This design comes from an exercise in tuning for a short achievable clock period and few clock cycles on the open sky130 flow, not from production work.
In this exercise RTL edits were held to simulation tests only and were not proved equivalent to the original.
The series may have gaps, and a smaller design here may also do less where the tests do not look.

==> design.v <==
module alu (
    input  wire [17:0] A,         
    input  wire [17:0] B,         
    input  wire [2:0]  ALUctrl,   
    output reg  [17:0] ALU_out,   
    output wire        zero       
);
always @(*) begin
    case (ALUctrl)
        3'b000: ALU_out = A + B;                  
        3'b001: ALU_out = A - B;                  
        3'b010: ALU_out = ~(A & B);               
        3'b011: ALU_out = ~(A | B);               
        3'b100: ALU_out = A >> B[4:0];            
        3'b101: ALU_out = $signed(A) >>> B[4:0];  
        default: ALU_out = 18'b0;
    endcase
end
assign zero = (ALU_out == 18'b0);
endmodule
module extend_unit (
    input  wire [4:0]  imm,
    input  wire        ExtSel,
    output wire [17:0] ExtImm
);
assign ExtImm = (ExtSel == 1'b0) ?
                {{13{imm[4]}}, imm} :
                {13'b0, imm};
endmodule
module register_file (
    input  wire        clk,
    input  wire        reset,
    input  wire        regWrite,
    input  wire [3:0]  writeReg,
    input  wire [17:0] writeData,
    input  wire [3:0]  readReg1,
    input  wire [3:0]  readReg2,
    output wire [17:0] readData1,
    output wire [17:0] readData2
);
    reg [17:0] regs [0:15];
    integer i;
    always @(posedge clk or posedge reset) begin
        if (reset) begin
            for (i = 0; i < 16; i = i + 1)
                regs[i] <= 18'b0;
        end else if (regWrite) begin
            regs[writeReg] <= writeData;
        end
    end
    assign readData1 = regs[readReg1];
    assign readData2 = regs[readReg2];
endmodule
module control_unit (
    input  wire        clk,
    input  wire        reset,
    input  wire [4:0]  opcode,    
    output reg         IRWrite,   
    output reg         PCWrite,
    output reg         PCSrc,     
    output reg         RegWrite,
    output reg         RegDstSP,  
    output reg  [1:0]  WBSel,     
    output reg         ASelSP,    
    output reg         BSelRd,    
    output reg  [1:0]  ALUSrc,    
    output reg         ALUOutWrite,
    output reg         MDRWrite,
    output reg         MemWrite,
    output reg         AddrSP,    
    output reg         ExtSel,
    output reg  [2:0]  ALUCtrl,
    output reg         Halted
);
    reg [3:0] state, next_state;
    localparam FETCH        = 4'b0000,
               DECODE       = 4'b0001,
               EXECUTE      = 4'b0010,
               WB_RTYPE     = 4'b0011,
               MEM_READ     = 4'b0100,
               WB_LD        = 4'b0101,
               MEM_WRITE    = 4'b0110,
               STACK_WRITE  = 4'b0111,
               STACK_DEC    = 4'b1000,
               STACK_READ   = 4'b1001,
               POP_WRITE    = 4'b1010,
               STACK_INC    = 4'b1011,
               JUMP_JAL     = 4'b1100,
               HALT         = 4'b1101;
    localparam OP_ADD   = 5'b00000,
               OP_SUB   = 5'b00001,
               OP_NAND  = 5'b00010,
               OP_NOR   = 5'b00011,
               OP_SRL   = 5'b00100,
               OP_SRA   = 5'b00101,
               OP_ADDI  = 5'b00110,
               OP_SUBI  = 5'b00111,
               OP_NANDI = 5'b01000,
               OP_NORI  = 5'b01001,
               OP_JUMP  = 5'b01010,
               OP_JAL   = 5'b01011,
               OP_LD    = 5'b01100,
               OP_ST    = 5'b01101,
               OP_PUSH  = 5'b01110,
               OP_POP   = 5'b01111,
               OP_LUI   = 5'b10000,
               OP_CMOV  = 5'b10001,
               OP_HALT  = 5'b11111;
    always @(posedge clk or posedge reset) begin
        if (reset)
            state <= FETCH;
        else
            state <= next_state;
    end
    always @(*) begin
        next_state = FETCH;
        case (state)
            FETCH: next_state = DECODE;
            DECODE: begin
                case (opcode)
                    OP_ADD, OP_SUB, OP_NAND, OP_NOR, OP_SRL, OP_SRA,
                    OP_ADDI, OP_SUBI, OP_NANDI, OP_NORI,
                    OP_LUI, OP_CMOV:
                        next_state = EXECUTE;
                    OP_JUMP, OP_JAL:
                        next_state = JUMP_JAL;
                    OP_LD:   next_state = MEM_READ;
                    OP_ST:   next_state = MEM_WRITE;
                    OP_PUSH: next_state = STACK_WRITE;
                    OP_POP:  next_state = STACK_INC;
                    OP_HALT: next_state = HALT;
                    default: next_state = FETCH;  
                endcase
            end
            EXECUTE:     next_state = WB_RTYPE;
            WB_RTYPE:    next_state = FETCH;
            MEM_READ:    next_state = WB_LD;
            WB_LD:       next_state = FETCH;
            MEM_WRITE:   next_state = FETCH;
            STACK_WRITE: next_state = STACK_DEC;
            STACK_DEC:   next_state = FETCH;
            STACK_INC:   next_state = STACK_READ;
            STACK_READ:  next_state = POP_WRITE;
            POP_WRITE:   next_state = FETCH;
            JUMP_JAL:    next_state = FETCH;
            HALT:        next_state = HALT;
            default:     next_state = FETCH;
        endcase
    end
    always @(*) begin
        IRWrite     = 0;
        PCWrite     = 0;
        PCSrc       = 0;
        RegWrite    = 0;
        RegDstSP    = 0;
        WBSel       = 2'b00;
        ASelSP      = 0;
        BSelRd      = 0;
        ALUSrc      = 2'b00;
        ALUOutWrite = 0;
        MDRWrite    = 0;
        MemWrite    = 0;
        AddrSP      = 0;
        ExtSel      = 0;
        ALUCtrl     = 3'b000;
        Halted      = 0;
        case (state)
            FETCH: begin
                IRWrite = 1;
                PCWrite = 1;
            end
            EXECUTE: begin
                ALUOutWrite = 1;
                case (opcode)
                    OP_ADD:   ALUCtrl = 3'b000;
                    OP_SUB:   ALUCtrl = 3'b001;
                    OP_NAND:  ALUCtrl = 3'b010;
                    OP_NOR:   ALUCtrl = 3'b011;
                    OP_SRL:   ALUCtrl = 3'b100;
                    OP_SRA:   ALUCtrl = 3'b101;
                    OP_ADDI:  begin ALUCtrl = 3'b000; ALUSrc = 2'b01; end
                    OP_SUBI:  begin ALUCtrl = 3'b001; ALUSrc = 2'b01; end
                    OP_NANDI: begin ALUCtrl = 3'b010; ALUSrc = 2'b01; end
                    OP_NORI:  begin ALUCtrl = 3'b011; ALUSrc = 2'b01; end
                    default:  ALUCtrl = 3'b000;
                endcase
            end
            WB_RTYPE: begin
                RegWrite = 1;
            end
            MEM_READ: begin
                ALUSrc   = 2'b01;
                MDRWrite = 1;
            end
            WB_LD: begin
                RegWrite = 1;
                WBSel    = 2'b01;
            end
            MEM_WRITE: begin
                ALUSrc   = 2'b01;
                BSelRd   = 1;
                MemWrite = 1;
            end
            STACK_WRITE: begin
                ASelSP   = 1;
                AddrSP   = 1;
                BSelRd   = 1;
                MemWrite = 1;
            end
            STACK_DEC: begin
                ASelSP   = 1;
                ALUSrc   = 2'b10;
                ALUCtrl  = 3'b001;
                RegWrite = 1;
                RegDstSP = 1;
                WBSel    = 2'b11;
            end
            STACK_INC: begin
                ASelSP   = 1;
                ALUSrc   = 2'b10;
                ALUCtrl  = 3'b000;
                RegWrite = 1;
                RegDstSP = 1;
                WBSel    = 2'b11;
            end
            STACK_READ: begin
                ASelSP   = 1;
                AddrSP   = 1;
                MDRWrite = 1;
            end
            POP_WRITE: begin
                RegWrite = 1;
                WBSel    = 2'b01;
            end
            JUMP_JAL: begin
                PCWrite = 1;
                PCSrc   = 1;
                if (opcode == OP_JAL) begin
                    RegWrite = 1;
                    WBSel    = 2'b10;
                end
            end
            HALT: begin
                Halted = 1;
            end
            default: ;
        endcase
    end
endmodule
module cpu_top (
    input  wire        clk,
    input  wire        reset,
    output wire [11:0] imem_addr,
    input  wire [17:0] imem_data,
    output wire [11:0] dmem_addr,
    output wire [17:0] dmem_wdata,
    output wire        dmem_we,
    input  wire [17:0] dmem_rdata,
    output wire        halted
);
    wire IRWrite, PCWrite, PCSrc, RegWrite, RegDstSP;
    wire ASelSP, BSelRd, ALUOutWrite, MDRWrite, MemWrite, AddrSP, ExtSel;
    wire [1:0] WBSel, ALUSrc;
    wire [2:0] ALUCtrl;
    reg [17:0] IR;
    always @(posedge clk or posedge reset) begin
        if (reset)
            IR <= 18'd0;
        else if (IRWrite)
            IR <= imem_data;
    end
    wire [4:0] opcode = IR[17:13];
    wire [3:0] rd     = IR[12:9];
    wire [3:0] rs1    = IR[8:5];
    wire [3:0] rs2    = IR[4:1];
    wire [4:0] imm5   = IR[4:0];
    reg  [11:0] PC;
    wire [11:0] PC_next;
    wire [11:0] PC_plus1;
    wire [11:0] PC_branch;
    wire [11:0] PC_offset;
    assign PC_offset = opcode[0] ? {{3{IR[8]}}, IR[8:0]} : IR[11:0];
    assign PC_plus1  = PC + 12'd1;
    assign PC_branch = PC + PC_offset;  
    always @(posedge clk or posedge reset) begin
        if (reset)
            PC <= 12'd0;
        else if (PCWrite)
            PC <= PC_next;
    end
    assign PC_next   = (PCSrc) ? PC_branch : PC_plus1;
    assign imem_addr = PC;
    control_unit CU (
        .clk(clk),
        .reset(reset),
        .opcode(opcode),
        .IRWrite(IRWrite),
        .PCWrite(PCWrite),
        .PCSrc(PCSrc),
        .RegWrite(RegWrite),
        .RegDstSP(RegDstSP),
        .WBSel(WBSel),
        .ASelSP(ASelSP),
        .BSelRd(BSelRd),
        .ALUSrc(ALUSrc),
        .ALUOutWrite(ALUOutWrite),
        .MDRWrite(MDRWrite),
        .MemWrite(MemWrite),
        .AddrSP(AddrSP),
        .ExtSel(ExtSel),
        .ALUCtrl(ALUCtrl),
        .Halted(halted)
    );
    wire [17:0] regA, regB, writeBackData;
    wire [3:0]  readA  = ASelSP   ? 4'd15 : rs1;
    wire [3:0]  readB  = BSelRd   ? rd    : rs2;
    wire [3:0]  writeR = RegDstSP ? 4'd15 : rd;
    wire cmov_skip = (opcode == 5'b10001) && (regB == 18'd0);
    wire doWrite   = RegWrite && !cmov_skip;
    register_file RF (
        .clk(clk),
        .reset(reset),
        .regWrite(doWrite),
        .writeReg(writeR),
        .writeData(writeBackData),
        .readReg1(readA),
        .readReg2(readB),
        .readData1(regA),
        .readData2(regB)
    );
    wire [17:0] ExtImm;
    extend_unit EU (
        .imm(imm5),
        .ExtSel(ExtSel),
        .ExtImm(ExtImm)
    );
    wire [17:0] ALU_in2;
    wire [17:0] ALU_out;
    assign ALU_in2 = (ALUSrc == 2'b01) ? ExtImm :
                     (ALUSrc == 2'b10) ? 18'd1  : regB;
    alu ALU (
        .A(regA),
        .B(ALU_in2),
        .ALUctrl(ALUCtrl),
        .ALU_out(ALU_out),
        .zero()
    );
    reg [17:0] ALUOut;
    always @(posedge clk or posedge reset) begin
        if (reset)
            ALUOut <= 18'd0;
        else if (ALUOutWrite) begin
            if (opcode == 5'b10000)       
                ALUOut <= {IR[8:0], 9'd0};
            else if (opcode == 5'b10001)  
                ALUOut <= regA;
            else
                ALUOut <= ALU_out;
        end
    end
    reg [17:0] MDR;
    always @(posedge clk or posedge reset) begin
        if (reset)
            MDR <= 18'd0;
        else if (MDRWrite)
            MDR <= dmem_rdata;
    end
    assign dmem_addr  = AddrSP ? regA[11:0] : ALU_out[11:0];
    assign dmem_wdata = regB;
    assign dmem_we    = MemWrite;
    assign writeBackData = (WBSel == 2'b00) ? ALUOut :
                           (WBSel == 2'b01) ? MDR    :
                           (WBSel == 2'b10) ? {6'd0, PC} : ALU_out;
endmodule
==> run.sh <==
#!/bin/bash
# synth_recipe.tcl (not shown) runs the flow's synth.tcl, then flattens the netlist and writes it again
# the make line also repeats each setting of config.mk as NAME=value (left out here)
make -C /OpenROAD-flow-scripts/flow DESIGN_CONFIG=/design/flow/config.mk WORK_HOME=/design/flow/orfs CLKGATE_MAP_FILE= SYNTH_SCRIPT=/design/flow/synth_recipe.tcl finish
==> config.mk <==
export PLATFORM = sky130hd
export DESIGN_NAME = cpu_top
export DESIGN_NICKNAME = cpu_top
export VERILOG_FILES = /design/flow/design.v
export SDC_FILE = /design/flow/constraint.sdc
export NUM_CORES = 4
export LEC_CHECK = 0
export CAP_MARGIN = 20
export CORE_MARGIN = 2
export CORE_UTILIZATION = 40
export PLACE_DENSITY = 0.6
export SETUP_SLACK_MARGIN = 0.2
export SLEW_MARGIN = 20
==> constraint.sdc <==
create_clock -name core_clock -period 10.0 [get_ports {clk}]
set_input_delay 2.0000 -clock core_clock [delete_from_list [all_inputs] [get_ports {clk}]]
set_output_delay 2.0000 -clock core_clock [all_outputs]
set_load 0.01 [all_outputs]
Run 1, placed cells, one color a class:
Drawn at 3 px/µm.
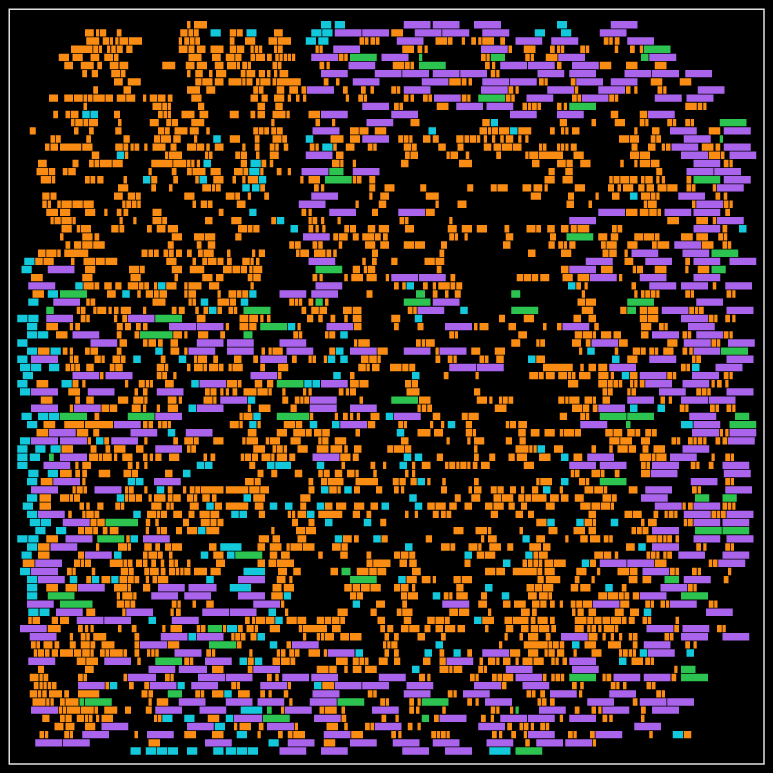
[orange] remaining logic cells | cells: 2,236 | share of their area: 54%
[green] clock drivers and dummy loads | cells: 73 | share of their area: 5.3%
[purple] sequential cells | cells: 358 | share of their area: 33%
[cyan] remaining buffers and delay cells | cells: 234 | share of their area: 7.6%

Run 1, gate-type map:
Drawn at 3 px/µm.
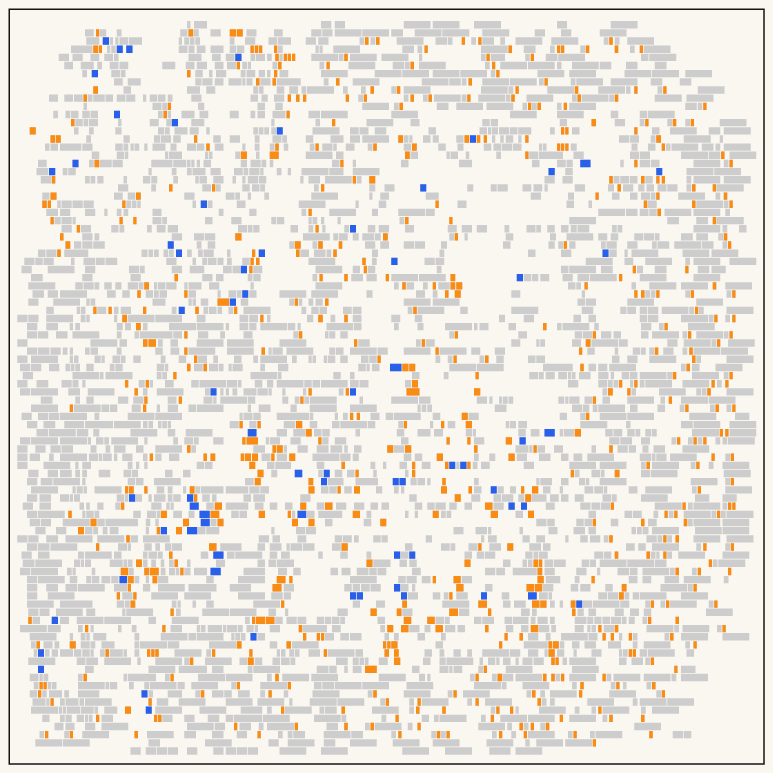
[orange] nand cells | cells: 560 | where: spread over the die
[blue] and/or cells | cells: 69

==> key figures, run 1 <==
Layout
  – Multi-input gate share of total cell area: 51.1%
  – Seq Cell Count: between 300 and 400
  – Most common cell after layout, fill and taps aside: nand2_1
  – Area added between synthesis and finish: 14.3%
  – Largest register FFs: ~290
  – Most flops, register: RF.regs
  – Highest-count cells in the layout ignoring fill and taps: nand2_1, dfrtp_1, o21ai_0
  – Comb_multi_in: roughly 2,200
  – # nets final: 2,943
  – Seq/total area: around 32%
  – Filler cells: 5,880
  – Ratio of cells with drive above 1 in the final layout: around 15%
  – Non-clk invs: 60
  – Bufs w/o clock: between 200 and 250
  – Clock network area share: under 10%

Synth
  – Syn Area/Cell: slightly below 9 µm²
  – Register area share after synthesis: 36.7%
  – Post-synth top cells: nand2_1, dfrtp_1, o21ai_0
  – Synth unique cells: approximately 100
  – Syn Std Cell Area: about 0.024 mm²
  – Post-synth EDFFs: 0
  – Largest cells by area after synthesis: dfrtp_1, o21ai_0, nand2_1, mux2_2, mux2i_1
  – Largest family of logic cells by synthesized area: compound AO/OA/AOI/OAI gates
  – Synth async-reset ratio: 100%
  – Gate Count Post-Synth: about 2,800
  – Yosys top cell by area: dfrtp_1
  – #FFs+latches synth: 358
  – Post-Synth XOR/XNOR Area: roughly 1.4%
  – Multiplexer area fraction after synthesis: 10.7%
  – Synth Area in Simple Gates: 17.9%

Timing
  – Crit path time final: 9.49 ns
  – Setup slack after layout: between 0.5 and 0.6 ns
  – Achievable Freq: 105 MHz
  – Final hold violation count: 0
  – Slew @ Worst Pin: 1.21 ns
  – Hold Slack: 0.477 ns
  – Final setup viols: 0
  – Setup Total Neg Slack: 0 ns
  – Max_slew headroom: between 10% and 20%
  – Slew Limit Fails: 0

Clocking
  – Root buf cell: clkbuf_16
  – Post-CTS sizing: 0
  – CTS Buf Count: 42
  – Clk latency of the worst-skew pair: slightly above 0.6 ns
  – Post-CTS setup buffer count: 0
  – CTS tree: done
  – # clock sinks: 358
  – Hold Buf Count CTS: 0
  – Clock Tree Buf Depth: 3

Floorplanning
  – DIE AREA: 0.0630 mm²
  – FP Rows: 90
  – IO Pins: roughly 80
  – Tapcells: about 780
  – Initial Utilization: between 40% and 50%
  – Die X: 251 µm
  – Die height: ~250 µm

Drt
  – Wire length per cell: approximately 36 µm
  – Post-Route M1 WL: around 52,000 µm
  – Metal3 WL: between 15,000 and 20,000 µm
  – Initial drt markers: 3,805

Critical path
  – CP max FO: 28
  – CP dominant cell by count: a21o_1
  – Cell Chain, Critical Path: buf_4 -> nand2b_1 -> mux2i_1 -> o31ai_1 -> o2111ai_1 -> o21ai_2 -> nand2_4 -> inv_1 -> ha_1 -> nor2_1 -> xnor2_1 -> ha_1 -> nor2b_1 -> o21ai_0 -> nand2_1 -> a21o_1 -> a21o_1 -> a21o_1 -> a311oi_1 -> xor2_1 -> o221ai_1 -> a21oi_1 -> a21oi_1 -> clkdlybuf4s50_1
  – CP top delay family: compound AO/OA/AOI/OAI gates
  – CP Capture Point: dmem_addr[10]
  – Depth of the worst register-to-register path: 21
  – CP endpoint kind: primary output
  – Setup crit start kind: flop
  – Setup Crit Path Kind: flop to primary output
  – Critical path arrival: roughly 7.5 ns
  – Crit-path max cell delay: between 1 and 1.5 ns
  – Stages on worst setup path: 24
  – Critical Path RT: about 8 ns

Worst hold path
  – WHS Path Cells: 2
  – Hold path start: RF.regs[14][7]
  – Worst Hold Class: flop to flop
  – Hold EP: RF.regs[14][7]

Placement
  – RePlAce Congestion: 1.07
  – Area of placed instances: 0.0264 mm²
  – Dpl ws: between 0.9 and 1 ns
  – PortBufs: 81
  – Dpl hpwl: approximately 100,000 µm

Run
  – Max_cap viols: 0

GRT
  – Grt ovf: 0
  – Global-route wire length before repair: approximately 190,000 µm
  – Most Used Layer, Global Route: met2
  – Total GRT Usage: between 40% and 50%
  – Routing usage on met2: around three fifths
  – Pin count of the biggest net entering global routing: 140
  – M3 GR Usage: about an eighth

Run status
  – Outcome: finished clean
Testbench counts for the RTL of run 1, summed over its fixed seeds: cycles 88,488.
Run 1, signal wires on met1:
Drawn at 3 px/µm. Cells faint in the background.
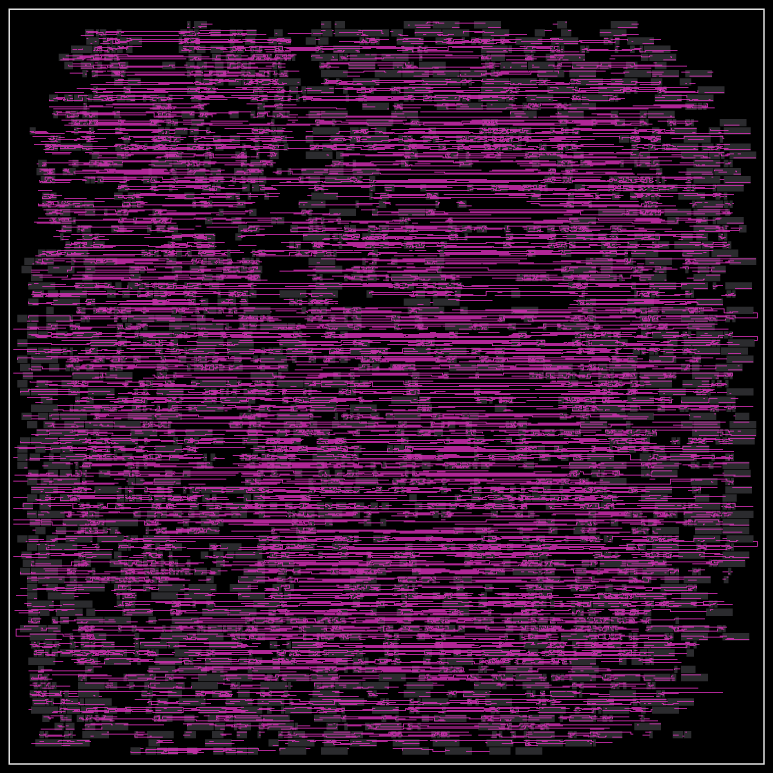
share of all routed wire: 39%
nets with wire on the layer: 2,813
met1 GRT Util: 53.0%
DR vias: 25,400

Run 1, critical path on the layout:
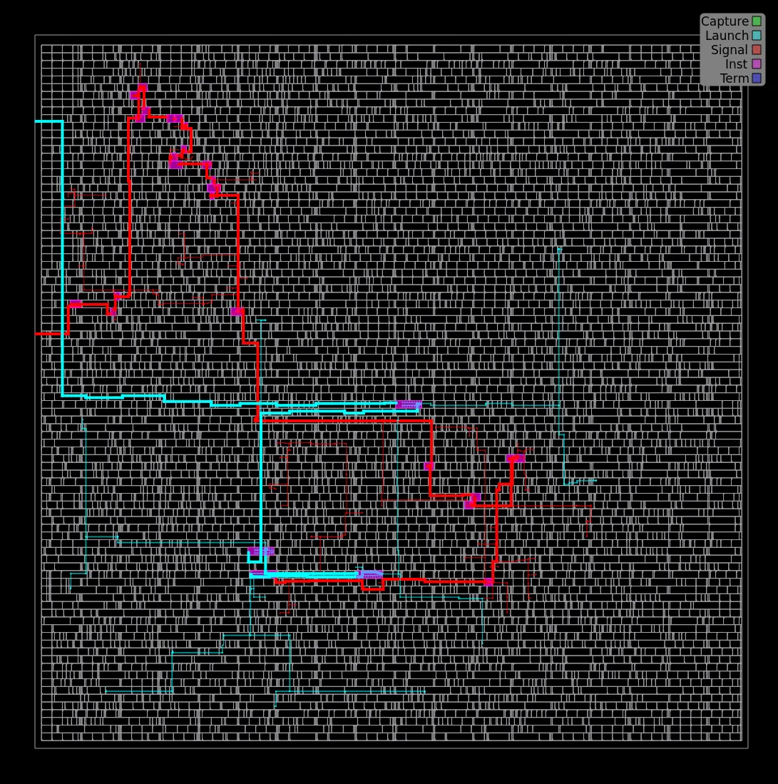
non-filler cells, final: 3,685
Final Core Density: 46.2%

Run 1, sequential cells grouped by signal name:
Drawn at 1.5 px/µm.
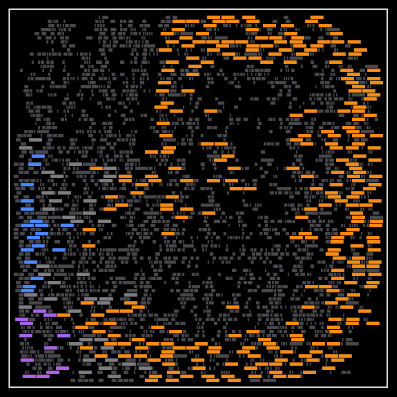

--- run 2 (changed files replaced; the others as in run 1) ---
==> design.v <==
module cpu_top (
    input  wire        clk,
    input  wire        reset,
    output wire [11:0] imem_addr,
    input  wire [17:0] imem_data,
    output wire [11:0] dmem_addr,
    output wire [17:0] dmem_wdata,
    output wire        dmem_we,
    input  wire [17:0] dmem_rdata,
    output wire        halted
);
    reg [11:0] pc;
    reg [17:0] ir;
    reg        ir_v;
    reg [11:0] ir_pc1;      
    reg        halted_r;
    reg [11:0] m_addr;
    reg [17:0] m_wdata;
    reg        m_we;
    reg        m_ld;
    reg [3:0]  m_rd;
    reg [17:0] R [0:15];
    wire [4:0]  f_op  = imem_data[17:13];
    wire        f_jmp = (f_op[4:1] == 4'b0101);                
    wire [11:0] f_off = f_op[0] ? {{3{imem_data[8]}}, imem_data[8:0]}
                                : imem_data[11:0];
    wire [11:0] pc1   = pc + 12'd1;
    wire [12:0] f_sum = {pc, 1'b1} + {f_off, 1'b1};              
    wire [11:0] f_tgt = f_sum[12:1];
    wire [4:0]  op  = ir[17:13];
    wire [3:0]  rd  = ir[12:9];
    wire [3:0]  rs1 = ir[8:5];
    wire [3:0]  rs2 = ir[4:1];
    wire [17:0] sx  = {{13{ir[4]}}, ir[4:0]};
    wire d_rr    = (op[4:3] == 2'b00) && (op[2:1] != 2'b11);    
    wire d_addsub= (op == 5'd0) || (op == 5'd1) || (op == 5'd6) || (op == 5'd7);
    wire d_logic = (op == 5'd2) || (op == 5'd3) || (op == 5'd8) || (op == 5'd9);
    wire d_shift = (op == 5'd4) || (op == 5'd5);
    wire d_imm   = (op == 5'd6) || (op == 5'd7) || (op == 5'd8) || (op == 5'd9);
    wire d_jal   = (op == 5'd11);
    wire d_ld    = (op == 5'd12);
    wire d_st    = (op == 5'd13);
    wire d_push  = (op == 5'd14);
    wire d_pop   = (op == 5'd15);
    wire d_lui   = (op == 5'd16);
    wire d_cmov  = (op == 5'd17);
    wire d_halt  = (op == 5'd31);
    wire use_rs1 = d_rr | d_imm | d_ld | d_st | d_cmov;
    wire use_rs2 = d_rr | d_cmov;
    wire use_rd  = d_st | d_push;
    wire use_sp  = d_push | d_pop;
    wire hazard = m_ld & ((use_rs1 & (m_rd == rs1)) |
                          (use_rs2 & (m_rd == rs2)) |
                          (use_rd  & (m_rd == rd))  |
                          (use_sp  & (m_rd == 4'd15)));
    wire run   = ir_v & ~halted_r;
    wire stall = run & hazard;
    wire go    = run & ~hazard;
    wire [17:0] a   = R[rs1];
    wire [17:0] br  = R[rs2];
    wire [17:0] rdv = R[rd];
    wire [17:0] sp  = R[15];
    wire [17:0] b     = d_imm ? sx : br;
    wire        sub   = op[0];
    wire [17:0] sum   = a + (b ^ {18{sub}}) + {17'd0, sub};
    wire [17:0] lgc   = op[0] ? ~(a | b) : ~(a & b);
    wire        sfill = op[0] & a[17];
    wire [18:0] shx   = $signed({sfill, a}) >>> br[4:0];
    wire [17:0] shr   = shx[17:0];
    wire [17:0] sp_pm = sp + {{17{~op[0]}}, 1'b1};                
    wire [17:0] x_res = ({18{d_addsub}}      & sum)
                      | ({18{d_logic}}       & lgc)
                      | ({18{d_shift}}       & shr)
                      | ({18{d_lui}}         & {ir[8:0], 9'd0})
                      | ({18{d_cmov}}        & a)
                      | ({18{d_jal}}         & {6'd0, ir_pc1})
                      | ({18{d_push|d_pop}}  & sp_pm);
    wire x_we = go & (d_rr | d_imm | d_lui | d_jal | d_push | d_pop |
                      (d_cmov & (br != 18'd0)));
    wire [3:0] x_wa = (d_push | d_pop) ? 4'd15 : rd;
    wire [11:0] ea = a[11:0] + sx[11:0];
    always @(posedge clk or posedge reset) begin
        if (reset) begin
            pc     <= 12'd0;
            ir     <= 18'd0;
            ir_v   <= 1'b0;
            ir_pc1 <= 12'd0;
        end else if (!stall) begin
            pc     <= f_jmp ? f_tgt : pc1;
            ir     <= imem_data;
            ir_v   <= 1'b1;
            ir_pc1 <= pc1;
        end
    end
    always @(posedge clk or posedge reset) begin
        if (reset) begin
            halted_r <= 1'b0;
            m_addr   <= 12'd0;
            m_wdata  <= 18'd0;
            m_we     <= 1'b0;
            m_ld     <= 1'b0;
            m_rd     <= 4'd0;
        end else begin
            if (go & d_halt)
                halted_r <= 1'b1;
            m_addr  <= d_push ? sp[11:0] : d_pop ? sp_pm[11:0] : ea;
            m_wdata <= rdv;
            m_we    <= go & (d_st | d_push);
            m_ld    <= go & (d_ld | d_pop);
            m_rd    <= rd;
        end
    end
    integer i;
    always @(posedge clk or posedge reset) begin
        if (reset) begin
            for (i = 0; i < 16; i = i + 1)
                R[i] <= 18'd0;
        end else begin
            for (i = 0; i < 16; i = i + 1) begin
                if (x_we && x_wa == i[3:0])
                    R[i] <= x_res;
                else if (m_ld && m_rd == i[3:0])
                    R[i] <= dmem_rdata;
            end
        end
    end
    assign imem_addr  = pc;
    assign dmem_addr  = m_addr;
    assign dmem_wdata = m_wdata;
    assign dmem_we    = m_we;
    assign halted     = halted_r;
endmodule
==> config.mk <==
export PLATFORM = sky130hd
export DESIGN_NAME = cpu_top
export DESIGN_NICKNAME = cpu_top
export VERILOG_FILES = /design/flow/design.v
export SDC_FILE = /design/flow/constraint.sdc
export NUM_CORES = 4
export LEC_CHECK = 0
export ABC_CLOCK_PERIOD_IN_PS = 2500
export CAP_MARGIN = 20
export CORE_MARGIN = 2
export CORE_UTILIZATION = 40
export PLACE_DENSITY = 0.6
export SETUP_SLACK_MARGIN = 5
export SLEW_MARGIN = 20
Run 2, sequential cells grouped by signal name:
Drawn at 1.5 px/µm.
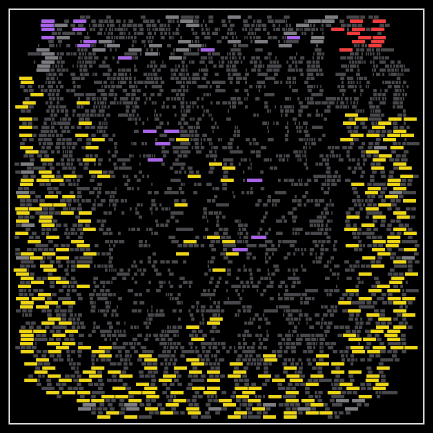
[yellow] R | placed flops: 288 | where: spread over the die
[purple] ir | placed flops: 18
[red] m_addr | placed flops: 12 | where: north-east
not colored: 50

Run 2, placed cells, one color a class:
Drawn at 2 px/µm.
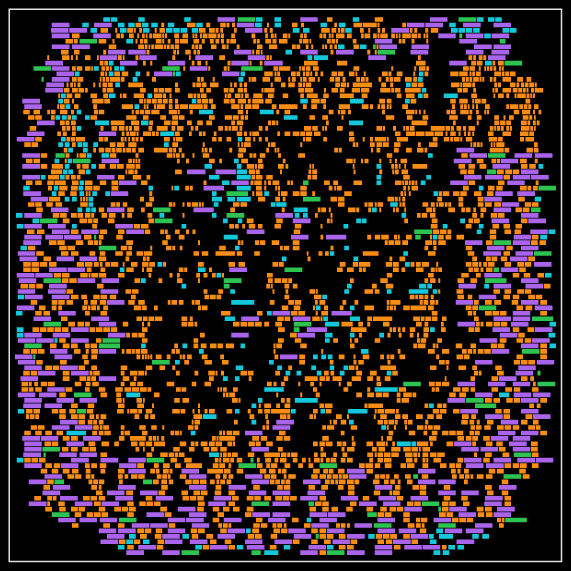
[purple] sequential cells | cells: 368 | share of their area: 28%
[cyan] remaining buffers and delay cells | cells: 291 | share of their area: 8.7%
[green] clock drivers and dummy loads | cells: 81 | share of their area: 4.8%
[orange] remaining logic cells | cells: 2,462 | share of their area: 59%

==> run 2 against run 1 <==
Sequential share of layout area down 5.4 points. Area after synthesis grew 21%. Wire length is 26% higher. Via count is 20% higher. Fmax rose by 79%. Final area increased by 24%.
==> key figures, run 2 <==
Placement
  – Dpl ws: 2.92 ns (was 0.996 ns)
  – PortBufs: 81 (unchanged)
  – RePlAce Congestion: 1.06 (was 1.07)
  – Dpl hpwl: 112,000 µm (was 97,200 µm)
  – Area of placed instances: 0.0314 mm² (was 0.0264 mm²)

Layout
  – Ratio of cells with drive above 1 in the final layout: 17.1% (was 14.5%)
  – Final Core Density: 47.3% (was 46.2%)
  – Non-filler cells, final: 4,163 (was 3,685)
  – Seq Cell Count: 368 (was 358)
  – Highest-count cells in the layout ignoring fill and taps: mux2i_1, dfrtp_1, a21oi_1 (was nand2_1, dfrtp_1, o21ai_0)
  – Filler cells: 6,695 (was 5,880)
  – Most flops, register: R (was RF.regs)
  – Seq/total area: 26.7% (was 32.1%)
  – Largest register FFs: 288 (unchanged)
  – Area added between synthesis and finish: 17.2% (was 14.3%)
  – Non-clk invs: 45 (was 60)
  – Most common cell after layout, fill and taps aside: mux2i_1 (was nand2_1)
  – # nets final: 3,266 (was 2,943)
  – Bufs w/o clock: 291 (was 234)
  – Multi-input gate share of total cell area: 56.2% (was 51.1%)
  – Clock network area share: 4.67% (was 5.16%)

Clocking
  – Post-CTS sizing: 126 (was 0)
  – Hold Buf Count CTS: 0 (unchanged)
  – Post-CTS setup buffer count: 63 (was 0)
  – CTS tree: done (unchanged)
  – Root buf cell: clkbuf_16 (unchanged)
  – Clock Tree Buf Depth: 3 (unchanged)
  – CTS Buf Count: 46 (was 42)
  – Clk latency of the worst-skew pair: 0.61 ns (about the same)
  – # clock sinks: 368 (was 358)

Critical path
  – CP endpoint kind: flop (was primary output)
  – CP max FO: 18 (was 28)
  – CP top delay family: compound AO/OA/AOI/OAI gates (unchanged)
  – Critical path arrival: 5.75 ns (was 7.49 ns)
  – Setup crit start kind: flop (unchanged)
  – CP Capture Point: R[1][16] (was dmem_addr[10])
  – Crit-path max cell delay: 0.54 ns (was 1.04 ns)
  – Stages on worst setup path: 20 (was 24)
  – Cell Chain, Critical Path: buf_8 -> nor2b_1 -> a221oi_1 -> nor3_2 -> o32a_4 -> mux2i_4 -> nor2b_2 -> or2_4 -> fa_2 -> a211o_1 -> a2111oi_4 -> o221ai_2 -> a31o_2 -> nand2_2 -> buf_6 -> o31ai_4 -> a311oi_2 -> buf_4 -> and3_4 -> mux2i_1 (was buf_4 -> nand2b_1 -> mux2i_1 -> o31ai_1 -> o2111ai_1 -> o21ai_2 -> nand2_4 -> inv_1 -> ha_1 -> nor2_1 -> xnor2_1 -> ha_1 -> nor2b_1 -> o21ai_0 -> nand2_1 -> a21o_1 -> a21o_1 -> a21o_1 -> a311oi_1 -> xor2_1 -> o221ai_1 -> a21oi_1 -> a21oi_1 -> clkdlybuf4s50_1)
  – Critical Path RT: 10.45 ns (was 8.00 ns)
  – Setup Crit Path Kind: flop to flop (was flop to primary output)

Timing
  – Setup Total Neg Slack: 0 ns (unchanged)
  – Slew @ Worst Pin: 1.24 ns (was 1.21 ns)
  – Max_slew headroom: 17.4% (was 18.9%)
  – Hold Slack: 0.526 ns (was 0.477 ns)
  – Setup slack after layout: 4.70 ns (was 0.505 ns)
  – Final setup viols: 0 (unchanged)
  – Final hold violation count: 0 (unchanged)
  – Achievable Freq: 189 MHz (was 105 MHz)

Worst hold path
  – Hold path start: halted_r (was RF.regs[14][7])
  – Hold EP: halted_r (was RF.regs[14][7])
  – Worst Hold Class: flop to flop (unchanged)

Run status
  – Outcome: finished clean (unchanged)

Synth
  – Post-synth EDFFs: 0 (unchanged)
  – Synth unique cells: 98 (was 104)
  – Syn Std Cell Area: 0.0295 mm² (was 0.0244 mm²)
  – Multiplexer area fraction after synthesis: 24.3% (was 10.7%)
  – Synth Area in Simple Gates: 12.2% (was 17.9%)
  – Yosys top cell by area: dfrtp_1 (unchanged)
  – Post-Synth XOR/XNOR Area: 2.50% (was 1.42%)
  – Post-synth top cells: mux2i_1, dfrtp_1, a21oi_1 (was nand2_1, dfrtp_1, o21ai_0)
  – #FFs+latches synth: 368 (was 358)
  – Synth async-reset ratio: 100% (unchanged)
  – Register area share after synthesis: 31.3% (was 36.7%)
  – Largest family of logic cells by synthesized area: multiplexers (was compound AO/OA/AOI/OAI gates)
  – Gate Count Post-Synth: 3,126 (was 2,824)

GRT
  – Most Used Layer, Global Route: met2 (unchanged)
  – Met1 GRT Util: 58.9% (was 53.0%)
  – M3 GR Usage: 13.3% (was 11.8%)
  – Global-route wire length before repair: 231,000 µm (was 187,000 µm)
  – Routing usage on met2: 60.8% (was 61.4%)
  – Pin count of the biggest net entering global routing: 159 (was 140)

Drt
  – Post-Route M1 WL: 67,600 µm (was 51,600 µm)
  – Wire length per cell: 40.4 µm (was 36.2 µm)
  – Initial drt markers: 4,885 (was 3,805)
  – DR vias: 30,500 (was 25,400)

Floorplanning
  – DIE AREA: 0.0759 mm² (was 0.0630 mm²)
  – IO Pins: 82 (unchanged)
  – Die height: 275 µm (was 251 µm)
  – Tapcells: 959 (was 782)

Run
  – Max_cap viols: 0 (unchanged)
Testbench counts for the RTL of run 2, summed over its fixed seeds: cycles 23,427.
Run 2, signal wires on met1:
Drawn at 3 px/µm. Cells faint in the background.
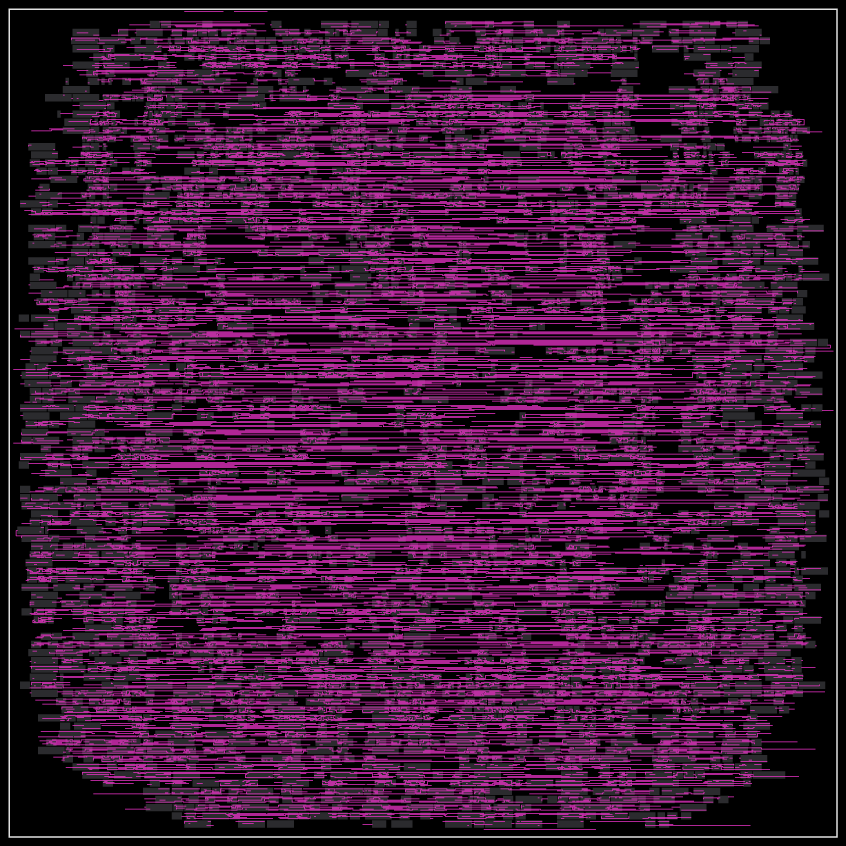

## Run 3: files that changed since run 2, shown whole
==> design.v <==
module cpu_top (
    input  wire        clk,
    input  wire        reset,
    output wire [11:0] imem_addr,
    input  wire [17:0] imem_data,
    output wire [11:0] dmem_addr,
    output wire [17:0] dmem_wdata,
    output wire        dmem_we,
    input  wire [17:0] dmem_rdata,
    output wire        halted
);
    reg [11:0] pc;
    reg [17:0] ir;
    reg        ir_v;
    reg [11:0] ir_pc1;         
    reg        x_v;
    reg [17:0] x_a, x_b, x_c;
    reg        x_add, x_sub, x_lgc, x_nor, x_shf, x_sra, x_pass;
    reg        x_wen;          
    reg        x_cmov;         
    reg [3:0]  x_wa;
    reg        x_ld, x_st, x_push, x_halt;
    reg [3:0]  x_rd;
    reg [11:0] m_addr;
    reg [17:0] m_wdata;
    reg        m_we;
    reg        m_ld;
    reg [3:0]  m_rd;
    reg        halted_r;
    reg [17:0] R [0:15];
    wire [4:0]  f_op   = imem_data[17:13];
    wire        f_jmp  = (f_op[4:1] == 4'b0101);                
    wire [11:0] pc1    = pc + 12'd1;
    wire [12:0] f_sj   = {pc, 1'b1} + {imem_data[11:0], 1'b1};    
    wire [12:0] f_sl   = {pc, 1'b1} + {{3{imem_data[8]}}, imem_data[8:0], 1'b1};  
    wire [11:0] f_next = !f_jmp   ? pc1 :
                         f_op[0]  ? f_sl[12:1] : f_sj[12:1];
    wire [17:0] s_add = x_a + x_b;
    wire [17:0] s_sub = x_a - x_b;
    wire [17:0] lgc   = x_nor ? ~(x_a | x_b) : ~(x_a & x_b);
    wire [18:0] shx   = $signed({x_sra & x_a[17], x_a}) >>> x_b[4:0];
    wire [17:0] x_res = ({18{x_add}}  & s_add)
                      | ({18{x_sub}}  & s_sub)
                      | ({18{x_lgc}}  & lgc)
                      | ({18{x_shf}}  & shx[17:0])
                      | ({18{x_pass}} & x_a);
    wire        x_we  = x_v & (x_wen | (x_cmov & (x_b != 18'd0)));
    wire [4:0]  op  = ir[17:13];
    wire [3:0]  rd  = ir[12:9];
    wire [3:0]  rs1 = ir[8:5];
    wire [3:0]  rs2 = ir[4:1];
    wire [17:0] sx  = {{13{ir[4]}}, ir[4:0]};
    wire d_rr    = (op[4:3] == 2'b00) && (op[2:1] != 2'b11);    
    wire d_imm   = (op == 5'd6) || (op == 5'd7) || (op == 5'd8) || (op == 5'd9);
    wire d_add   = (op == 5'd0) || (op == 5'd6);
    wire d_sub   = (op == 5'd1) || (op == 5'd7);
    wire d_lgc   = (op == 5'd2) || (op == 5'd3) || (op == 5'd8) || (op == 5'd9);
    wire d_shf   = (op == 5'd4) || (op == 5'd5);
    wire d_jal   = (op == 5'd11);
    wire d_ld    = (op == 5'd12);
    wire d_st    = (op == 5'd13);
    wire d_push  = (op == 5'd14);
    wire d_pop   = (op == 5'd15);
    wire d_lui   = (op == 5'd16);
    wire d_cmov  = (op == 5'd17);
    wire d_halt  = (op == 5'd31);
    wire use_rs1 = d_rr | d_imm | d_ld | d_st | d_cmov;
    wire use_rs2 = d_rr | d_cmov;
    wire use_rd  = d_st | d_push;
    wire use_sp  = d_push | d_pop;
    wire hazard = x_v & x_ld & ((use_rs1 & (x_rd == rs1)) |
                                (use_rs2 & (x_rd == rs2)) |
                                (use_rd  & (x_rd == rd))  |
                                (use_sp  & (x_rd == 4'd15)));
    wire run   = ir_v & ~halted_r;
    wire stall = run & hazard;
    wire go    = run & ~hazard & ~(x_v & x_halt);
    wire [3:0] ra = use_sp ? 4'd15 : rs1;
    function [17:0] rdreg(input [3:0] n);
        if (x_we && x_wa == n)
            rdreg = x_res;
        else if (m_ld && m_rd == n)
            rdreg = dmem_rdata;
        else
            rdreg = R[n];
    endfunction
    wire [17:0] va = rdreg(ra);
    wire [17:0] vb = rdreg(rs2);
    wire [17:0] vc = rdreg(rd);
    wire [17:0] d_a = d_lui ? {ir[8:0], 9'd0} :
                      d_jal ? {6'd0, ir_pc1}  : va;
    wire [17:0] d_b = (d_imm | d_ld | d_st) ? sx :
                      (d_push | d_pop) ? 18'd1 : vb;    
    always @(posedge clk or posedge reset) begin
        if (reset) begin
            pc     <= 12'd0;
            ir     <= 18'd0;
            ir_v   <= 1'b0;
            ir_pc1 <= 12'd0;
        end else if (!stall) begin
            pc     <= f_next;
            ir     <= imem_data;
            ir_v   <= 1'b1;
            ir_pc1 <= pc1;
        end
    end
    always @(posedge clk or posedge reset) begin
        if (reset) begin
            x_v    <= 1'b0;
            x_a    <= 18'd0;
            x_b    <= 18'd0;
            x_c    <= 18'd0;
            x_add  <= 1'b0;
            x_sub  <= 1'b0;
            x_lgc  <= 1'b0;
            x_nor  <= 1'b0;
            x_shf  <= 1'b0;
            x_sra  <= 1'b0;
            x_pass <= 1'b0;
            x_wen  <= 1'b0;
            x_cmov <= 1'b0;
            x_wa   <= 4'd0;
            x_ld   <= 1'b0;
            x_st   <= 1'b0;
            x_push <= 1'b0;
            x_halt <= 1'b0;
            x_rd   <= 4'd0;
        end else begin
            x_v    <= go;
            x_a    <= d_a;
            x_b    <= d_b;
            x_c    <= vc;
            x_add  <= d_add | d_ld | d_st | d_pop;
            x_sub  <= d_sub | d_push;
            x_lgc  <= d_lgc;
            x_nor  <= op[0];
            x_shf  <= d_shf;
            x_sra  <= op[0];
            x_pass <= d_lui | d_jal | d_cmov;
            x_wen  <= d_rr | d_imm | d_lui | d_jal | d_push | d_pop;
            x_cmov <= d_cmov;
            x_wa   <= use_sp ? 4'd15 : rd;
            x_ld   <= d_ld | d_pop;
            x_st   <= d_st | d_push;
            x_push <= d_push;
            x_halt <= d_halt;
            x_rd   <= rd;
        end
    end
    always @(posedge clk or posedge reset) begin
        if (reset) begin
            halted_r <= 1'b0;
            m_addr   <= 12'd0;
            m_wdata  <= 18'd0;
            m_we     <= 1'b0;
            m_ld     <= 1'b0;
            m_rd     <= 4'd0;
        end else begin
            if (x_v & x_halt)
                halted_r <= 1'b1;
            m_addr  <= x_push ? x_a[11:0] : s_add[11:0];
            m_wdata <= x_c;
            m_we    <= x_v & x_st;
            m_ld    <= x_v & x_ld;
            m_rd    <= x_rd;
        end
    end
    integer i;
    always @(posedge clk or posedge reset) begin
        if (reset) begin
            for (i = 0; i < 16; i = i + 1)
                R[i] <= 18'd0;
        end else begin
            for (i = 0; i < 16; i = i + 1) begin
                if (x_we && x_wa == i[3:0])
                    R[i] <= x_res;
                else if (m_ld && m_rd == i[3:0])
                    R[i] <= dmem_rdata;
            end
        end
    end
    assign imem_addr  = pc;
    assign dmem_addr  = m_addr;
    assign dmem_wdata = m_wdata;
    assign dmem_we    = m_we;
    assign halted     = halted_r;
endmodule
Run 3, signal wires on met1:
Drawn at 3 px/µm. Cells faint in the background.
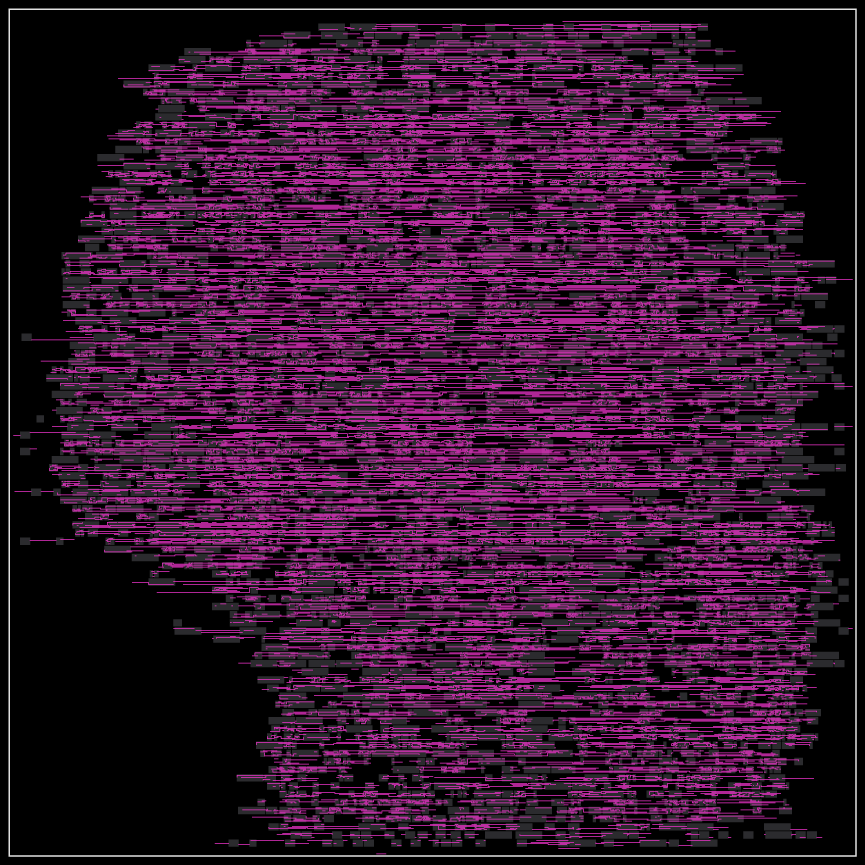
main direction: horizontal
share of all routed wire: 39%
wire length on this layer: 58.1 mm

==> run 3 against run 2 <==
Hold slack got worse by 0.18 ns. Via count rose by 4.6%. Global-route usage fell by 5.8 points. Setup slack improved by 0.54 ns. Utilization fell by 1.6 points. First-iteration DRC count rose by 2.5%.
==> key figures, run 3 <==
Synth
  – Synth Area in Simple Gates: 16.0% (was 12.2%)
  – Compound-Gate Fraction of Synth Area: 28.0% (was 21.4%)
  – Synth unique cells: 94 (was 98)
  – Synth async-reset ratio: 100% (unchanged)
  – Yosys top cell by area: dfrtp_1 (unchanged)
  – Post-Synth XOR/XNOR Area: 2.13% (was 2.50%)
  – Gate Count Post-Synth: 3,528 (was 3,126)
  – Area share of the largest cell type after synthesis: 35.9% (was 31.3%)
  – Top-count cell post-synth: dfrtp_1 (was mux2i_1)
  – Synth Area in Adders: 2.91% (was 2.88%)
  – Syn Std Cell Area: 0.0309 mm² (was 0.0295 mm²)
  – Post-synth EDFFs: 0 (unchanged)
  – Largest cells by area after synthesis: dfrtp_1, a22oi_1, a21oi_1, mux2_2, mux2i_1 (was dfrtp_1, mux2i_1, a22oi_1, a21oi_1, mux2_2)
  – Largest family of logic cells by synthesized area: compound AO/OA/AOI/OAI gates (was multiplexers)
  – Register area share after synthesis: 35.9% (was 31.3%)
  – #FFs+latches synth: 443 (was 368)
  – Syn Area/Cell: 8.75 µm² (was 9.43 µm²)
  – Multiplexer area fraction after synthesis: 9.51% (was 24.3%)
  – Syn nets: 3,636 (was 3,223)
  – Post-synth top cells: dfrtp_1, a21oi_1, nand2_1 (was mux2i_1, dfrtp_1, a21oi_1)

Timing
  – Final hold violation count: 0 (unchanged)
  – Slew @ Worst Pin: 1.28 ns (was 1.24 ns)
  – RSZ-0062 raised after global routing: false (was true)
  – Achievable Freq: 210 MHz (was 189 MHz)
  – Slew Limit Fails: 0 (unchanged)
  – Max_slew headroom: 13.6% (was 17.4%)
  – Hold Slack: 0.348 ns (was 0.526 ns)
  – Final setup viols: 0 (unchanged)

Layout
  – Highest-count cells in the layout ignoring fill and taps: dfrtp_1, a21oi_1, nand2_1 (was mux2i_1, dfrtp_1, a21oi_1)
  – Signal buf overhead: 5.30% (was 8.38%)
  – Clock network area share: 5.08% (was 4.67%)
  – Largest register FFs: 288 (unchanged)
  – Most common cell after layout, fill and taps aside: dfrtp_1 (was mux2i_1)
  – Bufs w/o clock: 218 (was 291)
  – Ant diodes: 9 (was 2)
  – Comb_multi_in: 2,658 (was 2,417)
  – Area added between synthesis and finish: 13.0% (was 17.2%)
  – Seq/total area: 31.8% (was 26.7%)
  – Largest class: multi-input combinational cells (unchanged)
  – Multi-input gate share of total cell area: 53.2% (was 56.2%)
  – Non-clk invs: 77 (was 45)
  – Flip-flop and latch area: 0.0111 mm² (was 0.00924 mm²)
  – Clock buffers: 73 (was 60)
  – Filler cells: 7,400 (was 6,695)
  – # nets final: 3,558 (was 3,266)
  – Seq Cell Count: 443 (was 368)
  – Ratio of cells with drive above 1 in the final layout: 13.3% (was 17.1%)
  – Most flops, register: R (unchanged)

Critical path
  – RR Startpoint: ir[6] (was ir[3])
  – Critical path arrival: 5.33 ns (was 5.75 ns)
  – Setup Crit Path Kind: flop to flop (unchanged)
  – Flop2flop setup slack: 5.24 ns (was 4.70 ns)
  – CP max FO: 49 (was 18)
  – Cell Chain, Critical Path: buf_4 -> nand2_1 -> nor3_2 -> buf_4 -> a22oi_1 -> nand2_1 -> o32ai_1 -> o21ai_0 -> a21boi_0 -> a31oi_1 (was buf_8 -> nor2b_1 -> a221oi_1 -> nor3_2 -> o32a_4 -> mux2i_4 -> nor2b_2 -> or2_4 -> fa_2 -> a211o_1 -> a2111oi_4 -> o221ai_2 -> a31o_2 -> nand2_2 -> buf_6 -> o31ai_4 -> a311oi_2 -> buf_4 -> and3_4 -> mux2i_1)
  – Setup crit start kind: flop (unchanged)
  – Critical Path RT: 10.57 ns (was 10.45 ns)
  – Depth of the worst register-to-register path: 10 (was 20)
  – CP endpoint kind: flop (unchanged)
  – Crit-path max cell delay: 1.01 ns (was 0.54 ns)
  – Slowest CP cell: o21ai_0 (was dfrtp_4)
  – Reg-to-reg endpoint: x_a[11] (was R[1][16])
  – Stages on worst setup path: 10 (was 20)
  – CP top delay family: compound AO/OA/AOI/OAI gates (unchanged)
  – CP Launch Point: ir[6] (was ir[3])
  – CP Capture Point: x_a[11] (was R[1][16])

Drt
  – Post-DRT Antenna Nets: 0 (unchanged)
  – DR WL met2: 58,900 µm (was 67,100 µm)
  – DR top layer: met5 (unchanged)
  – Metal3 WL: 22,100 µm (was 21,300 µm)
  – TritonRoute pass-1 iters: 11 (was 9)
  – Drt drc: 0 (unchanged)
  – Total wire length: 150,000 µm (was 168,000 µm)
  – DR vias: 32,000 (was 30,500)
  – Wire length per cell: 33.2 µm (was 40.4 µm)
  – Initial drt markers: 5,008 (was 4,885)
  – Post-Route M1 WL: 58,100 µm (was 67,600 µm)

Clocking
  – Clk latency of the worst-skew pair: 0.66 ns (was 0.61 ns)
  – Root buf cell: clkbuf_16 (unchanged)
  – # clock sinks: 443 (was 368)
  – Htree depth: 2 (unchanged)
  – Worst-path clk slew: 0.06 ns (was 0.07 ns)
  – CTS Buf Count: 52 (was 46)
  – CTS tree: done (unchanged)
  – Hold Buf Count CTS: 0 (unchanged)
  – Clock Tree Buf Depth: 3 (unchanged)
  – Post-CTS setup buffer count: 0 (was 63)
  – Post-CTS sizing: 0 (was 126)

Worst hold path
  – Hold EP: m_wdata[5] (was halted_r)
  – WHS Path Cells: 0 (was 1)
  – Hold path start: x_c[5] (was halted_r)
  – Worst Hold Class: flop to flop (unchanged)

GRT
  – Global-route wire length before repair: 216,000 µm (was 231,000 µm)
  – Routing usage on met2: 50.5% (was 60.8%)
  – Vias in the first global route: 29,600 (was 28,900)
  – Pin count of the biggest net entering global routing: 68 (was 159)
  – Most Used Layer, Global Route: met2 (unchanged)
  – M3 GR Usage: 16.4% (was 13.3%)
  – Met1 GRT Util: 49.2% (was 58.9%)
  – Grt ovf: 0 (unchanged)
  – Total GRT Usage: 37.5% (was 43.3%)

Floorplanning
  – Die height: 282 µm (was 275 µm)
  – FP Rows: 101 (was 99)
  – Die X: 282 µm (was 275 µm)
  – DIE AREA: 0.0794 mm² (was 0.0759 mm²)
  – Initial Utilization: 40.5% (was 40.4%)
  – IO Pins: 82 (unchanged)
  – Tapcells: 1,030 (was 959)

Placement
  – Dpl ws: 5.27 ns (was 2.92 ns)
  – Area of placed instances: 0.0330 mm² (was 0.0314 mm²)
  – PortBufs: 81 (unchanged)
  – RePlAce Congestion: 1.00 (was 1.06)
  – Dpl hpwl: 93,400 µm (was 112,000 µm)

Run
  – Max_cap viols: 0 (unchanged)

Run status
  – Outcome: finished clean (unchanged)
Testbench counts for the RTL of run 3, summed over its fixed seeds: cycles 23,491.
Run 3, critical path on the layout:
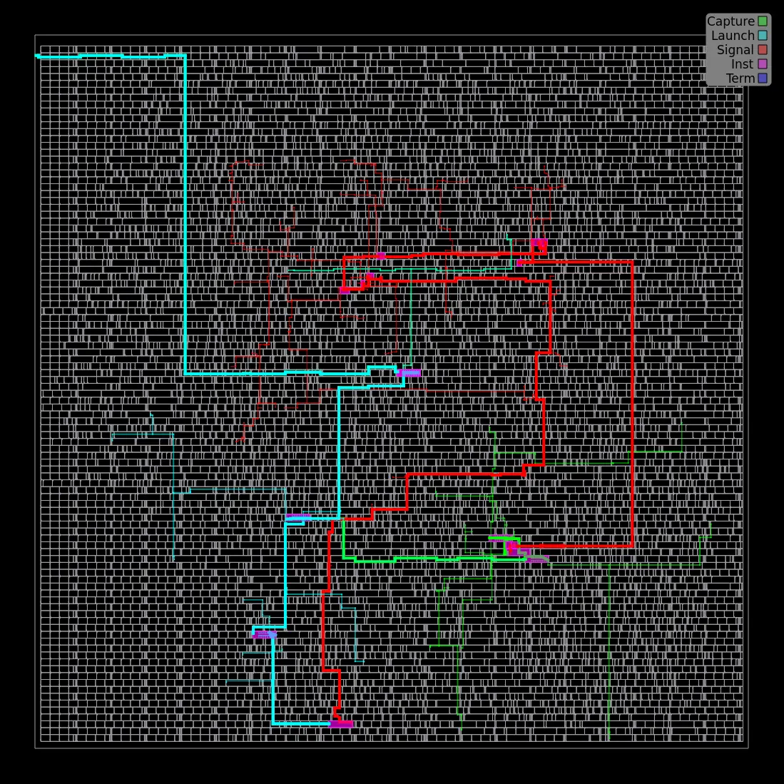
Final Core Density: 45.8%
Setup Total Neg Slack: 0 ns
setup slack after layout: 5.24 ns
non-filler cells, final: 4,531
crit path time final: 4.76 ns

Run 3, placed cells, one color a class:
Drawn at 2 px/µm.
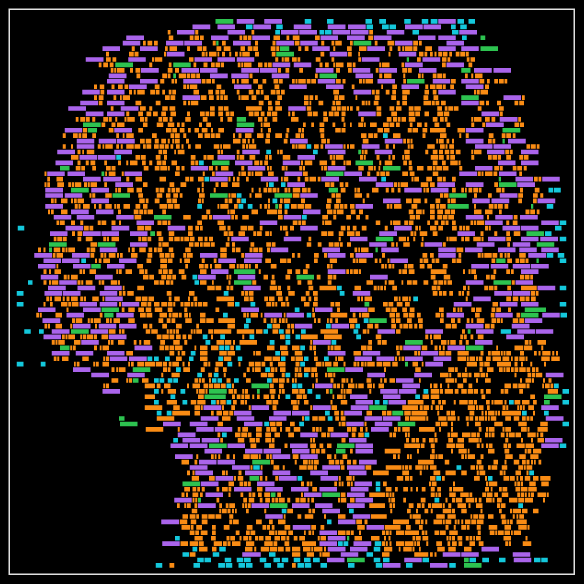

==> inputs of run 4 (changes only) <==
==> flow/run.sh (new file) <==
#!/bin/bash
# The standard layout, with timing repair aimed at a period well under the
# 10 ns clock (setup margin 7 ns), so the resizer works on the paths that set
# the achieved period. The clock, constraints and synthesis are unchanged.
set -euo pipefail
bash standard.sh SETUP_SLACK_MARGIN=7 finish > standard_make.log 2>&1
==> standard.sh (new file) <==
#!/bin/bash
# synth_recipe.tcl (not shown) runs the flow's synth.tcl, then flattens the netlist and writes it again
# the make line also repeats each setting of config.mk as NAME=value (left out here)
make -C /OpenROAD-flow-scripts/flow DESIGN_CONFIG=/design/flow/config.mk WORK_HOME=/design/flow/orfs CLKGATE_MAP_FILE= SYNTH_SCRIPT=/design/flow/synth_recipe.tcl "${@:-finish}"
--- a/config.mk
+++ b/config.mk
@@ -10,5 +10,5 @@
 export CORE_MARGIN = 2
 export CORE_UTILIZATION = 40
 export PLACE_DENSITY = 0.6
-export SETUP_SLACK_MARGIN = 5
 export SLEW_MARGIN = 20
+export TNS_END_PERCENT = 100
removed: run.sh
Run 4, placed cells, one color a class:
Drawn at 2 px/µm.
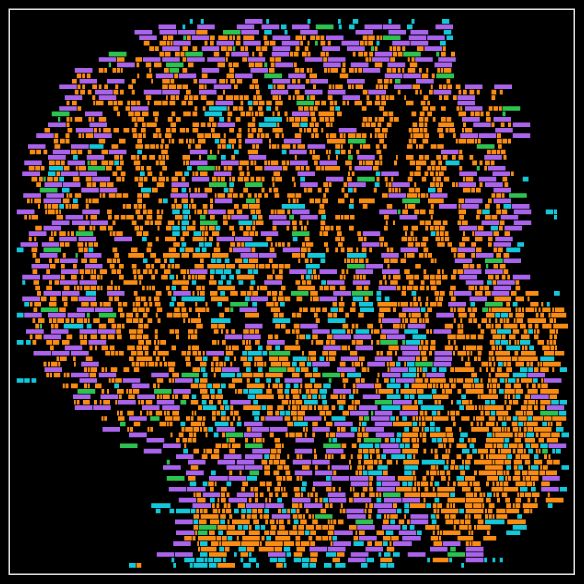
[green] clock drivers and dummy loads | cells: 96 | share of their area: 4.4%
[cyan] remaining buffers and delay cells | cells: 457 | share of their area: 12%
[purple] sequential cells | cells: 443 | share of their area: 29%
[orange] remaining logic cells | cells: 2,741 | share of their area: 55%

==> run 4 against run 3 <==
Area after synthesis stayed put. Critical endpoint is now R[1][15]. Flip-flop and latch count stayed put. Fmax is 42% higher. Synthesized cell count stayed put. First-iteration DRC count is 15% higher. Count of clock-buffer cells in the layout is 4 lower. Critical path depth is 3 higher. Register-to-register slack better by 1.4 ns. Still clean. Via count is 6.8% higher. Die area stayed put. Sequential share of layout area is 3.6 points lower.
==> key figures, run 4 <==
Run status
  – Outcome: finished clean (unchanged)

Synth
  – Register area share after synthesis: 35.9% (unchanged)
  – Yosys top cell by area: dfrtp_1 (unchanged)
  – Compound-Gate Fraction of Synth Area: 28.0% (unchanged)
  – #FFs+latches synth: 443 (unchanged)
  – Multiplexer area fraction after synthesis: 9.51% (unchanged)
  – Post-Synth XOR/XNOR Area: 2.13% (unchanged)
  – Syn Std Cell Area: 0.0309 mm² (unchanged)
  – Syn Area/Cell: 8.75 µm² (unchanged)
  – Area share of the largest cell type after synthesis: 35.9% (unchanged)
  – Gate Count Post-Synth: 3,528 (unchanged)
  – Largest family of logic cells by synthesized area: compound AO/OA/AOI/OAI gates (unchanged)
  – Post-synth top cells: dfrtp_1, a21oi_1, nand2_1 (unchanged)
  – Top-count cell post-synth: dfrtp_1 (unchanged)
  – Largest cells by area after synthesis: dfrtp_1, a22oi_1, a21oi_1, mux2_2, mux2i_1 (unchanged)
  – Synth Area in Simple Gates: 16.0% (unchanged)
  – Post-synth EDFFs: 0 (unchanged)
  – Syn nets: 3,636 (unchanged)
  – Synth Area in Adders: 2.91% (unchanged)
  – Synth unique cells: 94 (unchanged)
  – Synth async-reset ratio: 100% (unchanged)

Critical path
  – Setup Crit Path Kind: flop to flop (unchanged)
  – CP endpoint kind: flop (unchanged)
  – CP top delay family: simple AND/OR/NAND/NOR gates (was compound AO/OA/AOI/OAI gates)
  – Slowest CP cell: or4_4 (was o21ai_0)
  – Cell Chain, Critical Path: inv_2 -> ha_4 -> or4_4 -> or3_4 -> a211oi_4 -> buf_6 -> o31ai_4 -> mux2i_2 -> o21bai_4 -> nor3_4 -> buf_12 -> buf_8 -> mux2i_1 (was buf_4 -> nand2_1 -> nor3_2 -> buf_4 -> a22oi_1 -> nand2_1 -> o32ai_1 -> o21ai_0 -> a21boi_0 -> a31oi_1)
  – Stages on worst setup path: 13 (was 10)
  – Critical Path RT: 10.47 ns (was 10.57 ns)
  – Depth of the worst register-to-register path: 13 (was 10)
  – Critical path arrival: 3.82 ns (was 5.33 ns)
  – CP Capture Point: R[1][15] (was x_a[11])
  – CP max FO: 6 (was 49)
  – Reg-to-reg endpoint: R[1][15] (was x_a[11])
  – CP Launch Point: x_b[10] (was ir[6])
  – RR Startpoint: x_b[10] (was ir[6])
  – Crit-path max cell delay: 0.54 ns (was 1.01 ns)
  – Flop2flop setup slack: 6.65 ns (was 5.24 ns)

GRT
  – Most Used Layer, Global Route: met2 (unchanged)
  – Total GRT Usage: 39.9% (was 37.5%)
  – Global-route wire length before repair: 227,000 µm (was 216,000 µm)
  – Pin count of the biggest net entering global routing: 85 (was 68)
  – M3 GR Usage: 18.6% (was 16.4%)
  – Met1 GRT Util: 50.8% (was 49.2%)
  – Grt ovf: 0 (unchanged)
  – Routing usage on met2: 54.4% (was 50.5%)
  – Vias in the first global route: 30,600 (was 29,600)

Layout
  – Flip-flop and latch area: 0.0111 mm² (about the same)
  – Comb_multi_in: 2,663 (was 2,658)
  – Largest register FFs: 288 (unchanged)
  – Seq/total area: 28.2% (was 31.8%)
  – Largest class: multi-input combinational cells (unchanged)
  – Signal buf overhead: 11.6% (was 5.30%)
  – Seq Cell Count: 443 (unchanged)
  – Most flops, register: R (unchanged)
  – Bufs w/o clock: 457 (was 218)
  – Highest-count cells in the layout ignoring fill and taps: dfrtp_1, nand2_1, buf_4 (was dfrtp_1, a21oi_1, nand2_1)
  – Clock network area share: 4.22% (was 5.08%)
  – Clock buffers: 69 (was 73)
  – Area added between synthesis and finish: 28.0% (was 13.0%)
  – Ratio of cells with drive above 1 in the final layout: 29.7% (was 13.3%)
  – Non-clk invs: 78 (was 77)
  – Ant diodes: 9 (unchanged)
  – Final Core Density: 51.9% (was 45.8%)

Clocking
  – Post-CTS setup buffer count: 126 (was 0)
  – CTS Buf Count: 53 (was 52)
  – CTS tree: done (unchanged)
  – Htree depth: 2 (unchanged)
  – Clock Tree Buf Depth: 3 (unchanged)
  – Post-CTS sizing: 529 (was 0)
  – # clock sinks: 443 (unchanged)
  – Clk latency of the worst-skew pair: 0.65 ns (was 0.66 ns)
  – Hold Buf Count CTS: 0 (unchanged)
  – Root buf cell: clkbuf_16 (unchanged)
  – Worst-path clk slew: 0.06 ns (about the same)

Placement
  – Placed Cells incl. Taps: 4,418 (was 4,423)
  – RePlAce Congestion: 1.03 (was 1.00)
  – Dpl hpwl: 94,500 µm (was 93,400 µm)
  – Area of placed instances: 0.0334 mm² (was 0.0330 mm²)
  – Dpl ws: 5.35 ns (was 5.27 ns)
  – PortBufs: 81 (unchanged)

Worst hold path
  – Worst Hold Class: flop to flop (unchanged)
  – WHS Path Cells: 0 (unchanged)
  – Hold EP: m_wdata[4] (was m_wdata[5])

Floorplanning
  – FP Rows: 101 (unchanged)
  – Die X: 282 µm (unchanged)
  – Die height: 282 µm (unchanged)
  – IO Pins: 82 (unchanged)
  – Initial Utilization: 40.5% (unchanged)
  – DIE AREA: 0.0794 mm² (unchanged)
  – Tapcells: 1,030 (unchanged)

Timing
  – Final hold violation count: 0 (unchanged)
  – Slew Limit Fails: 0 (unchanged)
  – Setup Total Neg Slack: 0 ns (unchanged)
  – Max_slew headroom: 18.5% (was 13.6%)
  – Hold Slack: 0.338 ns (was 0.348 ns)
  – RSZ-0062 raised after global routing: true (was false)
  – Crit path time final: 3.35 ns (was 4.76 ns)
  – Setup slack after layout: 6.65 ns (was 5.24 ns)
  – Slew @ Worst Pin: 1.22 ns (was 1.28 ns)

Drt
  – Post-Route M1 WL: 61,200 µm (was 58,100 µm)
  – TritonRoute pass-1 iters: 10 (was 11)
  – DR WL met2: 64,600 µm (was 58,900 µm)
  – Drt drc: 0 (unchanged)
  – Initial drt markers: 5,783 (was 5,008)
  – Wire length per cell: 34.8 µm (was 33.2 µm)
  – Post-DRT Antenna Nets: 0 (unchanged)
  – DR top layer: met5 (unchanged)

Run
  – Max_cap viols: 0 (unchanged)
Run 4, gate-type map:
Drawn at 2 px/µm.
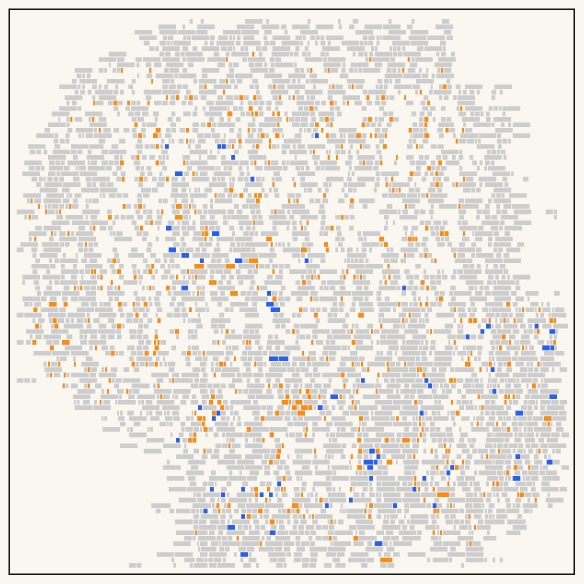
[blue] and/or cells | cells: 71
[orange] nand cells | cells: 482 | where: spread over the die
most common cell after layout, fill and taps aside: dfrtp_1
multi-input gate share of total cell area: 51.9%
non-filler cells, final: 4,776

Run 4, signal wires on met1:
Drawn at 3 px/µm. Cells faint in the background.
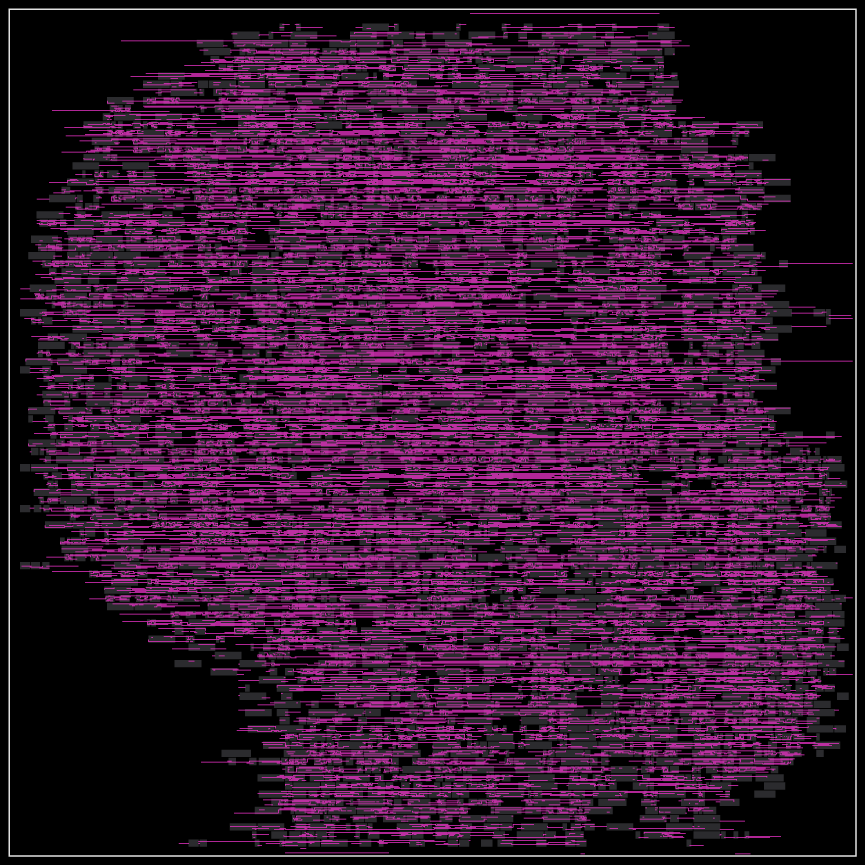

==> inputs of run 5 (changes only) <==
--- a/design.v
+++ b/design.v
@@ -31,10 +31,8 @@
     wire [4:0]  f_op   = imem_data[17:13];
     wire        f_jmp  = (f_op[4:1] == 4'b0101);                
     wire [11:0] pc1    = pc + 12'd1;
-    wire [12:0] f_sj   = {pc, 1'b1} + {imem_data[11:0], 1'b1};    
-    wire [12:0] f_sl   = {pc, 1'b1} + {{3{imem_data[8]}}, imem_data[8:0], 1'b1};  
-    wire [11:0] f_next = !f_jmp   ? pc1 :
-                         f_op[0]  ? f_sl[12:1] : f_sj[12:1];
+    wire [11:0] f_tj   = pc1 + imem_data[11:0];                         
+    wire [11:0] f_tl   = pc1 + {{3{imem_data[8]}}, imem_data[8:0]};     
     wire [17:0] s_add = x_a + x_b;
     wire [17:0] s_sub = x_a - x_b;
     wire [17:0] lgc   = x_nor ? ~(x_a | x_b) : ~(x_a & x_b);
@@ -43,8 +41,9 @@
                       | ({18{x_sub}}  & s_sub)
                       | ({18{x_lgc}}  & lgc)
                       | ({18{x_shf}}  & shx[17:0])
-                      | ({18{x_pass}} & x_a);
-    wire        x_we  = x_v & (x_wen | (x_cmov & (x_b != 18'd0)));
+                      | ({18{x_pass}} & x_a)
+                      | ({18{x_cmov}} & ((x_b != 18'd0) ? x_a : x_c));
+    wire        x_we  = x_v & x_wen;
     wire [4:0]  op  = ir[17:13];
     wire [3:0]  rd  = ir[12:9];
     wire [3:0]  rs1 = ir[8:5];
@@ -66,7 +65,7 @@
     wire d_halt  = (op == 5'd31);
     wire use_rs1 = d_rr | d_imm | d_ld | d_st | d_cmov;
     wire use_rs2 = d_rr | d_cmov;
-    wire use_rd  = d_st | d_push;
+    wire use_rd  = d_st | d_push | d_cmov;        
     wire use_sp  = d_push | d_pop;
     wire hazard = x_v & x_ld & ((use_rs1 & (x_rd == rs1)) |
                                 (use_rs2 & (x_rd == rs2)) |
@@ -91,14 +90,24 @@
                       d_jal ? {6'd0, ir_pc1}  : va;
     wire [17:0] d_b = (d_imm | d_ld | d_st) ? sx :
                       (d_push | d_pop) ? 18'd1 : vb;    
+    wire        f_sh = stall;
+    wire        f_si = ~stall & ~f_jmp;
+    wire        f_sj = ~stall &  f_jmp & ~f_op[0];
+    wire        f_sl = ~stall &  f_jmp &  f_op[0];
+    wire [11:0] f_next = ({12{f_sh}} & pc)   | ({12{f_si}} & pc1)
+                       | ({12{f_sj}} & f_tj) | ({12{f_sl}} & f_tl);
+    always @(posedge clk or posedge reset) begin
+        if (reset)
+            pc <= 12'd0;
+        else
+            pc <= f_next;
+    end
     always @(posedge clk or posedge reset) begin
         if (reset) begin
-            pc     <= 12'd0;
             ir     <= 18'd0;
             ir_v   <= 1'b0;
             ir_pc1 <= 12'd0;
         end else if (!stall) begin
-            pc     <= f_next;
             ir     <= imem_data;
             ir_v   <= 1'b1;
             ir_pc1 <= pc1;
@@ -136,8 +145,8 @@
             x_nor  <= op[0];
             x_shf  <= d_shf;
             x_sra  <= op[0];
-            x_pass <= d_lui | d_jal | d_cmov;
-            x_wen  <= d_rr | d_imm | d_lui | d_jal | d_push | d_pop;
+            x_pass <= d_lui | d_jal;
+            x_wen  <= d_rr | d_imm | d_lui | d_jal | d_push | d_pop | d_cmov;
             x_cmov <= d_cmov;
             x_wa   <= use_sp ? 4'd15 : rd;
             x_ld   <= d_ld | d_pop;
Run 5, signal wires on met1:
Drawn at 3 px/µm. Cells faint in the background.
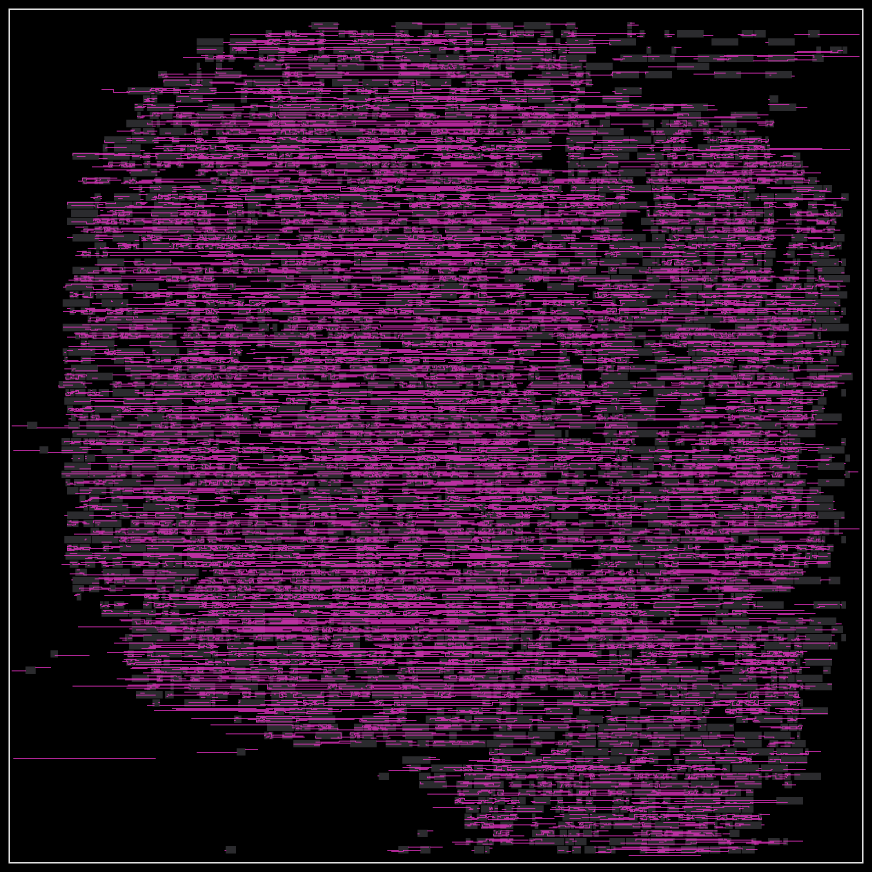
nets with wire on the layer: 3,508
wire length on this layer: 57.7 mm
share of all routed wire: 35%
main direction: horizontal
longest straight run: 86.0 µm
met1 GRT Util: 47.4%
total wire length: 163,000 µm

==> run 5 against run 4 <==
Count of clock-buffer cells in the layout is 3 lower. Clock skew fell by 0.0027 ns. First-iteration DRC count is 8.5% lower. Final area about the same. Cell count shrank 0.84%. Critical endpoint is now x_c[16]. Largest cell class unchanged.
==> key figures, run 5 <==
GRT
  – Antenna violations before repair: 7 (was 9)
  – Routing usage on met2: 54.6% (was 54.4%)
  – Vias in the first global route: 31,000 (was 30,600)
  – Grt ovf: 0 (unchanged)
  – Global-route wire length before repair: 227,000 µm (about the same)
  – Most Used Layer, Global Route: met2 (unchanged)
  – Pin count of the biggest net entering global routing: 74 (was 85)
  – M3 GR Usage: 15.1% (was 18.6%)
  – Total GRT Usage: 38.3% (was 39.9%)

Layout
  – Largest register FFs: 288 (unchanged)
  – Most common cell after layout, fill and taps aside: dfrtp_1 (unchanged)
  – Non-clk invs: 72 (was 78)
  – Final Core Density: 50.9% (was 51.9%)
  – Final instance area: 0.0395 mm² (about the same)
  – Non-filler cells, final: 4,736 (was 4,776)
  – Ratio of cells with drive above 1 in the final layout: 28.5% (was 29.7%)
  – Clock buffers: 66 (was 69)
  – Multi-input gate share of total cell area: 52.9% (was 51.9%)
  – Seq/total area: 28.2% (about the same)
  – Most flops, register: R (unchanged)
  – Multi-input logic area: 0.0209 mm² (was 0.0205 mm²)
  – Largest class: multi-input combinational cells (unchanged)
  – Filler cells: 7,211 (was 6,951)
  – Ant diodes: 4 (was 9)
  – Bufs w/o clock: 390 (was 457)
  – Area added between synthesis and finish: 26.0% (was 28.0%)
  – # nets final: 3,762 (was 3,804)
  – Flip-flop and latch area: 0.0112 mm² (was 0.0111 mm²)
  – Comb_multi_in: 2,695 (was 2,663)
  – Seq Cell Count: 443 (unchanged)
  – Clock network area share: 4.51% (was 4.22%)
  – Highest-count cells in the layout ignoring fill and taps: dfrtp_1, nand2_1, a22oi_1 (was dfrtp_1, nand2_1, buf_4)
  – Signal buf overhead: 10.2% (was 11.6%)

Critical path
  – Reg-to-reg endpoint: x_c[16] (was R[1][15])
  – Buf/Inv on CP: 4 (unchanged)
  – CP max FO: 4 (was 6)
  – Critical Path RT: 10.56 ns (was 10.47 ns)
  – CP Capture Point: x_c[16] (was R[1][15])
  – Crit-path max cell delay: 0.41 ns (was 0.54 ns)
  – Setup crit start kind: flop (unchanged)
  – Critical path arrival: 3.93 ns (was 3.82 ns)
  – Setup Crit Path Kind: flop to flop (unchanged)
  – Stages on worst setup path: 14 (was 13)
  – CP Launch Point: x_b[0] (was x_b[10])
  – Slowest CP cell: dfrtp_1 (was or4_4)
  – CP dominant cell by count: buf_4
  – RR Startpoint: x_b[0] (was x_b[10])
  – Cell Chain, Critical Path: buf_12 -> ha_4 -> fa_2 -> or2_1 -> a221oi_2 -> o211a_1 -> a311oi_4 -> buf_4 -> o21ba_4 -> a211oi_4 -> a21oi_4 -> buf_4 -> buf_16 -> mux2i_2 (was inv_2 -> ha_4 -> or4_4 -> or3_4 -> a211oi_4 -> buf_6 -> o31ai_4 -> mux2i_2 -> o21bai_4 -> nor3_4 -> buf_12 -> buf_8 -> mux2i_1)
  – CP top delay family: compound AO/OA/AOI/OAI gates (was simple AND/OR/NAND/NOR gates)
  – CP endpoint kind: flop (unchanged)
  – Depth of the worst register-to-register path: 14 (was 13)
  – Flop2flop setup slack: 6.63 ns (was 6.65 ns)

Synth
  – Dominant synthesized flop cell: dfrtp_1 (unchanged)
  – Multiplexer area fraction after synthesis: 10.7% (was 9.51%)
  – Gate Count Post-Synth: 3,564 (was 3,528)
  – Synth unique cells: 96 (was 94)
  – Post-Synth XOR/XNOR Area: 2.01% (was 2.13%)
  – Synth async-reset ratio: 100% (unchanged)
  – Top-count cell post-synth: dfrtp_1 (unchanged)
  – Syn Std Cell Area: 0.0314 mm² (was 0.0309 mm²)
  – Largest cells by area after synthesis: dfrtp_1, a22oi_1, mux2_2, a21oi_1, o21ai_0 (was dfrtp_1, a22oi_1, a21oi_1, mux2_2, mux2i_1)
  – Yosys warns: 2 (unchanged)
  – #FFs+latches synth: 443 (unchanged)
  – Synth Area in Simple Gates: 15.6% (was 16.0%)
  – Synth Area in Adders: 2.86% (was 2.91%)
  – Syn nets: 3,672 (was 3,636)
  – Largest family of logic cells by synthesized area: compound AO/OA/AOI/OAI gates (unchanged)
  – Area share of the largest cell type after synthesis: 35.3% (was 35.9%)
  – Post-synth EDFFs: 0 (unchanged)
  – Register area share after synthesis: 35.3% (was 35.9%)
  – Post-synth top cells: dfrtp_1, a21oi_1, nand2_1 (unchanged)
  – Syn Area/Cell: 8.80 µm² (was 8.75 µm²)
  – Yosys top cell by area: dfrtp_1 (unchanged)
  – Compound-Gate Fraction of Synth Area: 28.1% (was 28.0%)

Drt
  – TritonRoute pass-1 iters: 11 (was 10)
  – Vias per cell: 7.13 (was 7.15)
  – DR top layer: met5 (unchanged)
  – Metal3 WL: 24,200 µm (was 26,400 µm)
  – Drt drc: 0 (unchanged)
  – Post-DRT Antenna Nets: 0 (unchanged)
  – Post-Route M1 WL: 57,700 µm (was 61,200 µm)
  – Wire length per cell: 34.5 µm (was 34.8 µm)
  – Initial drt markers: 5,291 (was 5,783)
  – DR vias: 33,800 (was 34,100)
  – DR WL met2: 66,200 µm (was 64,600 µm)

Placement
  – Dpl ws: 5.31 ns (was 5.35 ns)
  – Area of placed instances: 0.0337 mm² (was 0.0334 mm²)
  – Placed Cells incl. Taps: 4,449 (was 4,418)
  – Dpl hpwl: 97,500 µm (was 94,500 µm)
  – RePlAce Congestion: 1.00 (was 1.03)
  – PortBufs: 81 (unchanged)

Floorplanning
  – IO Pins: 82 (unchanged)
  – Die height: 284 µm (was 282 µm)
  – Initial Utilization: 40.4% (was 40.5%)
  – Tapcells: 1,040 (was 1,030)
  – FP Rows: 102 (was 101)
  – Core Region: 0.0776 mm² (was 0.0762 mm²)
  – Die X: 284 µm (was 282 µm)
  – DIE AREA: 0.0807 mm² (was 0.0794 mm²)

Clocking
  – CTS tree: done (unchanged)
  – Clk latency of the worst-skew pair: 0.66 ns (was 0.65 ns)
  – Htree depth: 2 (unchanged)
  – Hold Buf Count CTS: 0 (unchanged)
  – CTS Buf Count: 52 (was 53)
  – Post-CTS sizing: 489 (was 529)
  – Worst-path clk slew: 0.07 ns (was 0.06 ns)
  – Root buf cell: clkbuf_16 (unchanged)
  – # clock sinks: 443 (unchanged)
  – Post-CTS setup buffer count: 114 (was 126)
  – Clock Tree Buf Depth: 3 (unchanged)

Run status
  – Outcome: finished clean (unchanged)

Timing
  – Slew Limit Fails: 0 (unchanged)
  – Setup slack after layout: 6.63 ns (was 6.65 ns)
  – Slew @ Worst Pin: 1.20 ns (was 1.22 ns)
  – Max_slew headroom: 20.0% (was 18.5%)
  – Achievable Freq: 297 MHz (was 298 MHz)
  – Crit path time final: 3.37 ns (was 3.35 ns)
  – Setup Total Neg Slack: 0 ns (unchanged)
  – RSZ-0062 raised after global routing: true (unchanged)
  – Final setup viols: 0 (unchanged)
  – Period Utilization, post-route: 33.7% (was 33.5%)
  – Final Skew: 0.0320 ns (was 0.0347 ns)
  – Final hold violation count: 0 (unchanged)
  – Hold Slack: 0.421 ns (was 0.338 ns)

Worst hold path
  – WHS Path Cells: 0 (unchanged)
  – Worst Hold Class: flop to flop (unchanged)
  – Hold path start: x_c[3] (was x_c[4])
  – Hold EP: m_wdata[3] (was m_wdata[4])

Run
  – Max_cap viols: 0 (unchanged)
Testbench counts for the RTL of run 5, summed over its fixed seeds: cycles 23,505.
Run 5, sequential cells grouped by signal name:
Drawn at 1.5 px/µm.
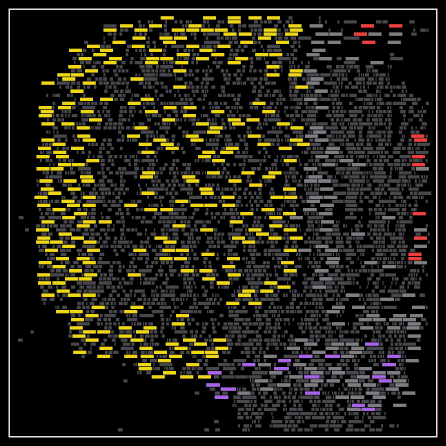
[red] m_addr | placed flops: 12
[purple] ir | placed flops: 18
[yellow] R | placed flops: 288

Run 5, gate-type map:
Drawn at 2 px/µm.
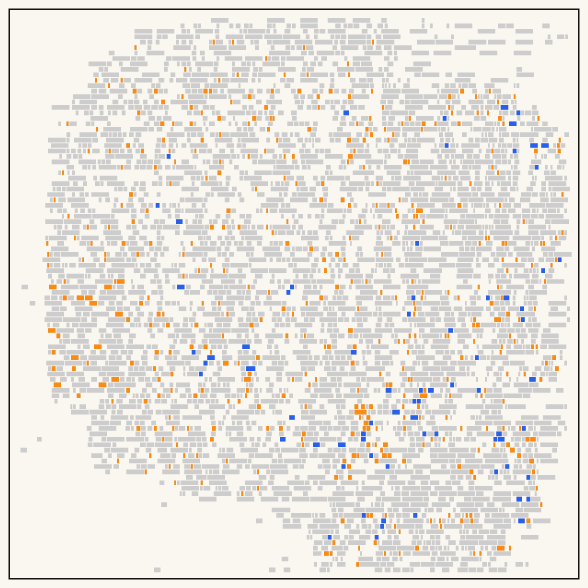

==> run 6: a larger rewrite; changed files in full <==
==> design.v <==
module cpu_top (
    input  wire        clk,
    input  wire        reset,
    output wire [11:0] imem_addr,
    input  wire [17:0] imem_data,
    output wire [11:0] dmem_addr,
    output wire [17:0] dmem_wdata,
    output wire        dmem_we,
    input  wire [17:0] dmem_rdata,
    output wire        halted
);
    reg [11:0] pc;
    reg [11:0] pc1;            
    reg [17:0] ir;
    reg        ir_v;
    reg [11:0] ir_pc1;         
    reg        x_v;
    reg [17:0] x_a, x_b, x_c;
    reg        x_add, x_sub, x_lgc, x_nor, x_shf, x_sra, x_pass;
    reg        x_wen;          
    reg        x_cmov;         
    reg [3:0]  x_wa;
    reg        x_ld, x_st, x_push, x_halt;
    reg [3:0]  x_rd;
    reg [11:0] m_addr;
    reg [17:0] m_wdata;
    reg        m_we;
    reg        m_ld;
    reg [3:0]  m_rd;
    reg        halted_r;
    reg [17:0] R [0:15];
    wire [4:0]  f_op   = imem_data[17:13];
    wire        f_jmp  = (f_op[4:1] == 4'b0101);                
    wire [11:0] f_off  = f_op[0] ? {{3{imem_data[8]}}, imem_data[8:0]}    
                                 : imem_data[11:0];                       
    wire [11:0] f_t0   = pc1 + f_off;                                     
    wire [12:0] f_t1s  = {pc1, 1'b1} + {f_off, 1'b1};
    wire [11:0] f_t1   = f_t1s[12:1];                                     
    wire [11:0] pc2    = pc1 + 12'd1;
    wire [17:0] s_add = x_a + x_b;
    wire [17:0] s_sub = x_a - x_b;
    wire [17:0] lgc   = x_nor ? ~(x_a | x_b) : ~(x_a & x_b);
    wire [18:0] shx   = $signed({x_sra & x_a[17], x_a}) >>> x_b[4:0];
    wire [17:0] x_res = ({18{x_add}}  & s_add)
                      | ({18{x_sub}}  & s_sub)
                      | ({18{x_lgc}}  & lgc)
                      | ({18{x_shf}}  & shx[17:0])
                      | ({18{x_pass}} & x_a)
                      | ({18{x_cmov}} & ((x_b != 18'd0) ? x_a : x_c));
    wire        x_we  = x_v & x_wen;
    wire [4:0]  op  = ir[17:13];
    wire [3:0]  rd  = ir[12:9];
    wire [3:0]  rs1 = ir[8:5];
    wire [3:0]  rs2 = ir[4:1];
    wire [17:0] sx  = {{13{ir[4]}}, ir[4:0]};
    wire d_rr    = (op[4:3] == 2'b00) && (op[2:1] != 2'b11);    
    wire d_imm   = (op == 5'd6) || (op == 5'd7) || (op == 5'd8) || (op == 5'd9);
    wire d_add   = (op == 5'd0) || (op == 5'd6);
    wire d_sub   = (op == 5'd1) || (op == 5'd7);
    wire d_lgc   = (op == 5'd2) || (op == 5'd3) || (op == 5'd8) || (op == 5'd9);
    wire d_shf   = (op == 5'd4) || (op == 5'd5);
    wire d_jal   = (op == 5'd11);
    wire d_ld    = (op == 5'd12);
    wire d_st    = (op == 5'd13);
    wire d_push  = (op == 5'd14);
    wire d_pop   = (op == 5'd15);
    wire d_lui   = (op == 5'd16);
    wire d_cmov  = (op == 5'd17);
    wire d_halt  = (op == 5'd31);
    wire use_rs1 = d_rr | d_imm | d_ld | d_st | d_cmov;
    wire use_rs2 = d_rr | d_cmov;
    wire use_rd  = d_st | d_push | d_cmov;        
    wire use_sp  = d_push | d_pop;
    wire hazard = x_v & x_ld & ((use_rs1 & (x_rd == rs1)) |
                                (use_rs2 & (x_rd == rs2)) |
                                (use_rd  & (x_rd == rd))  |
                                (use_sp  & (x_rd == 4'd15)));
    wire run   = ir_v & ~halted_r;
    wire stall = run & hazard;
    wire go    = run & ~hazard & ~(x_v & x_halt);
    wire [3:0] ra = use_sp ? 4'd15 : rs1;
    function [17:0] rdreg(input [3:0] n);
        if (x_we && x_wa == n)
            rdreg = x_res;
        else if (m_ld && m_rd == n)
            rdreg = dmem_rdata;
        else
            rdreg = R[n];
    endfunction
    wire [17:0] va = rdreg(ra);
    wire [17:0] vb = rdreg(rs2);
    wire [17:0] vc = rdreg(rd);
    wire [17:0] d_a = d_lui ? {ir[8:0], 9'd0} :
                      d_jal ? {6'd0, ir_pc1}  : va;
    wire [17:0] d_b = (d_imm | d_ld | d_st) ? sx :
                      (d_push | d_pop) ? 18'd1 : vb;    
    always @(posedge clk or posedge reset) begin
        if (reset) begin
            pc  <= 12'd0;
            pc1 <= 12'd1;
        end else if (!stall) begin
            pc  <= f_jmp ? f_t0 : pc1;
            pc1 <= f_jmp ? f_t1 : pc2;
        end
    end
    always @(posedge clk or posedge reset) begin
        if (reset)
            ir_v <= 1'b0;
        else if (!stall)
            ir_v <= 1'b1;
    end
    always @(posedge clk) begin
        if (!stall) begin
            ir     <= imem_data;
            ir_pc1 <= pc1;
        end
    end
    always @(posedge clk or posedge reset) begin
        if (reset)
            x_v <= 1'b0;
        else
            x_v <= go;
    end
    always @(posedge clk) begin
        x_a    <= d_a;
        x_b    <= d_b;
        x_c    <= vc;
        x_add  <= d_add | d_ld | d_st | d_pop;
        x_sub  <= d_sub | d_push;
        x_lgc  <= d_lgc;
        x_nor  <= op[0];
        x_shf  <= d_shf;
        x_sra  <= op[0];
        x_pass <= d_lui | d_jal;
        x_wen  <= d_rr | d_imm | d_lui | d_jal | d_push | d_pop | d_cmov;
        x_cmov <= d_cmov;
        x_wa   <= use_sp ? 4'd15 : rd;
        x_ld   <= d_ld | d_pop;
        x_st   <= d_st | d_push;
        x_push <= d_push;
        x_halt <= d_halt;
        x_rd   <= rd;
    end
    always @(posedge clk or posedge reset) begin
        if (reset) begin
            halted_r <= 1'b0;
            m_we     <= 1'b0;
            m_ld     <= 1'b0;
        end else begin
            if (x_v & x_halt)
                halted_r <= 1'b1;
            m_we    <= x_v & x_st;
            m_ld    <= x_v & x_ld;
        end
    end
    always @(posedge clk) begin
        m_addr  <= x_push ? x_a[11:0] : s_add[11:0];
        m_wdata <= x_c;
        m_rd    <= x_rd;
    end
    integer i;
    always @(posedge clk or posedge reset) begin
        if (reset) begin
            for (i = 0; i < 16; i = i + 1)
                R[i] <= 18'd0;
        end else begin
            for (i = 0; i < 16; i = i + 1) begin
                if (x_we && x_wa == i[3:0])
                    R[i] <= x_res;
                else if (m_ld && m_rd == i[3:0])
                    R[i] <= dmem_rdata;
            end
        end
    end
    assign imem_addr  = pc;
    assign dmem_addr  = m_addr;
    assign dmem_wdata = m_wdata;
    assign dmem_we    = m_we;
    assign halted     = halted_r;
endmodule
==> flow/run.sh <==
#!/bin/bash
# The standard layout, with two changes to how it is made:
#  - timing repair aims at a period well under the 10 ns clock (setup
#    margin 7 ns), so the resizer works on the paths that set the achieved
#    period;
#  - synthesis leaves adders to ABC instead of mapping them to the
#    library's full/half-adder cells (ADDER_MAP_FILE empty), which gives
#    faster carry logic. Registers, their names and cell types are the
#    same as the standard synthesis's.
# The clock, constraints and all other steps are unchanged.
set -euo pipefail
bash standard.sh ADDER_MAP_FILE= SETUP_SLACK_MARGIN=7 finish > standard_make.log 2>&1
Run 6, gate-type map:
Drawn at 2 px/µm.
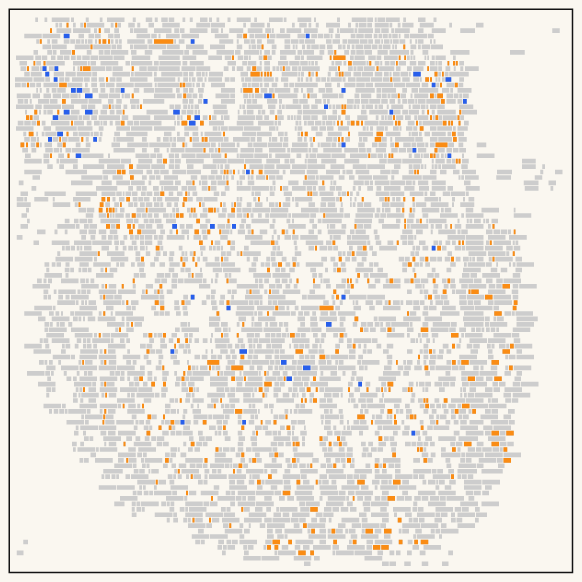
[blue] and/or cells | cells: 51
[orange] nand cells | cells: 500 | where: spread over the die
multi-input gate share of total cell area: 51.8%
non-filler cells, final: 4,881

==> run 6 against run 5 <==
Still clean on timing, DRC and antenna. Clock skew rose by 0.018 ns. Flip-flop and latch count rose by 12. Cell count rose by 3.1%. Register-to-register slack improved by 0.04 ns. Non-clock buffer count rose by 94. Critical path depth fell by 3. Die area fell by 2.1%. Area after synthesis fell by 2.2%. First-iteration DRC count rose by 3.0%.
==> key figures, run 6 <==
Critical path
  – RR Startpoint: x_b[0] (unchanged)
  – Buf/Inv on CP: 1 (was 4)
  – CP top delay family: compound AO/OA/AOI/OAI gates (unchanged)
  – CP endpoint kind: flop (unchanged)
  – Cell Chain, Critical Path: buf_12 -> or2_4 -> a311oi_4 -> o31ai_2 -> a221oi_2 -> a21boi_2 -> o21ai_2 -> xnor2_1 -> nand2_1 -> xnor2_1 -> mux2_4 (was buf_12 -> ha_4 -> fa_2 -> or2_1 -> a221oi_2 -> o211a_1 -> a311oi_4 -> buf_4 -> o21ba_4 -> a211oi_4 -> a21oi_4 -> buf_4 -> buf_16 -> mux2i_2)
  – Reg-to-reg endpoint: x_a[16] (was x_c[16])
  – CP dominant cell by count: xnor2_1 (was buf_4)
  – CP Launch Point: imem_data[5] (was x_b[0])
  – Slowest CP cell: a311oi_4 (was dfrtp_1)
  – Crit-path max cell delay: 0.34 ns (was 0.41 ns)
  – CP max FO: 8 (was 4)
  – Setup Crit Path Kind: primary input to flop (was flop to flop)
  – Setup crit start kind: primary input (was flop)
  – Depth of the worst register-to-register path: 16 (was 14)
  – Flop2flop setup slack: 6.67 ns (was 6.63 ns)
  – Stages on worst setup path: 11 (was 14)
  – CP Capture Point: pc[11] (was x_c[16])
  – Critical Path RT: 10.54 ns (was 10.56 ns)
  – Critical path arrival: 4.01 ns (was 3.93 ns)

Floorplanning
  – DIE AREA: 0.0789 mm² (was 0.0807 mm²)
  – Die X: 281 µm (was 284 µm)
  – Initial Utilization: 40.4% (about the same)
  – IO Pins: 82 (unchanged)
  – Die height: 281 µm (was 284 µm)
  – Core Region: 0.0759 mm² (was 0.0776 mm²)
  – Tapcells: 1,030 (was 1,040)
  – FP Rows: 101 (was 102)

Worst hold path
  – WHS Path Cells: 0 (unchanged)
  – Hold path start: x_c[2] (was x_c[3])
  – Hold EP: m_wdata[2] (was m_wdata[3])
  – Worst Hold Class: flop to flop (unchanged)

Drt
  – Vias per cell: 7.00 (was 7.13)
  – Post-DRT Antenna Nets: 0 (unchanged)
  – DR top layer: met5 (unchanged)
  – Wire length per cell: 33.1 µm (was 34.5 µm)
  – Initial drt markers: 5,448 (was 5,291)
  – Metal3 WL: 24,400 µm (was 24,200 µm)
  – Drt drc: 0 (unchanged)
  – DR WL met2: 62,700 µm (was 66,200 µm)
  – TritonRoute pass-1 iters: 10 (was 11)
  – Post-Route M1 WL: 58,800 µm (was 57,700 µm)

Timing
  – Final hold violation count: 0 (unchanged)
  – Slew @ Worst Pin: 1.24 ns (was 1.20 ns)
  – Setup slack after layout: 6.53 ns (was 6.63 ns)
  – Hold Slack: 0.356 ns (was 0.421 ns)
  – Final setup viols: 0 (unchanged)
  – Final Skew: 0.0496 ns (was 0.0320 ns)
  – Period Utilization, post-route: 34.7% (was 33.7%)
  – Slew Limit Fails: 0 (unchanged)
  – Crit path time final: 3.47 ns (was 3.37 ns)
  – RSZ-0062 raised after global routing: true (unchanged)
  – Setup Total Neg Slack: 0 ns (unchanged)
  – Achievable Freq: 288 MHz (was 297 MHz)
  – Max_slew headroom: 17.1% (was 20.0%)

Layout
  – Area added between synthesis and finish: 32.9% (was 26.0%)
  – Clock network area share: 4.58% (was 4.51%)
  – Highest-count cells in the layout ignoring fill and taps: dfrtp_1, buf_4, nand2_1 (was dfrtp_1, nand2_1, a22oi_1)
  – Flip-flop and latch area: 0.0111 mm² (was 0.0112 mm²)
  – Filler cells: 6,658 (was 7,211)
  – Multi-input logic area: 0.0211 mm² (was 0.0209 mm²)
  – Ratio of cells with drive above 1 in the final layout: 31.3% (was 28.5%)
  – Largest register FFs: 288 (unchanged)
  – Most flops, register: R (unchanged)
  – Seq Cell Count: 455 (was 443)
  – Seq/total area: 27.1% (was 28.2%)
  – Final instance area: 0.0408 mm² (was 0.0395 mm²)
  – Most common cell after layout, fill and taps aside: dfrtp_1 (unchanged)
  – Clock buffers: 78 (was 66)
  – Comb_multi_in: 2,759 (was 2,695)
  – # nets final: 3,835 (was 3,762)
  – Bufs w/o clock: 484 (was 390)
  – Final Core Density: 53.7% (was 50.9%)
  – Signal buf overhead: 12.7% (was 10.2%)
  – Ant diodes: 11 (was 4)
  – Largest class: multi-input combinational cells (unchanged)
  – Non-clk invs: 44 (was 72)

Placement
  – Area of placed instances: 0.0330 mm² (was 0.0337 mm²)
  – RePlAce Congestion: 1.07 (was 1.00)
  – Dpl hpwl: 92,200 µm (was 97,500 µm)
  – PortBufs: 81 (unchanged)
  – Dpl ws: 4.98 ns (was 5.31 ns)
  – Placed Cells incl. Taps: 4,489 (was 4,449)

Synth
  – Yosys warns: 2 (unchanged)
  – Syn Area/Cell: 8.46 µm² (was 8.80 µm²)
  – Dominant synthesized flop cell: dfrtp_1 (unchanged)
  – Synth Area in Adders: 0.938% (was 2.86%)
  – Synth Area in Simple Gates: 15.7% (was 15.6%)
  – Top-count cell post-synth: nand2_1 (was dfrtp_1)
  – Yosys top cell by area: dfrtp_1 (unchanged)
  – Post-synth top cells: nand2_1, dfrtp_1, a21oi_1 (was dfrtp_1, a21oi_1, nand2_1)
  – Synth unique cells: 93 (was 96)
  – Compound-Gate Fraction of Synth Area: 27.3% (was 28.1%)
  – Post-synth EDFFs: 30 (was 0)
  – Syn Std Cell Area: 0.0307 mm² (was 0.0314 mm²)
  – #FFs+latches synth: 455 (was 443)
  – Register area share after synthesis: 35.8% (was 35.3%)
  – Syn nets: 3,663 (was 3,672)
  – Synth async-reset ratio: 69.7% (was 100%)
  – Post-Synth XOR/XNOR Area: 4.03% (was 2.01%)
  – Multiplexer area fraction after synthesis: 10.9% (was 10.7%)
  – Gate Count Post-Synth: 3,625 (was 3,564)
  – Largest cells by area after synthesis: dfrtp_1, dfxtp_1, mux2i_1, a21oi_1, a22oi_1 (was dfrtp_1, a22oi_1, mux2_2, a21oi_1, o21ai_0)
  – Largest family of logic cells by synthesized area: compound AO/OA/AOI/OAI gates (unchanged)
  – Area share of the largest cell type after synthesis: 25.8% (was 35.3%)

Clocking
  – Clk latency of the worst-skew pair: 0.66 ns (about the same)
  – Hold Buf Count CTS: 0 (unchanged)
  – Root buf cell: clkbuf_16 (unchanged)
  – CTS Buf Count: 53 (was 52)
  – Htree depth: 2 (unchanged)
  – Worst-path clk slew: 0.06 ns (was 0.07 ns)
  – Post-CTS sizing: 669 (was 489)
  – Post-CTS setup buffer count: 150 (was 114)
  – Clock Tree Buf Depth: 3 (unchanged)
  – # clock sinks: 455 (was 443)
  – CTS tree: done (unchanged)

Run status
  – Outcome: finished clean (unchanged)

GRT
  – Global-route wire length before repair: 224,000 µm (was 227,000 µm)
  – Vias in the first global route: 31,100 (was 31,000)
  – M3 GR Usage: 17.0% (was 15.1%)
  – Antenna violations before repair: 11 (was 7)
  – Total GRT Usage: 39.1% (was 38.3%)
  – Routing usage on met2: 53.7% (was 54.6%)
  – Pin count of the biggest net entering global routing: 67 (was 74)
  – Grt ovf: 0 (unchanged)
  – Most Used Layer, Global Route: met2 (unchanged)

Run
  – Max_cap viols: 0 (unchanged)
Testbench counts for the RTL of run 6, summed over its fixed seeds: cycles 23,505.
Run 6, signal wires on met1:
Drawn at 3 px/µm. Cells faint in the background.
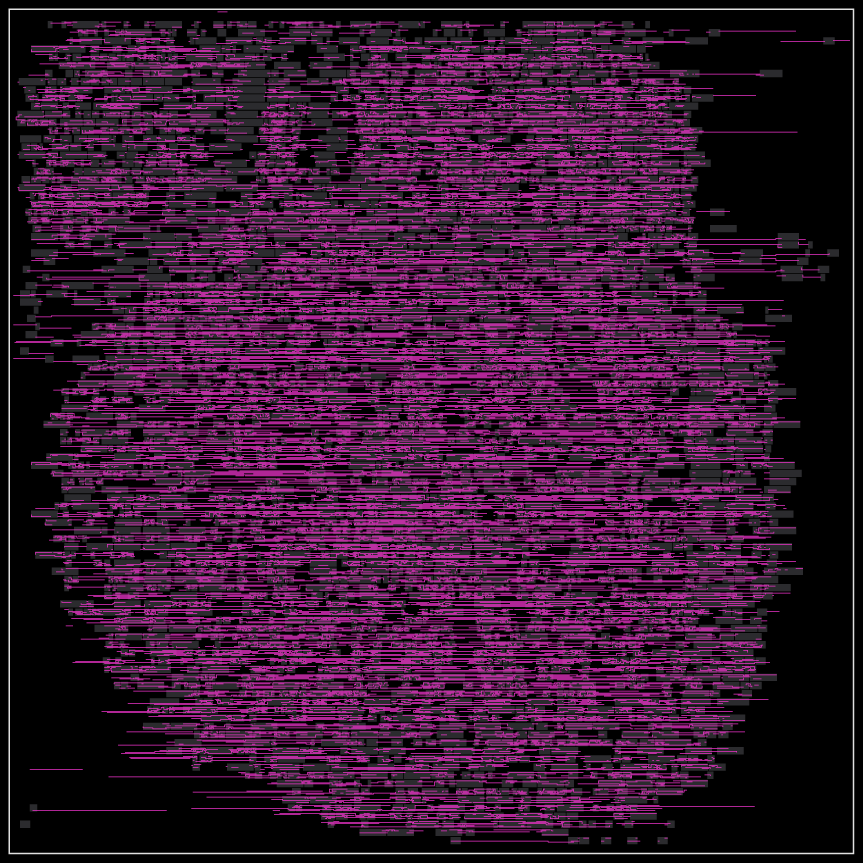
nets with wire on the layer: 3,609
wire length on this layer: 58.8 mm
main direction: horizontal
longest straight run: 80.5 µm
DR vias: 34,200
total wire length: 162,000 µm
met1 GRT Util: 49.1%

Run 6, critical path on the layout:
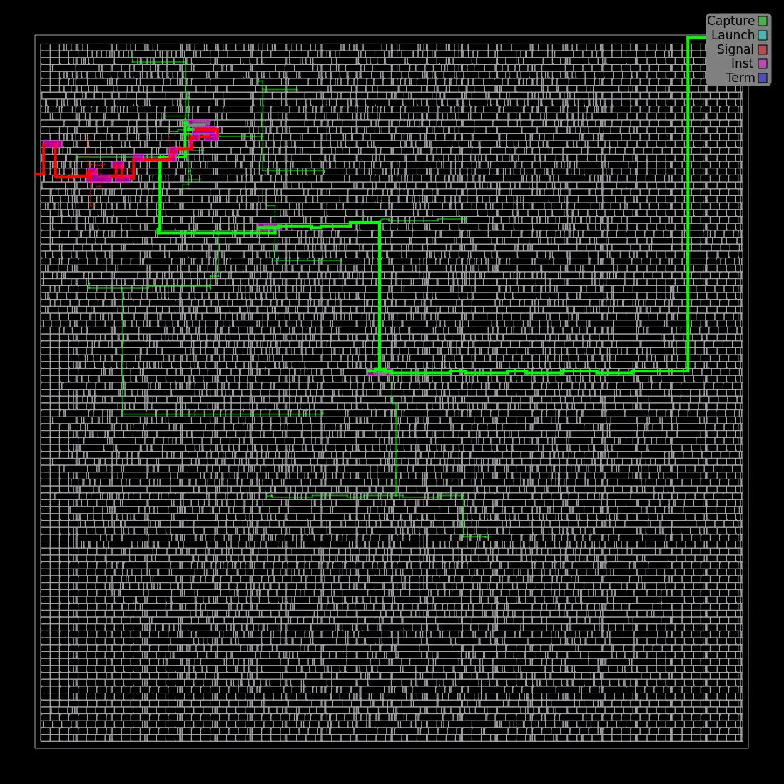

==> inputs of run 7 (changes only) <==
--- a/design.v
+++ b/design.v
@@ -24,10 +24,12 @@
     reg [3:0]  x_rd;
     reg [11:0] m_addr;
     reg [17:0] m_wdata;
-    reg        m_we;
     reg        m_ld;
     reg [3:0]  m_rd;
     reg        halted_r;
+    reg [11:0] pc_o;
+    reg        we_o;
+    reg        halted_o;
     reg [17:0] R [0:15];
     wire [4:0]  f_op   = imem_data[17:13];
     wire        f_jmp  = (f_op[4:1] == 4'b0101);                
@@ -103,6 +105,18 @@
             pc1 <= f_jmp ? f_t1 : pc2;
         end
     end
+    always @(posedge clk) begin
+        if (reset) begin
+            pc_o     <= 12'd0;
+            we_o     <= 1'b0;
+            halted_o <= 1'b0;
+        end else begin
+            if (!stall)
+                pc_o <= f_jmp ? f_t0 : pc1;
+            we_o     <= x_v & x_st;
+            halted_o <= halted_r | (x_v & x_halt);
+        end
+    end
     always @(posedge clk or posedge reset) begin
         if (reset)
             ir_v <= 1'b0;
@@ -144,12 +158,10 @@
     always @(posedge clk or posedge reset) begin
         if (reset) begin
             halted_r <= 1'b0;
-            m_we     <= 1'b0;
             m_ld     <= 1'b0;
         end else begin
             if (x_v & x_halt)
                 halted_r <= 1'b1;
-            m_we    <= x_v & x_st;
             m_ld    <= x_v & x_ld;
         end
     end
@@ -172,9 +184,9 @@
             end
         end
     end
-    assign imem_addr  = pc;
+    assign imem_addr  = pc_o;
     assign dmem_addr  = m_addr;
     assign dmem_wdata = m_wdata;
-    assign dmem_we    = m_we;
-    assign halted     = halted_r;
+    assign dmem_we    = we_o;
+    assign halted     = halted_o;
 endmodule
==> flow/run.sh (replaced) <==
#!/bin/bash
# The standard layout, with timing repair aimed at a period well under the
# 10 ns clock (setup margin 7 ns), so the resizer works on the paths that
# set the achieved period. Synthesis, clock, constraints and all other
# steps are unchanged.
set -euo pipefail
bash standard.sh SETUP_SLACK_MARGIN=7 finish > standard_make.log 2>&1
Run 7, critical path on the layout:
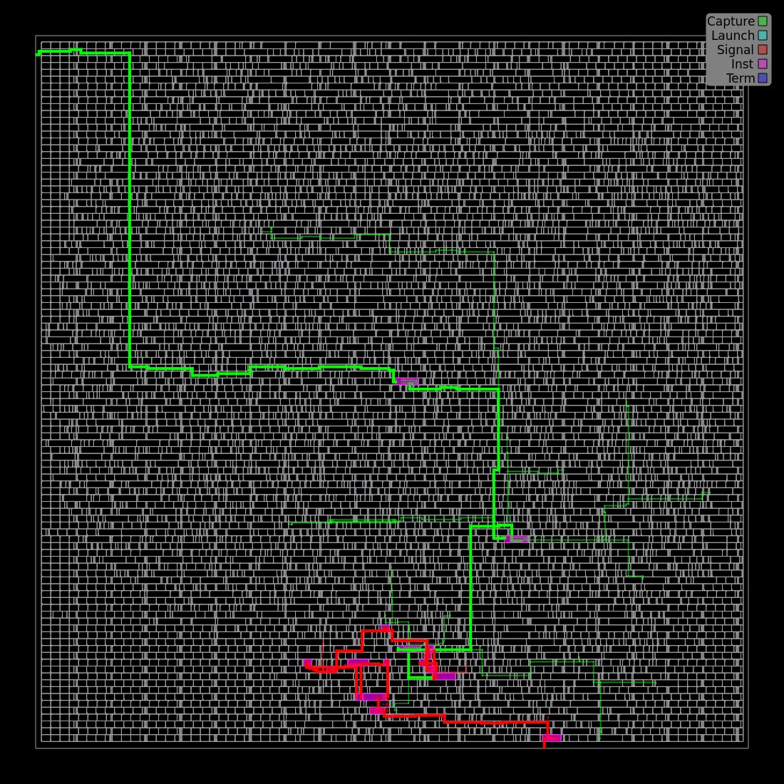
crit path time final: 3.46 ns
non-filler cells, final: 4,857

==> run 7 against run 6 <==
Via count fell by 0.53%. Count of clock-buffer cells in the layout down 5. Synthesized cell count rose by 0.17%. Still clean.
==> key figures, run 7 <==
Layout
  – Most common cell after layout, fill and taps aside: nand2_1 (was dfrtp_1)
  – Filler cells: 7,089 (was 6,658)
  – Area added between synthesis and finish: 28.4% (was 32.9%)
  – Ratio of cells with drive above 1 in the final layout: 27.1% (was 31.3%)
  – Signal buf overhead: 11.0% (was 12.7%)
  – Bufs w/o clock: 428 (was 484)
  – Non-clk invs: 82 (was 44)
  – Final instance area: 0.0399 mm² (was 0.0408 mm²)
  – # nets final: 3,877 (was 3,835)
  – Seq Cell Count: 456 (was 455)
  – Ant diodes: 3 (was 11)
  – Largest class: multi-input combinational cells (unchanged)
  – Flip-flop and latch area: 0.0111 mm² (about the same)
  – Highest-count cells in the layout ignoring fill and taps: nand2_1, dfrtp_1, a21oi_1 (was dfrtp_1, buf_4, nand2_1)
  – Largest register FFs: 288 (unchanged)
  – Comb_multi_in: 2,747 (was 2,759)
  – Multi-input gate share of total cell area: 52.2% (was 51.8%)
  – Multi-input logic area: 0.0208 mm² (was 0.0211 mm²)
  – Most flops, register: R (unchanged)
  – Clock buffers: 73 (was 78)
  – Clock network area share: 4.88% (was 4.58%)

Clocking
  – Clock Tree Buf Depth: 3 (unchanged)
  – Hold Buf Count CTS: 0 (unchanged)
  – Htree depth: 2 (unchanged)
  – Post-CTS sizing: 557 (was 669)
  – Worst-path clk slew: 0.06 ns (about the same)
  – CTS tree: done (unchanged)
  – Root buf cell: clkbuf_16 (unchanged)
  – CTS Buf Count: 54 (was 53)
  – # clock sinks: 456 (was 455)
  – Post-CTS setup buffer count: 112 (was 150)
  – Clk latency of the worst-skew pair: 0.68 ns (was 0.66 ns)

Synth
  – Post-Synth XOR/XNOR Area: 1.89% (was 4.03%)
  – Synth Area in Simple Gates: 16.8% (was 15.7%)
  – Syn Std Cell Area: 0.0311 mm² (was 0.0307 mm²)
  – Synth Area in Adders: 2.92% (was 0.938%)
  – Top-count cell post-synth: nand2_1 (unchanged)
  – Post-synth top cells: nand2_1, a21oi_1, dfrtp_1 (was nand2_1, dfrtp_1, a21oi_1)
  – #FFs+latches synth: 456 (was 455)
  – Gate Count Post-Synth: 3,631 (was 3,625)
  – Syn Area/Cell: 8.55 µm² (was 8.46 µm²)
  – Synth async-reset ratio: 66.7% (was 69.7%)
  – Syn nets: 3,739 (was 3,663)
  – Area share of the largest cell type after synthesis: 24.4% (was 25.8%)
  – Synth unique cells: 92 (was 93)
  – Yosys warns: 2 (unchanged)
  – Post-synth EDFFs: 30 (unchanged)
  – Register area share after synthesis: 35.3% (was 35.8%)
  – Yosys top cell by area: dfrtp_1 (unchanged)
  – Dominant synthesized flop cell: dfrtp_1 (unchanged)
  – Largest cells by area after synthesis: dfrtp_1, dfxtp_1, mux2i_1, a22oi_1, a21oi_1 (was dfrtp_1, dfxtp_1, mux2i_1, a21oi_1, a22oi_1)
  – Compound-Gate Fraction of Synth Area: 27.4% (was 27.3%)
  – Largest family of logic cells by synthesized area: compound AO/OA/AOI/OAI gates (unchanged)
  – Multiplexer area fraction after synthesis: 10.3% (was 10.9%)

GRT
  – M3 GR Usage: 15.6% (was 17.0%)
  – Routing usage on met2: 55.9% (was 53.7%)
  – Grt ovf: 0 (unchanged)
  – Met1 GRT Util: 49.3% (was 49.1%)
  – Total GRT Usage: 39.1% (about the same)
  – Global-route wire length before repair: 227,000 µm (was 224,000 µm)
  – Most Used Layer, Global Route: met2 (unchanged)
  – Vias in the first global route: 31,100 (about the same)
  – Antenna violations before repair: 11 (unchanged)
  – Pin count of the biggest net entering global routing: 151 (was 67)

Floorplanning
  – DIE AREA: 0.0799 mm² (was 0.0789 mm²)
  – IO Pins: 82 (unchanged)
  – Core Region: 0.0772 mm² (was 0.0759 mm²)
  – Initial Utilization: 40.2% (was 40.4%)
  – Die X: 283 µm (was 281 µm)
  – Die height: 283 µm (was 281 µm)
  – Tapcells: 1,040 (was 1,030)

Worst hold path
  – Worst Hold Class: flop to flop (unchanged)
  – Hold EP: m_wdata[15] (was m_wdata[2])
  – WHS Path Cells: 0 (unchanged)
  – Hold path start: x_c[15] (was x_c[2])

Drt
  – Post-DRT Antenna Nets: 0 (unchanged)
  – Post-Route M1 WL: 59,400 µm (was 58,800 µm)
  – Drt drc: 0 (unchanged)
  – Initial drt markers: 5,520 (was 5,448)
  – TritonRoute pass-1 iters: 10 (unchanged)
  – Total wire length: 164,000 µm (was 162,000 µm)
  – Wire length per cell: 33.8 µm (was 33.1 µm)
  – DR top layer: met5 (unchanged)
  – Metal3 WL: 25,000 µm (was 24,400 µm)
  – DR vias: 34,000 (was 34,200)
  – DR WL met2: 66,400 µm (was 62,700 µm)
  – Vias per cell: 7.00 (about the same)

Critical path
  – Setup Crit Path Kind: primary input to flop (unchanged)
  – CP dominant cell by count: a21oi_2 (was xnor2_1)
  – Setup crit start kind: primary input (unchanged)
  – Crit-path max cell delay: 0.34 ns (about the same)
  – Critical path arrival: 3.99 ns (was 4.01 ns)
  – CP endpoint kind: flop (unchanged)
  – CP Launch Point: imem_data[0] (was imem_data[5])
  – CP max FO: 3 (was 8)
  – Reg-to-reg endpoint: x_b[14] (was x_a[16])
  – Stages on worst setup path: 13 (was 11)
  – Depth of the worst register-to-register path: 17 (was 16)
  – Flop2flop setup slack: 6.64 ns (was 6.67 ns)
  – Cell Chain, Critical Path: buf_12 -> inv_12 -> ha_4 -> inv_4 -> fa_2 -> a21o_1 -> a21oi_2 -> o21bai_2 -> a21oi_2 -> buf_4 -> xor2_1 -> o22ai_1 -> a22o_1 (was buf_12 -> or2_4 -> a311oi_4 -> o31ai_2 -> a221oi_2 -> a21boi_2 -> o21ai_2 -> xnor2_1 -> nand2_1 -> xnor2_1 -> mux2_4)
  – CP top delay family: compound AO/OA/AOI/OAI gates (unchanged)
  – Slowest CP cell: fa_2 (was a311oi_4)
  – Buf/Inv on CP: 4 (was 1)
  – RR Startpoint: x_b[0] (unchanged)
  – CP Capture Point: pc1[6] (was pc[11])
  – Critical Path RT: 10.54 ns (about the same)

Placement
  – Area of placed instances: 0.0336 mm² (was 0.0330 mm²)
  – Dpl hpwl: 98,500 µm (was 92,200 µm)
  – PortBufs: 81 (unchanged)
  – RePlAce Congestion: 1.02 (was 1.07)
  – Placed Cells incl. Taps: 4,534 (was 4,489)
  – Dpl ws: 5.24 ns (was 4.98 ns)

Timing
  – RSZ-0062 raised after global routing: true (unchanged)
  – Period Utilization, post-route: 34.6% (was 34.7%)
  – Hold Slack: 0.369 ns (was 0.356 ns)
  – Final setup viols: 0 (unchanged)
  – Max_slew headroom: 27.4% (was 17.1%)
  – Final hold violation count: 0 (unchanged)
  – Slew Limit Fails: 0 (unchanged)
  – Slew @ Worst Pin: 1.08 ns (was 1.24 ns)
  – Final Skew: 0.0475 ns (was 0.0496 ns)
  – Setup slack after layout: 6.54 ns (was 6.53 ns)
  – Achievable Freq: 289 MHz (was 288 MHz)
  – Setup Total Neg Slack: 0 ns (unchanged)

Run status
  – Outcome: finished clean (unchanged)

Run
  – Max_cap viols: 0 (unchanged)
Testbench counts for the RTL of run 7, summed over its fixed seeds: cycles 23,505.
Run 7, placed cells, one color a class:
Drawn at 2 px/µm.
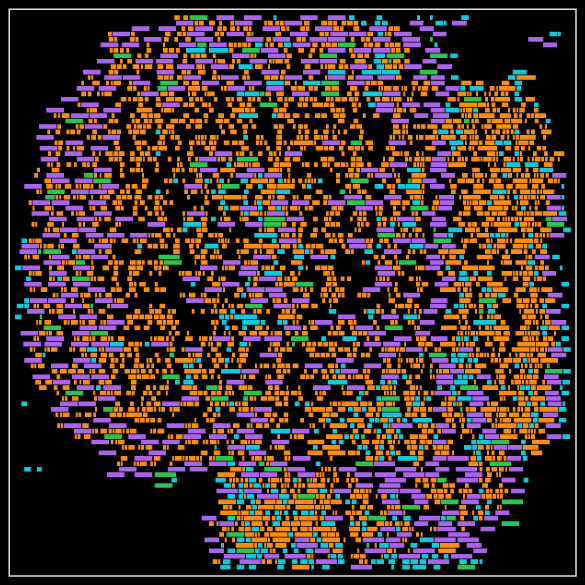
[green] clock drivers and dummy loads | cells: 101 | share of their area: 5.0%
[cyan] remaining buffers and delay cells | cells: 428 | share of their area: 11%
[purple] sequential cells | cells: 456 | share of their area: 29%
[orange] remaining logic cells | cells: 2,829 | share of their area: 55%
FP Rows: 102
Final Core Density: 51.6%
Seq/total area: 27.8%


==> screenshots <==
Gate-type map.
Drawn at 2 px/µm.
picture 1
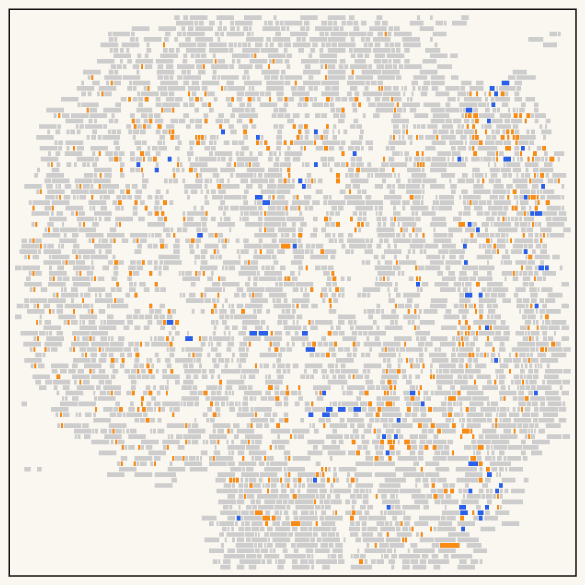
picture 2
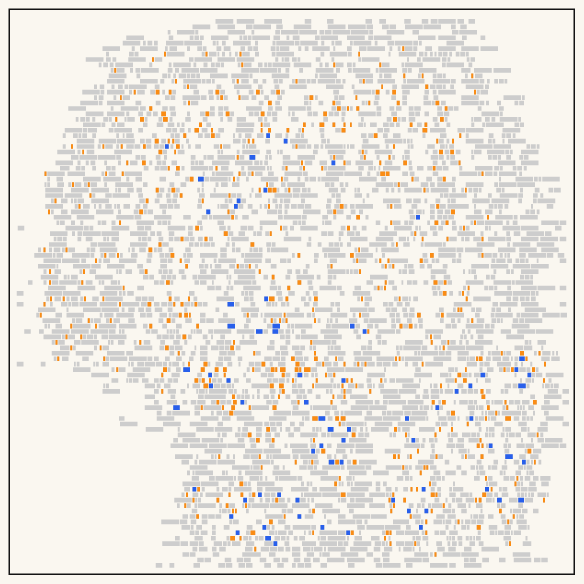
picture 3
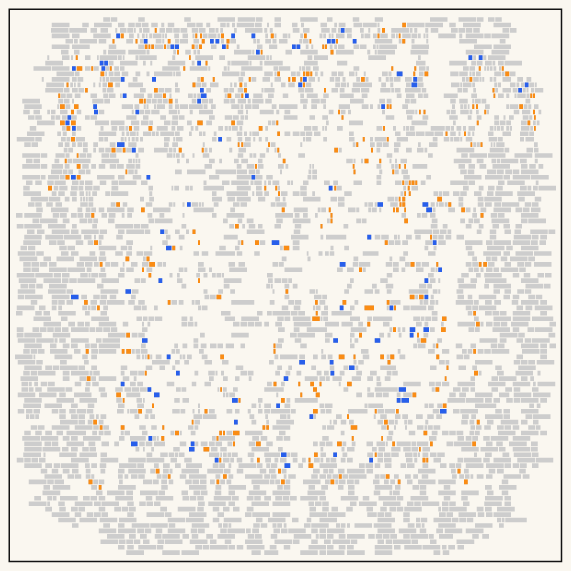
- picture 3 = run 2
- picture 2 = run 3
- picture 1 = run 7


==> screenshots <==
Critical path on the layout.
image #1
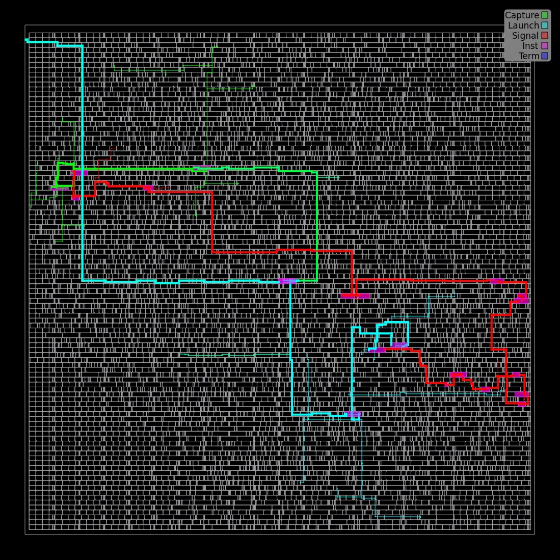
image #2
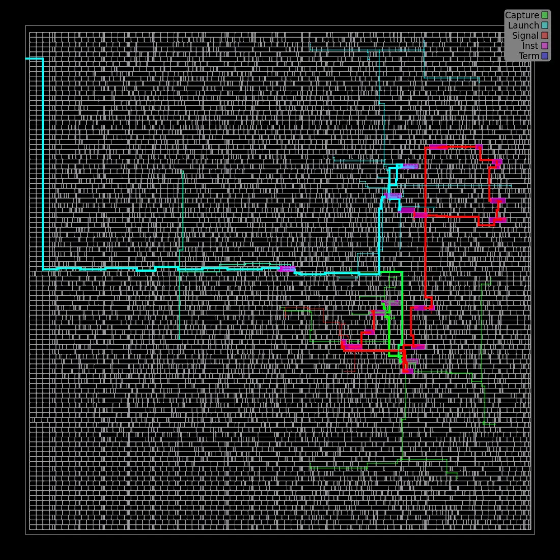
image #3
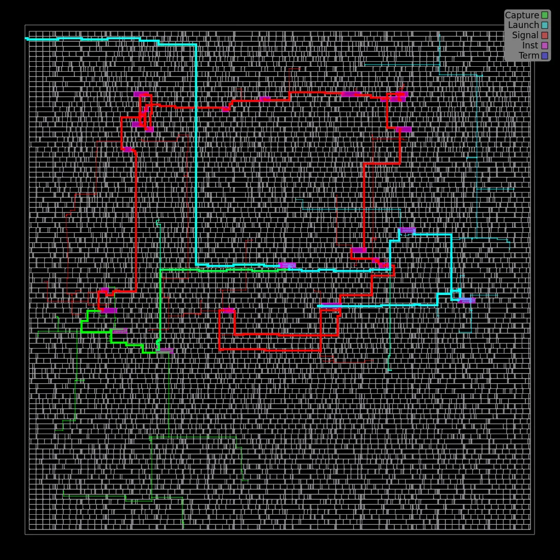
Image #2 comes from run 5.
Image #3 comes from run 2.
Image #1 comes from run 4.

[static timing again, ports no longer ideal]
How much do the figures lean on ideal ports? The routed layouts below were timed once more, with nothing changed but the port constraints. Step 1 sets driving cells, clkbuf_16 on the clock port and buf_2 on the other inputs (assumed; they add their load-dependent delay and slew). Step 2, shift: input delay + t, output delay - t, t = (earliest + latest rising clock arrival at the registers) / 2. This alone moves slack from input paths to output paths. a / b / c = ideal / step 1 / step 2; a / b = the first two.
run	t (ns)	slack for setup (ns)	worst setup path at the end	clock arrival spread, ns	worst slew at a driven data input, ns
run 1	0.652	0.505 / 0.437 / 1.089	register to output	0.043 / 0.044	0.06
run 2	0.671	4.698 / 4.698 / 4.698	register to register	0.023 / 0.023	0.06
run 3	0.707	5.238 / 5.238 / 5.195	input to register	0.050 / 0.050	0.12
run 4	0.707	6.647 / 6.647 / 6.025	input to register	0.038 / 0.038	0.10
run 5	0.708	6.632 / 6.632 / 6.007	input to register	0.041 / 0.041	0.13
run 6	0.708	6.527 / 6.549 / 5.841	input to register	0.050 / 0.050	0.14
run 7	0.726	6.543 / 6.573 / 5.847	input to register	0.050 / 0.051	0.14
After both steps every run listed still meets setup and hold. For run 7, which loses most, drivers alone change the setup slack by +0.030 ns; drivers and shift together by -0.696 ns.
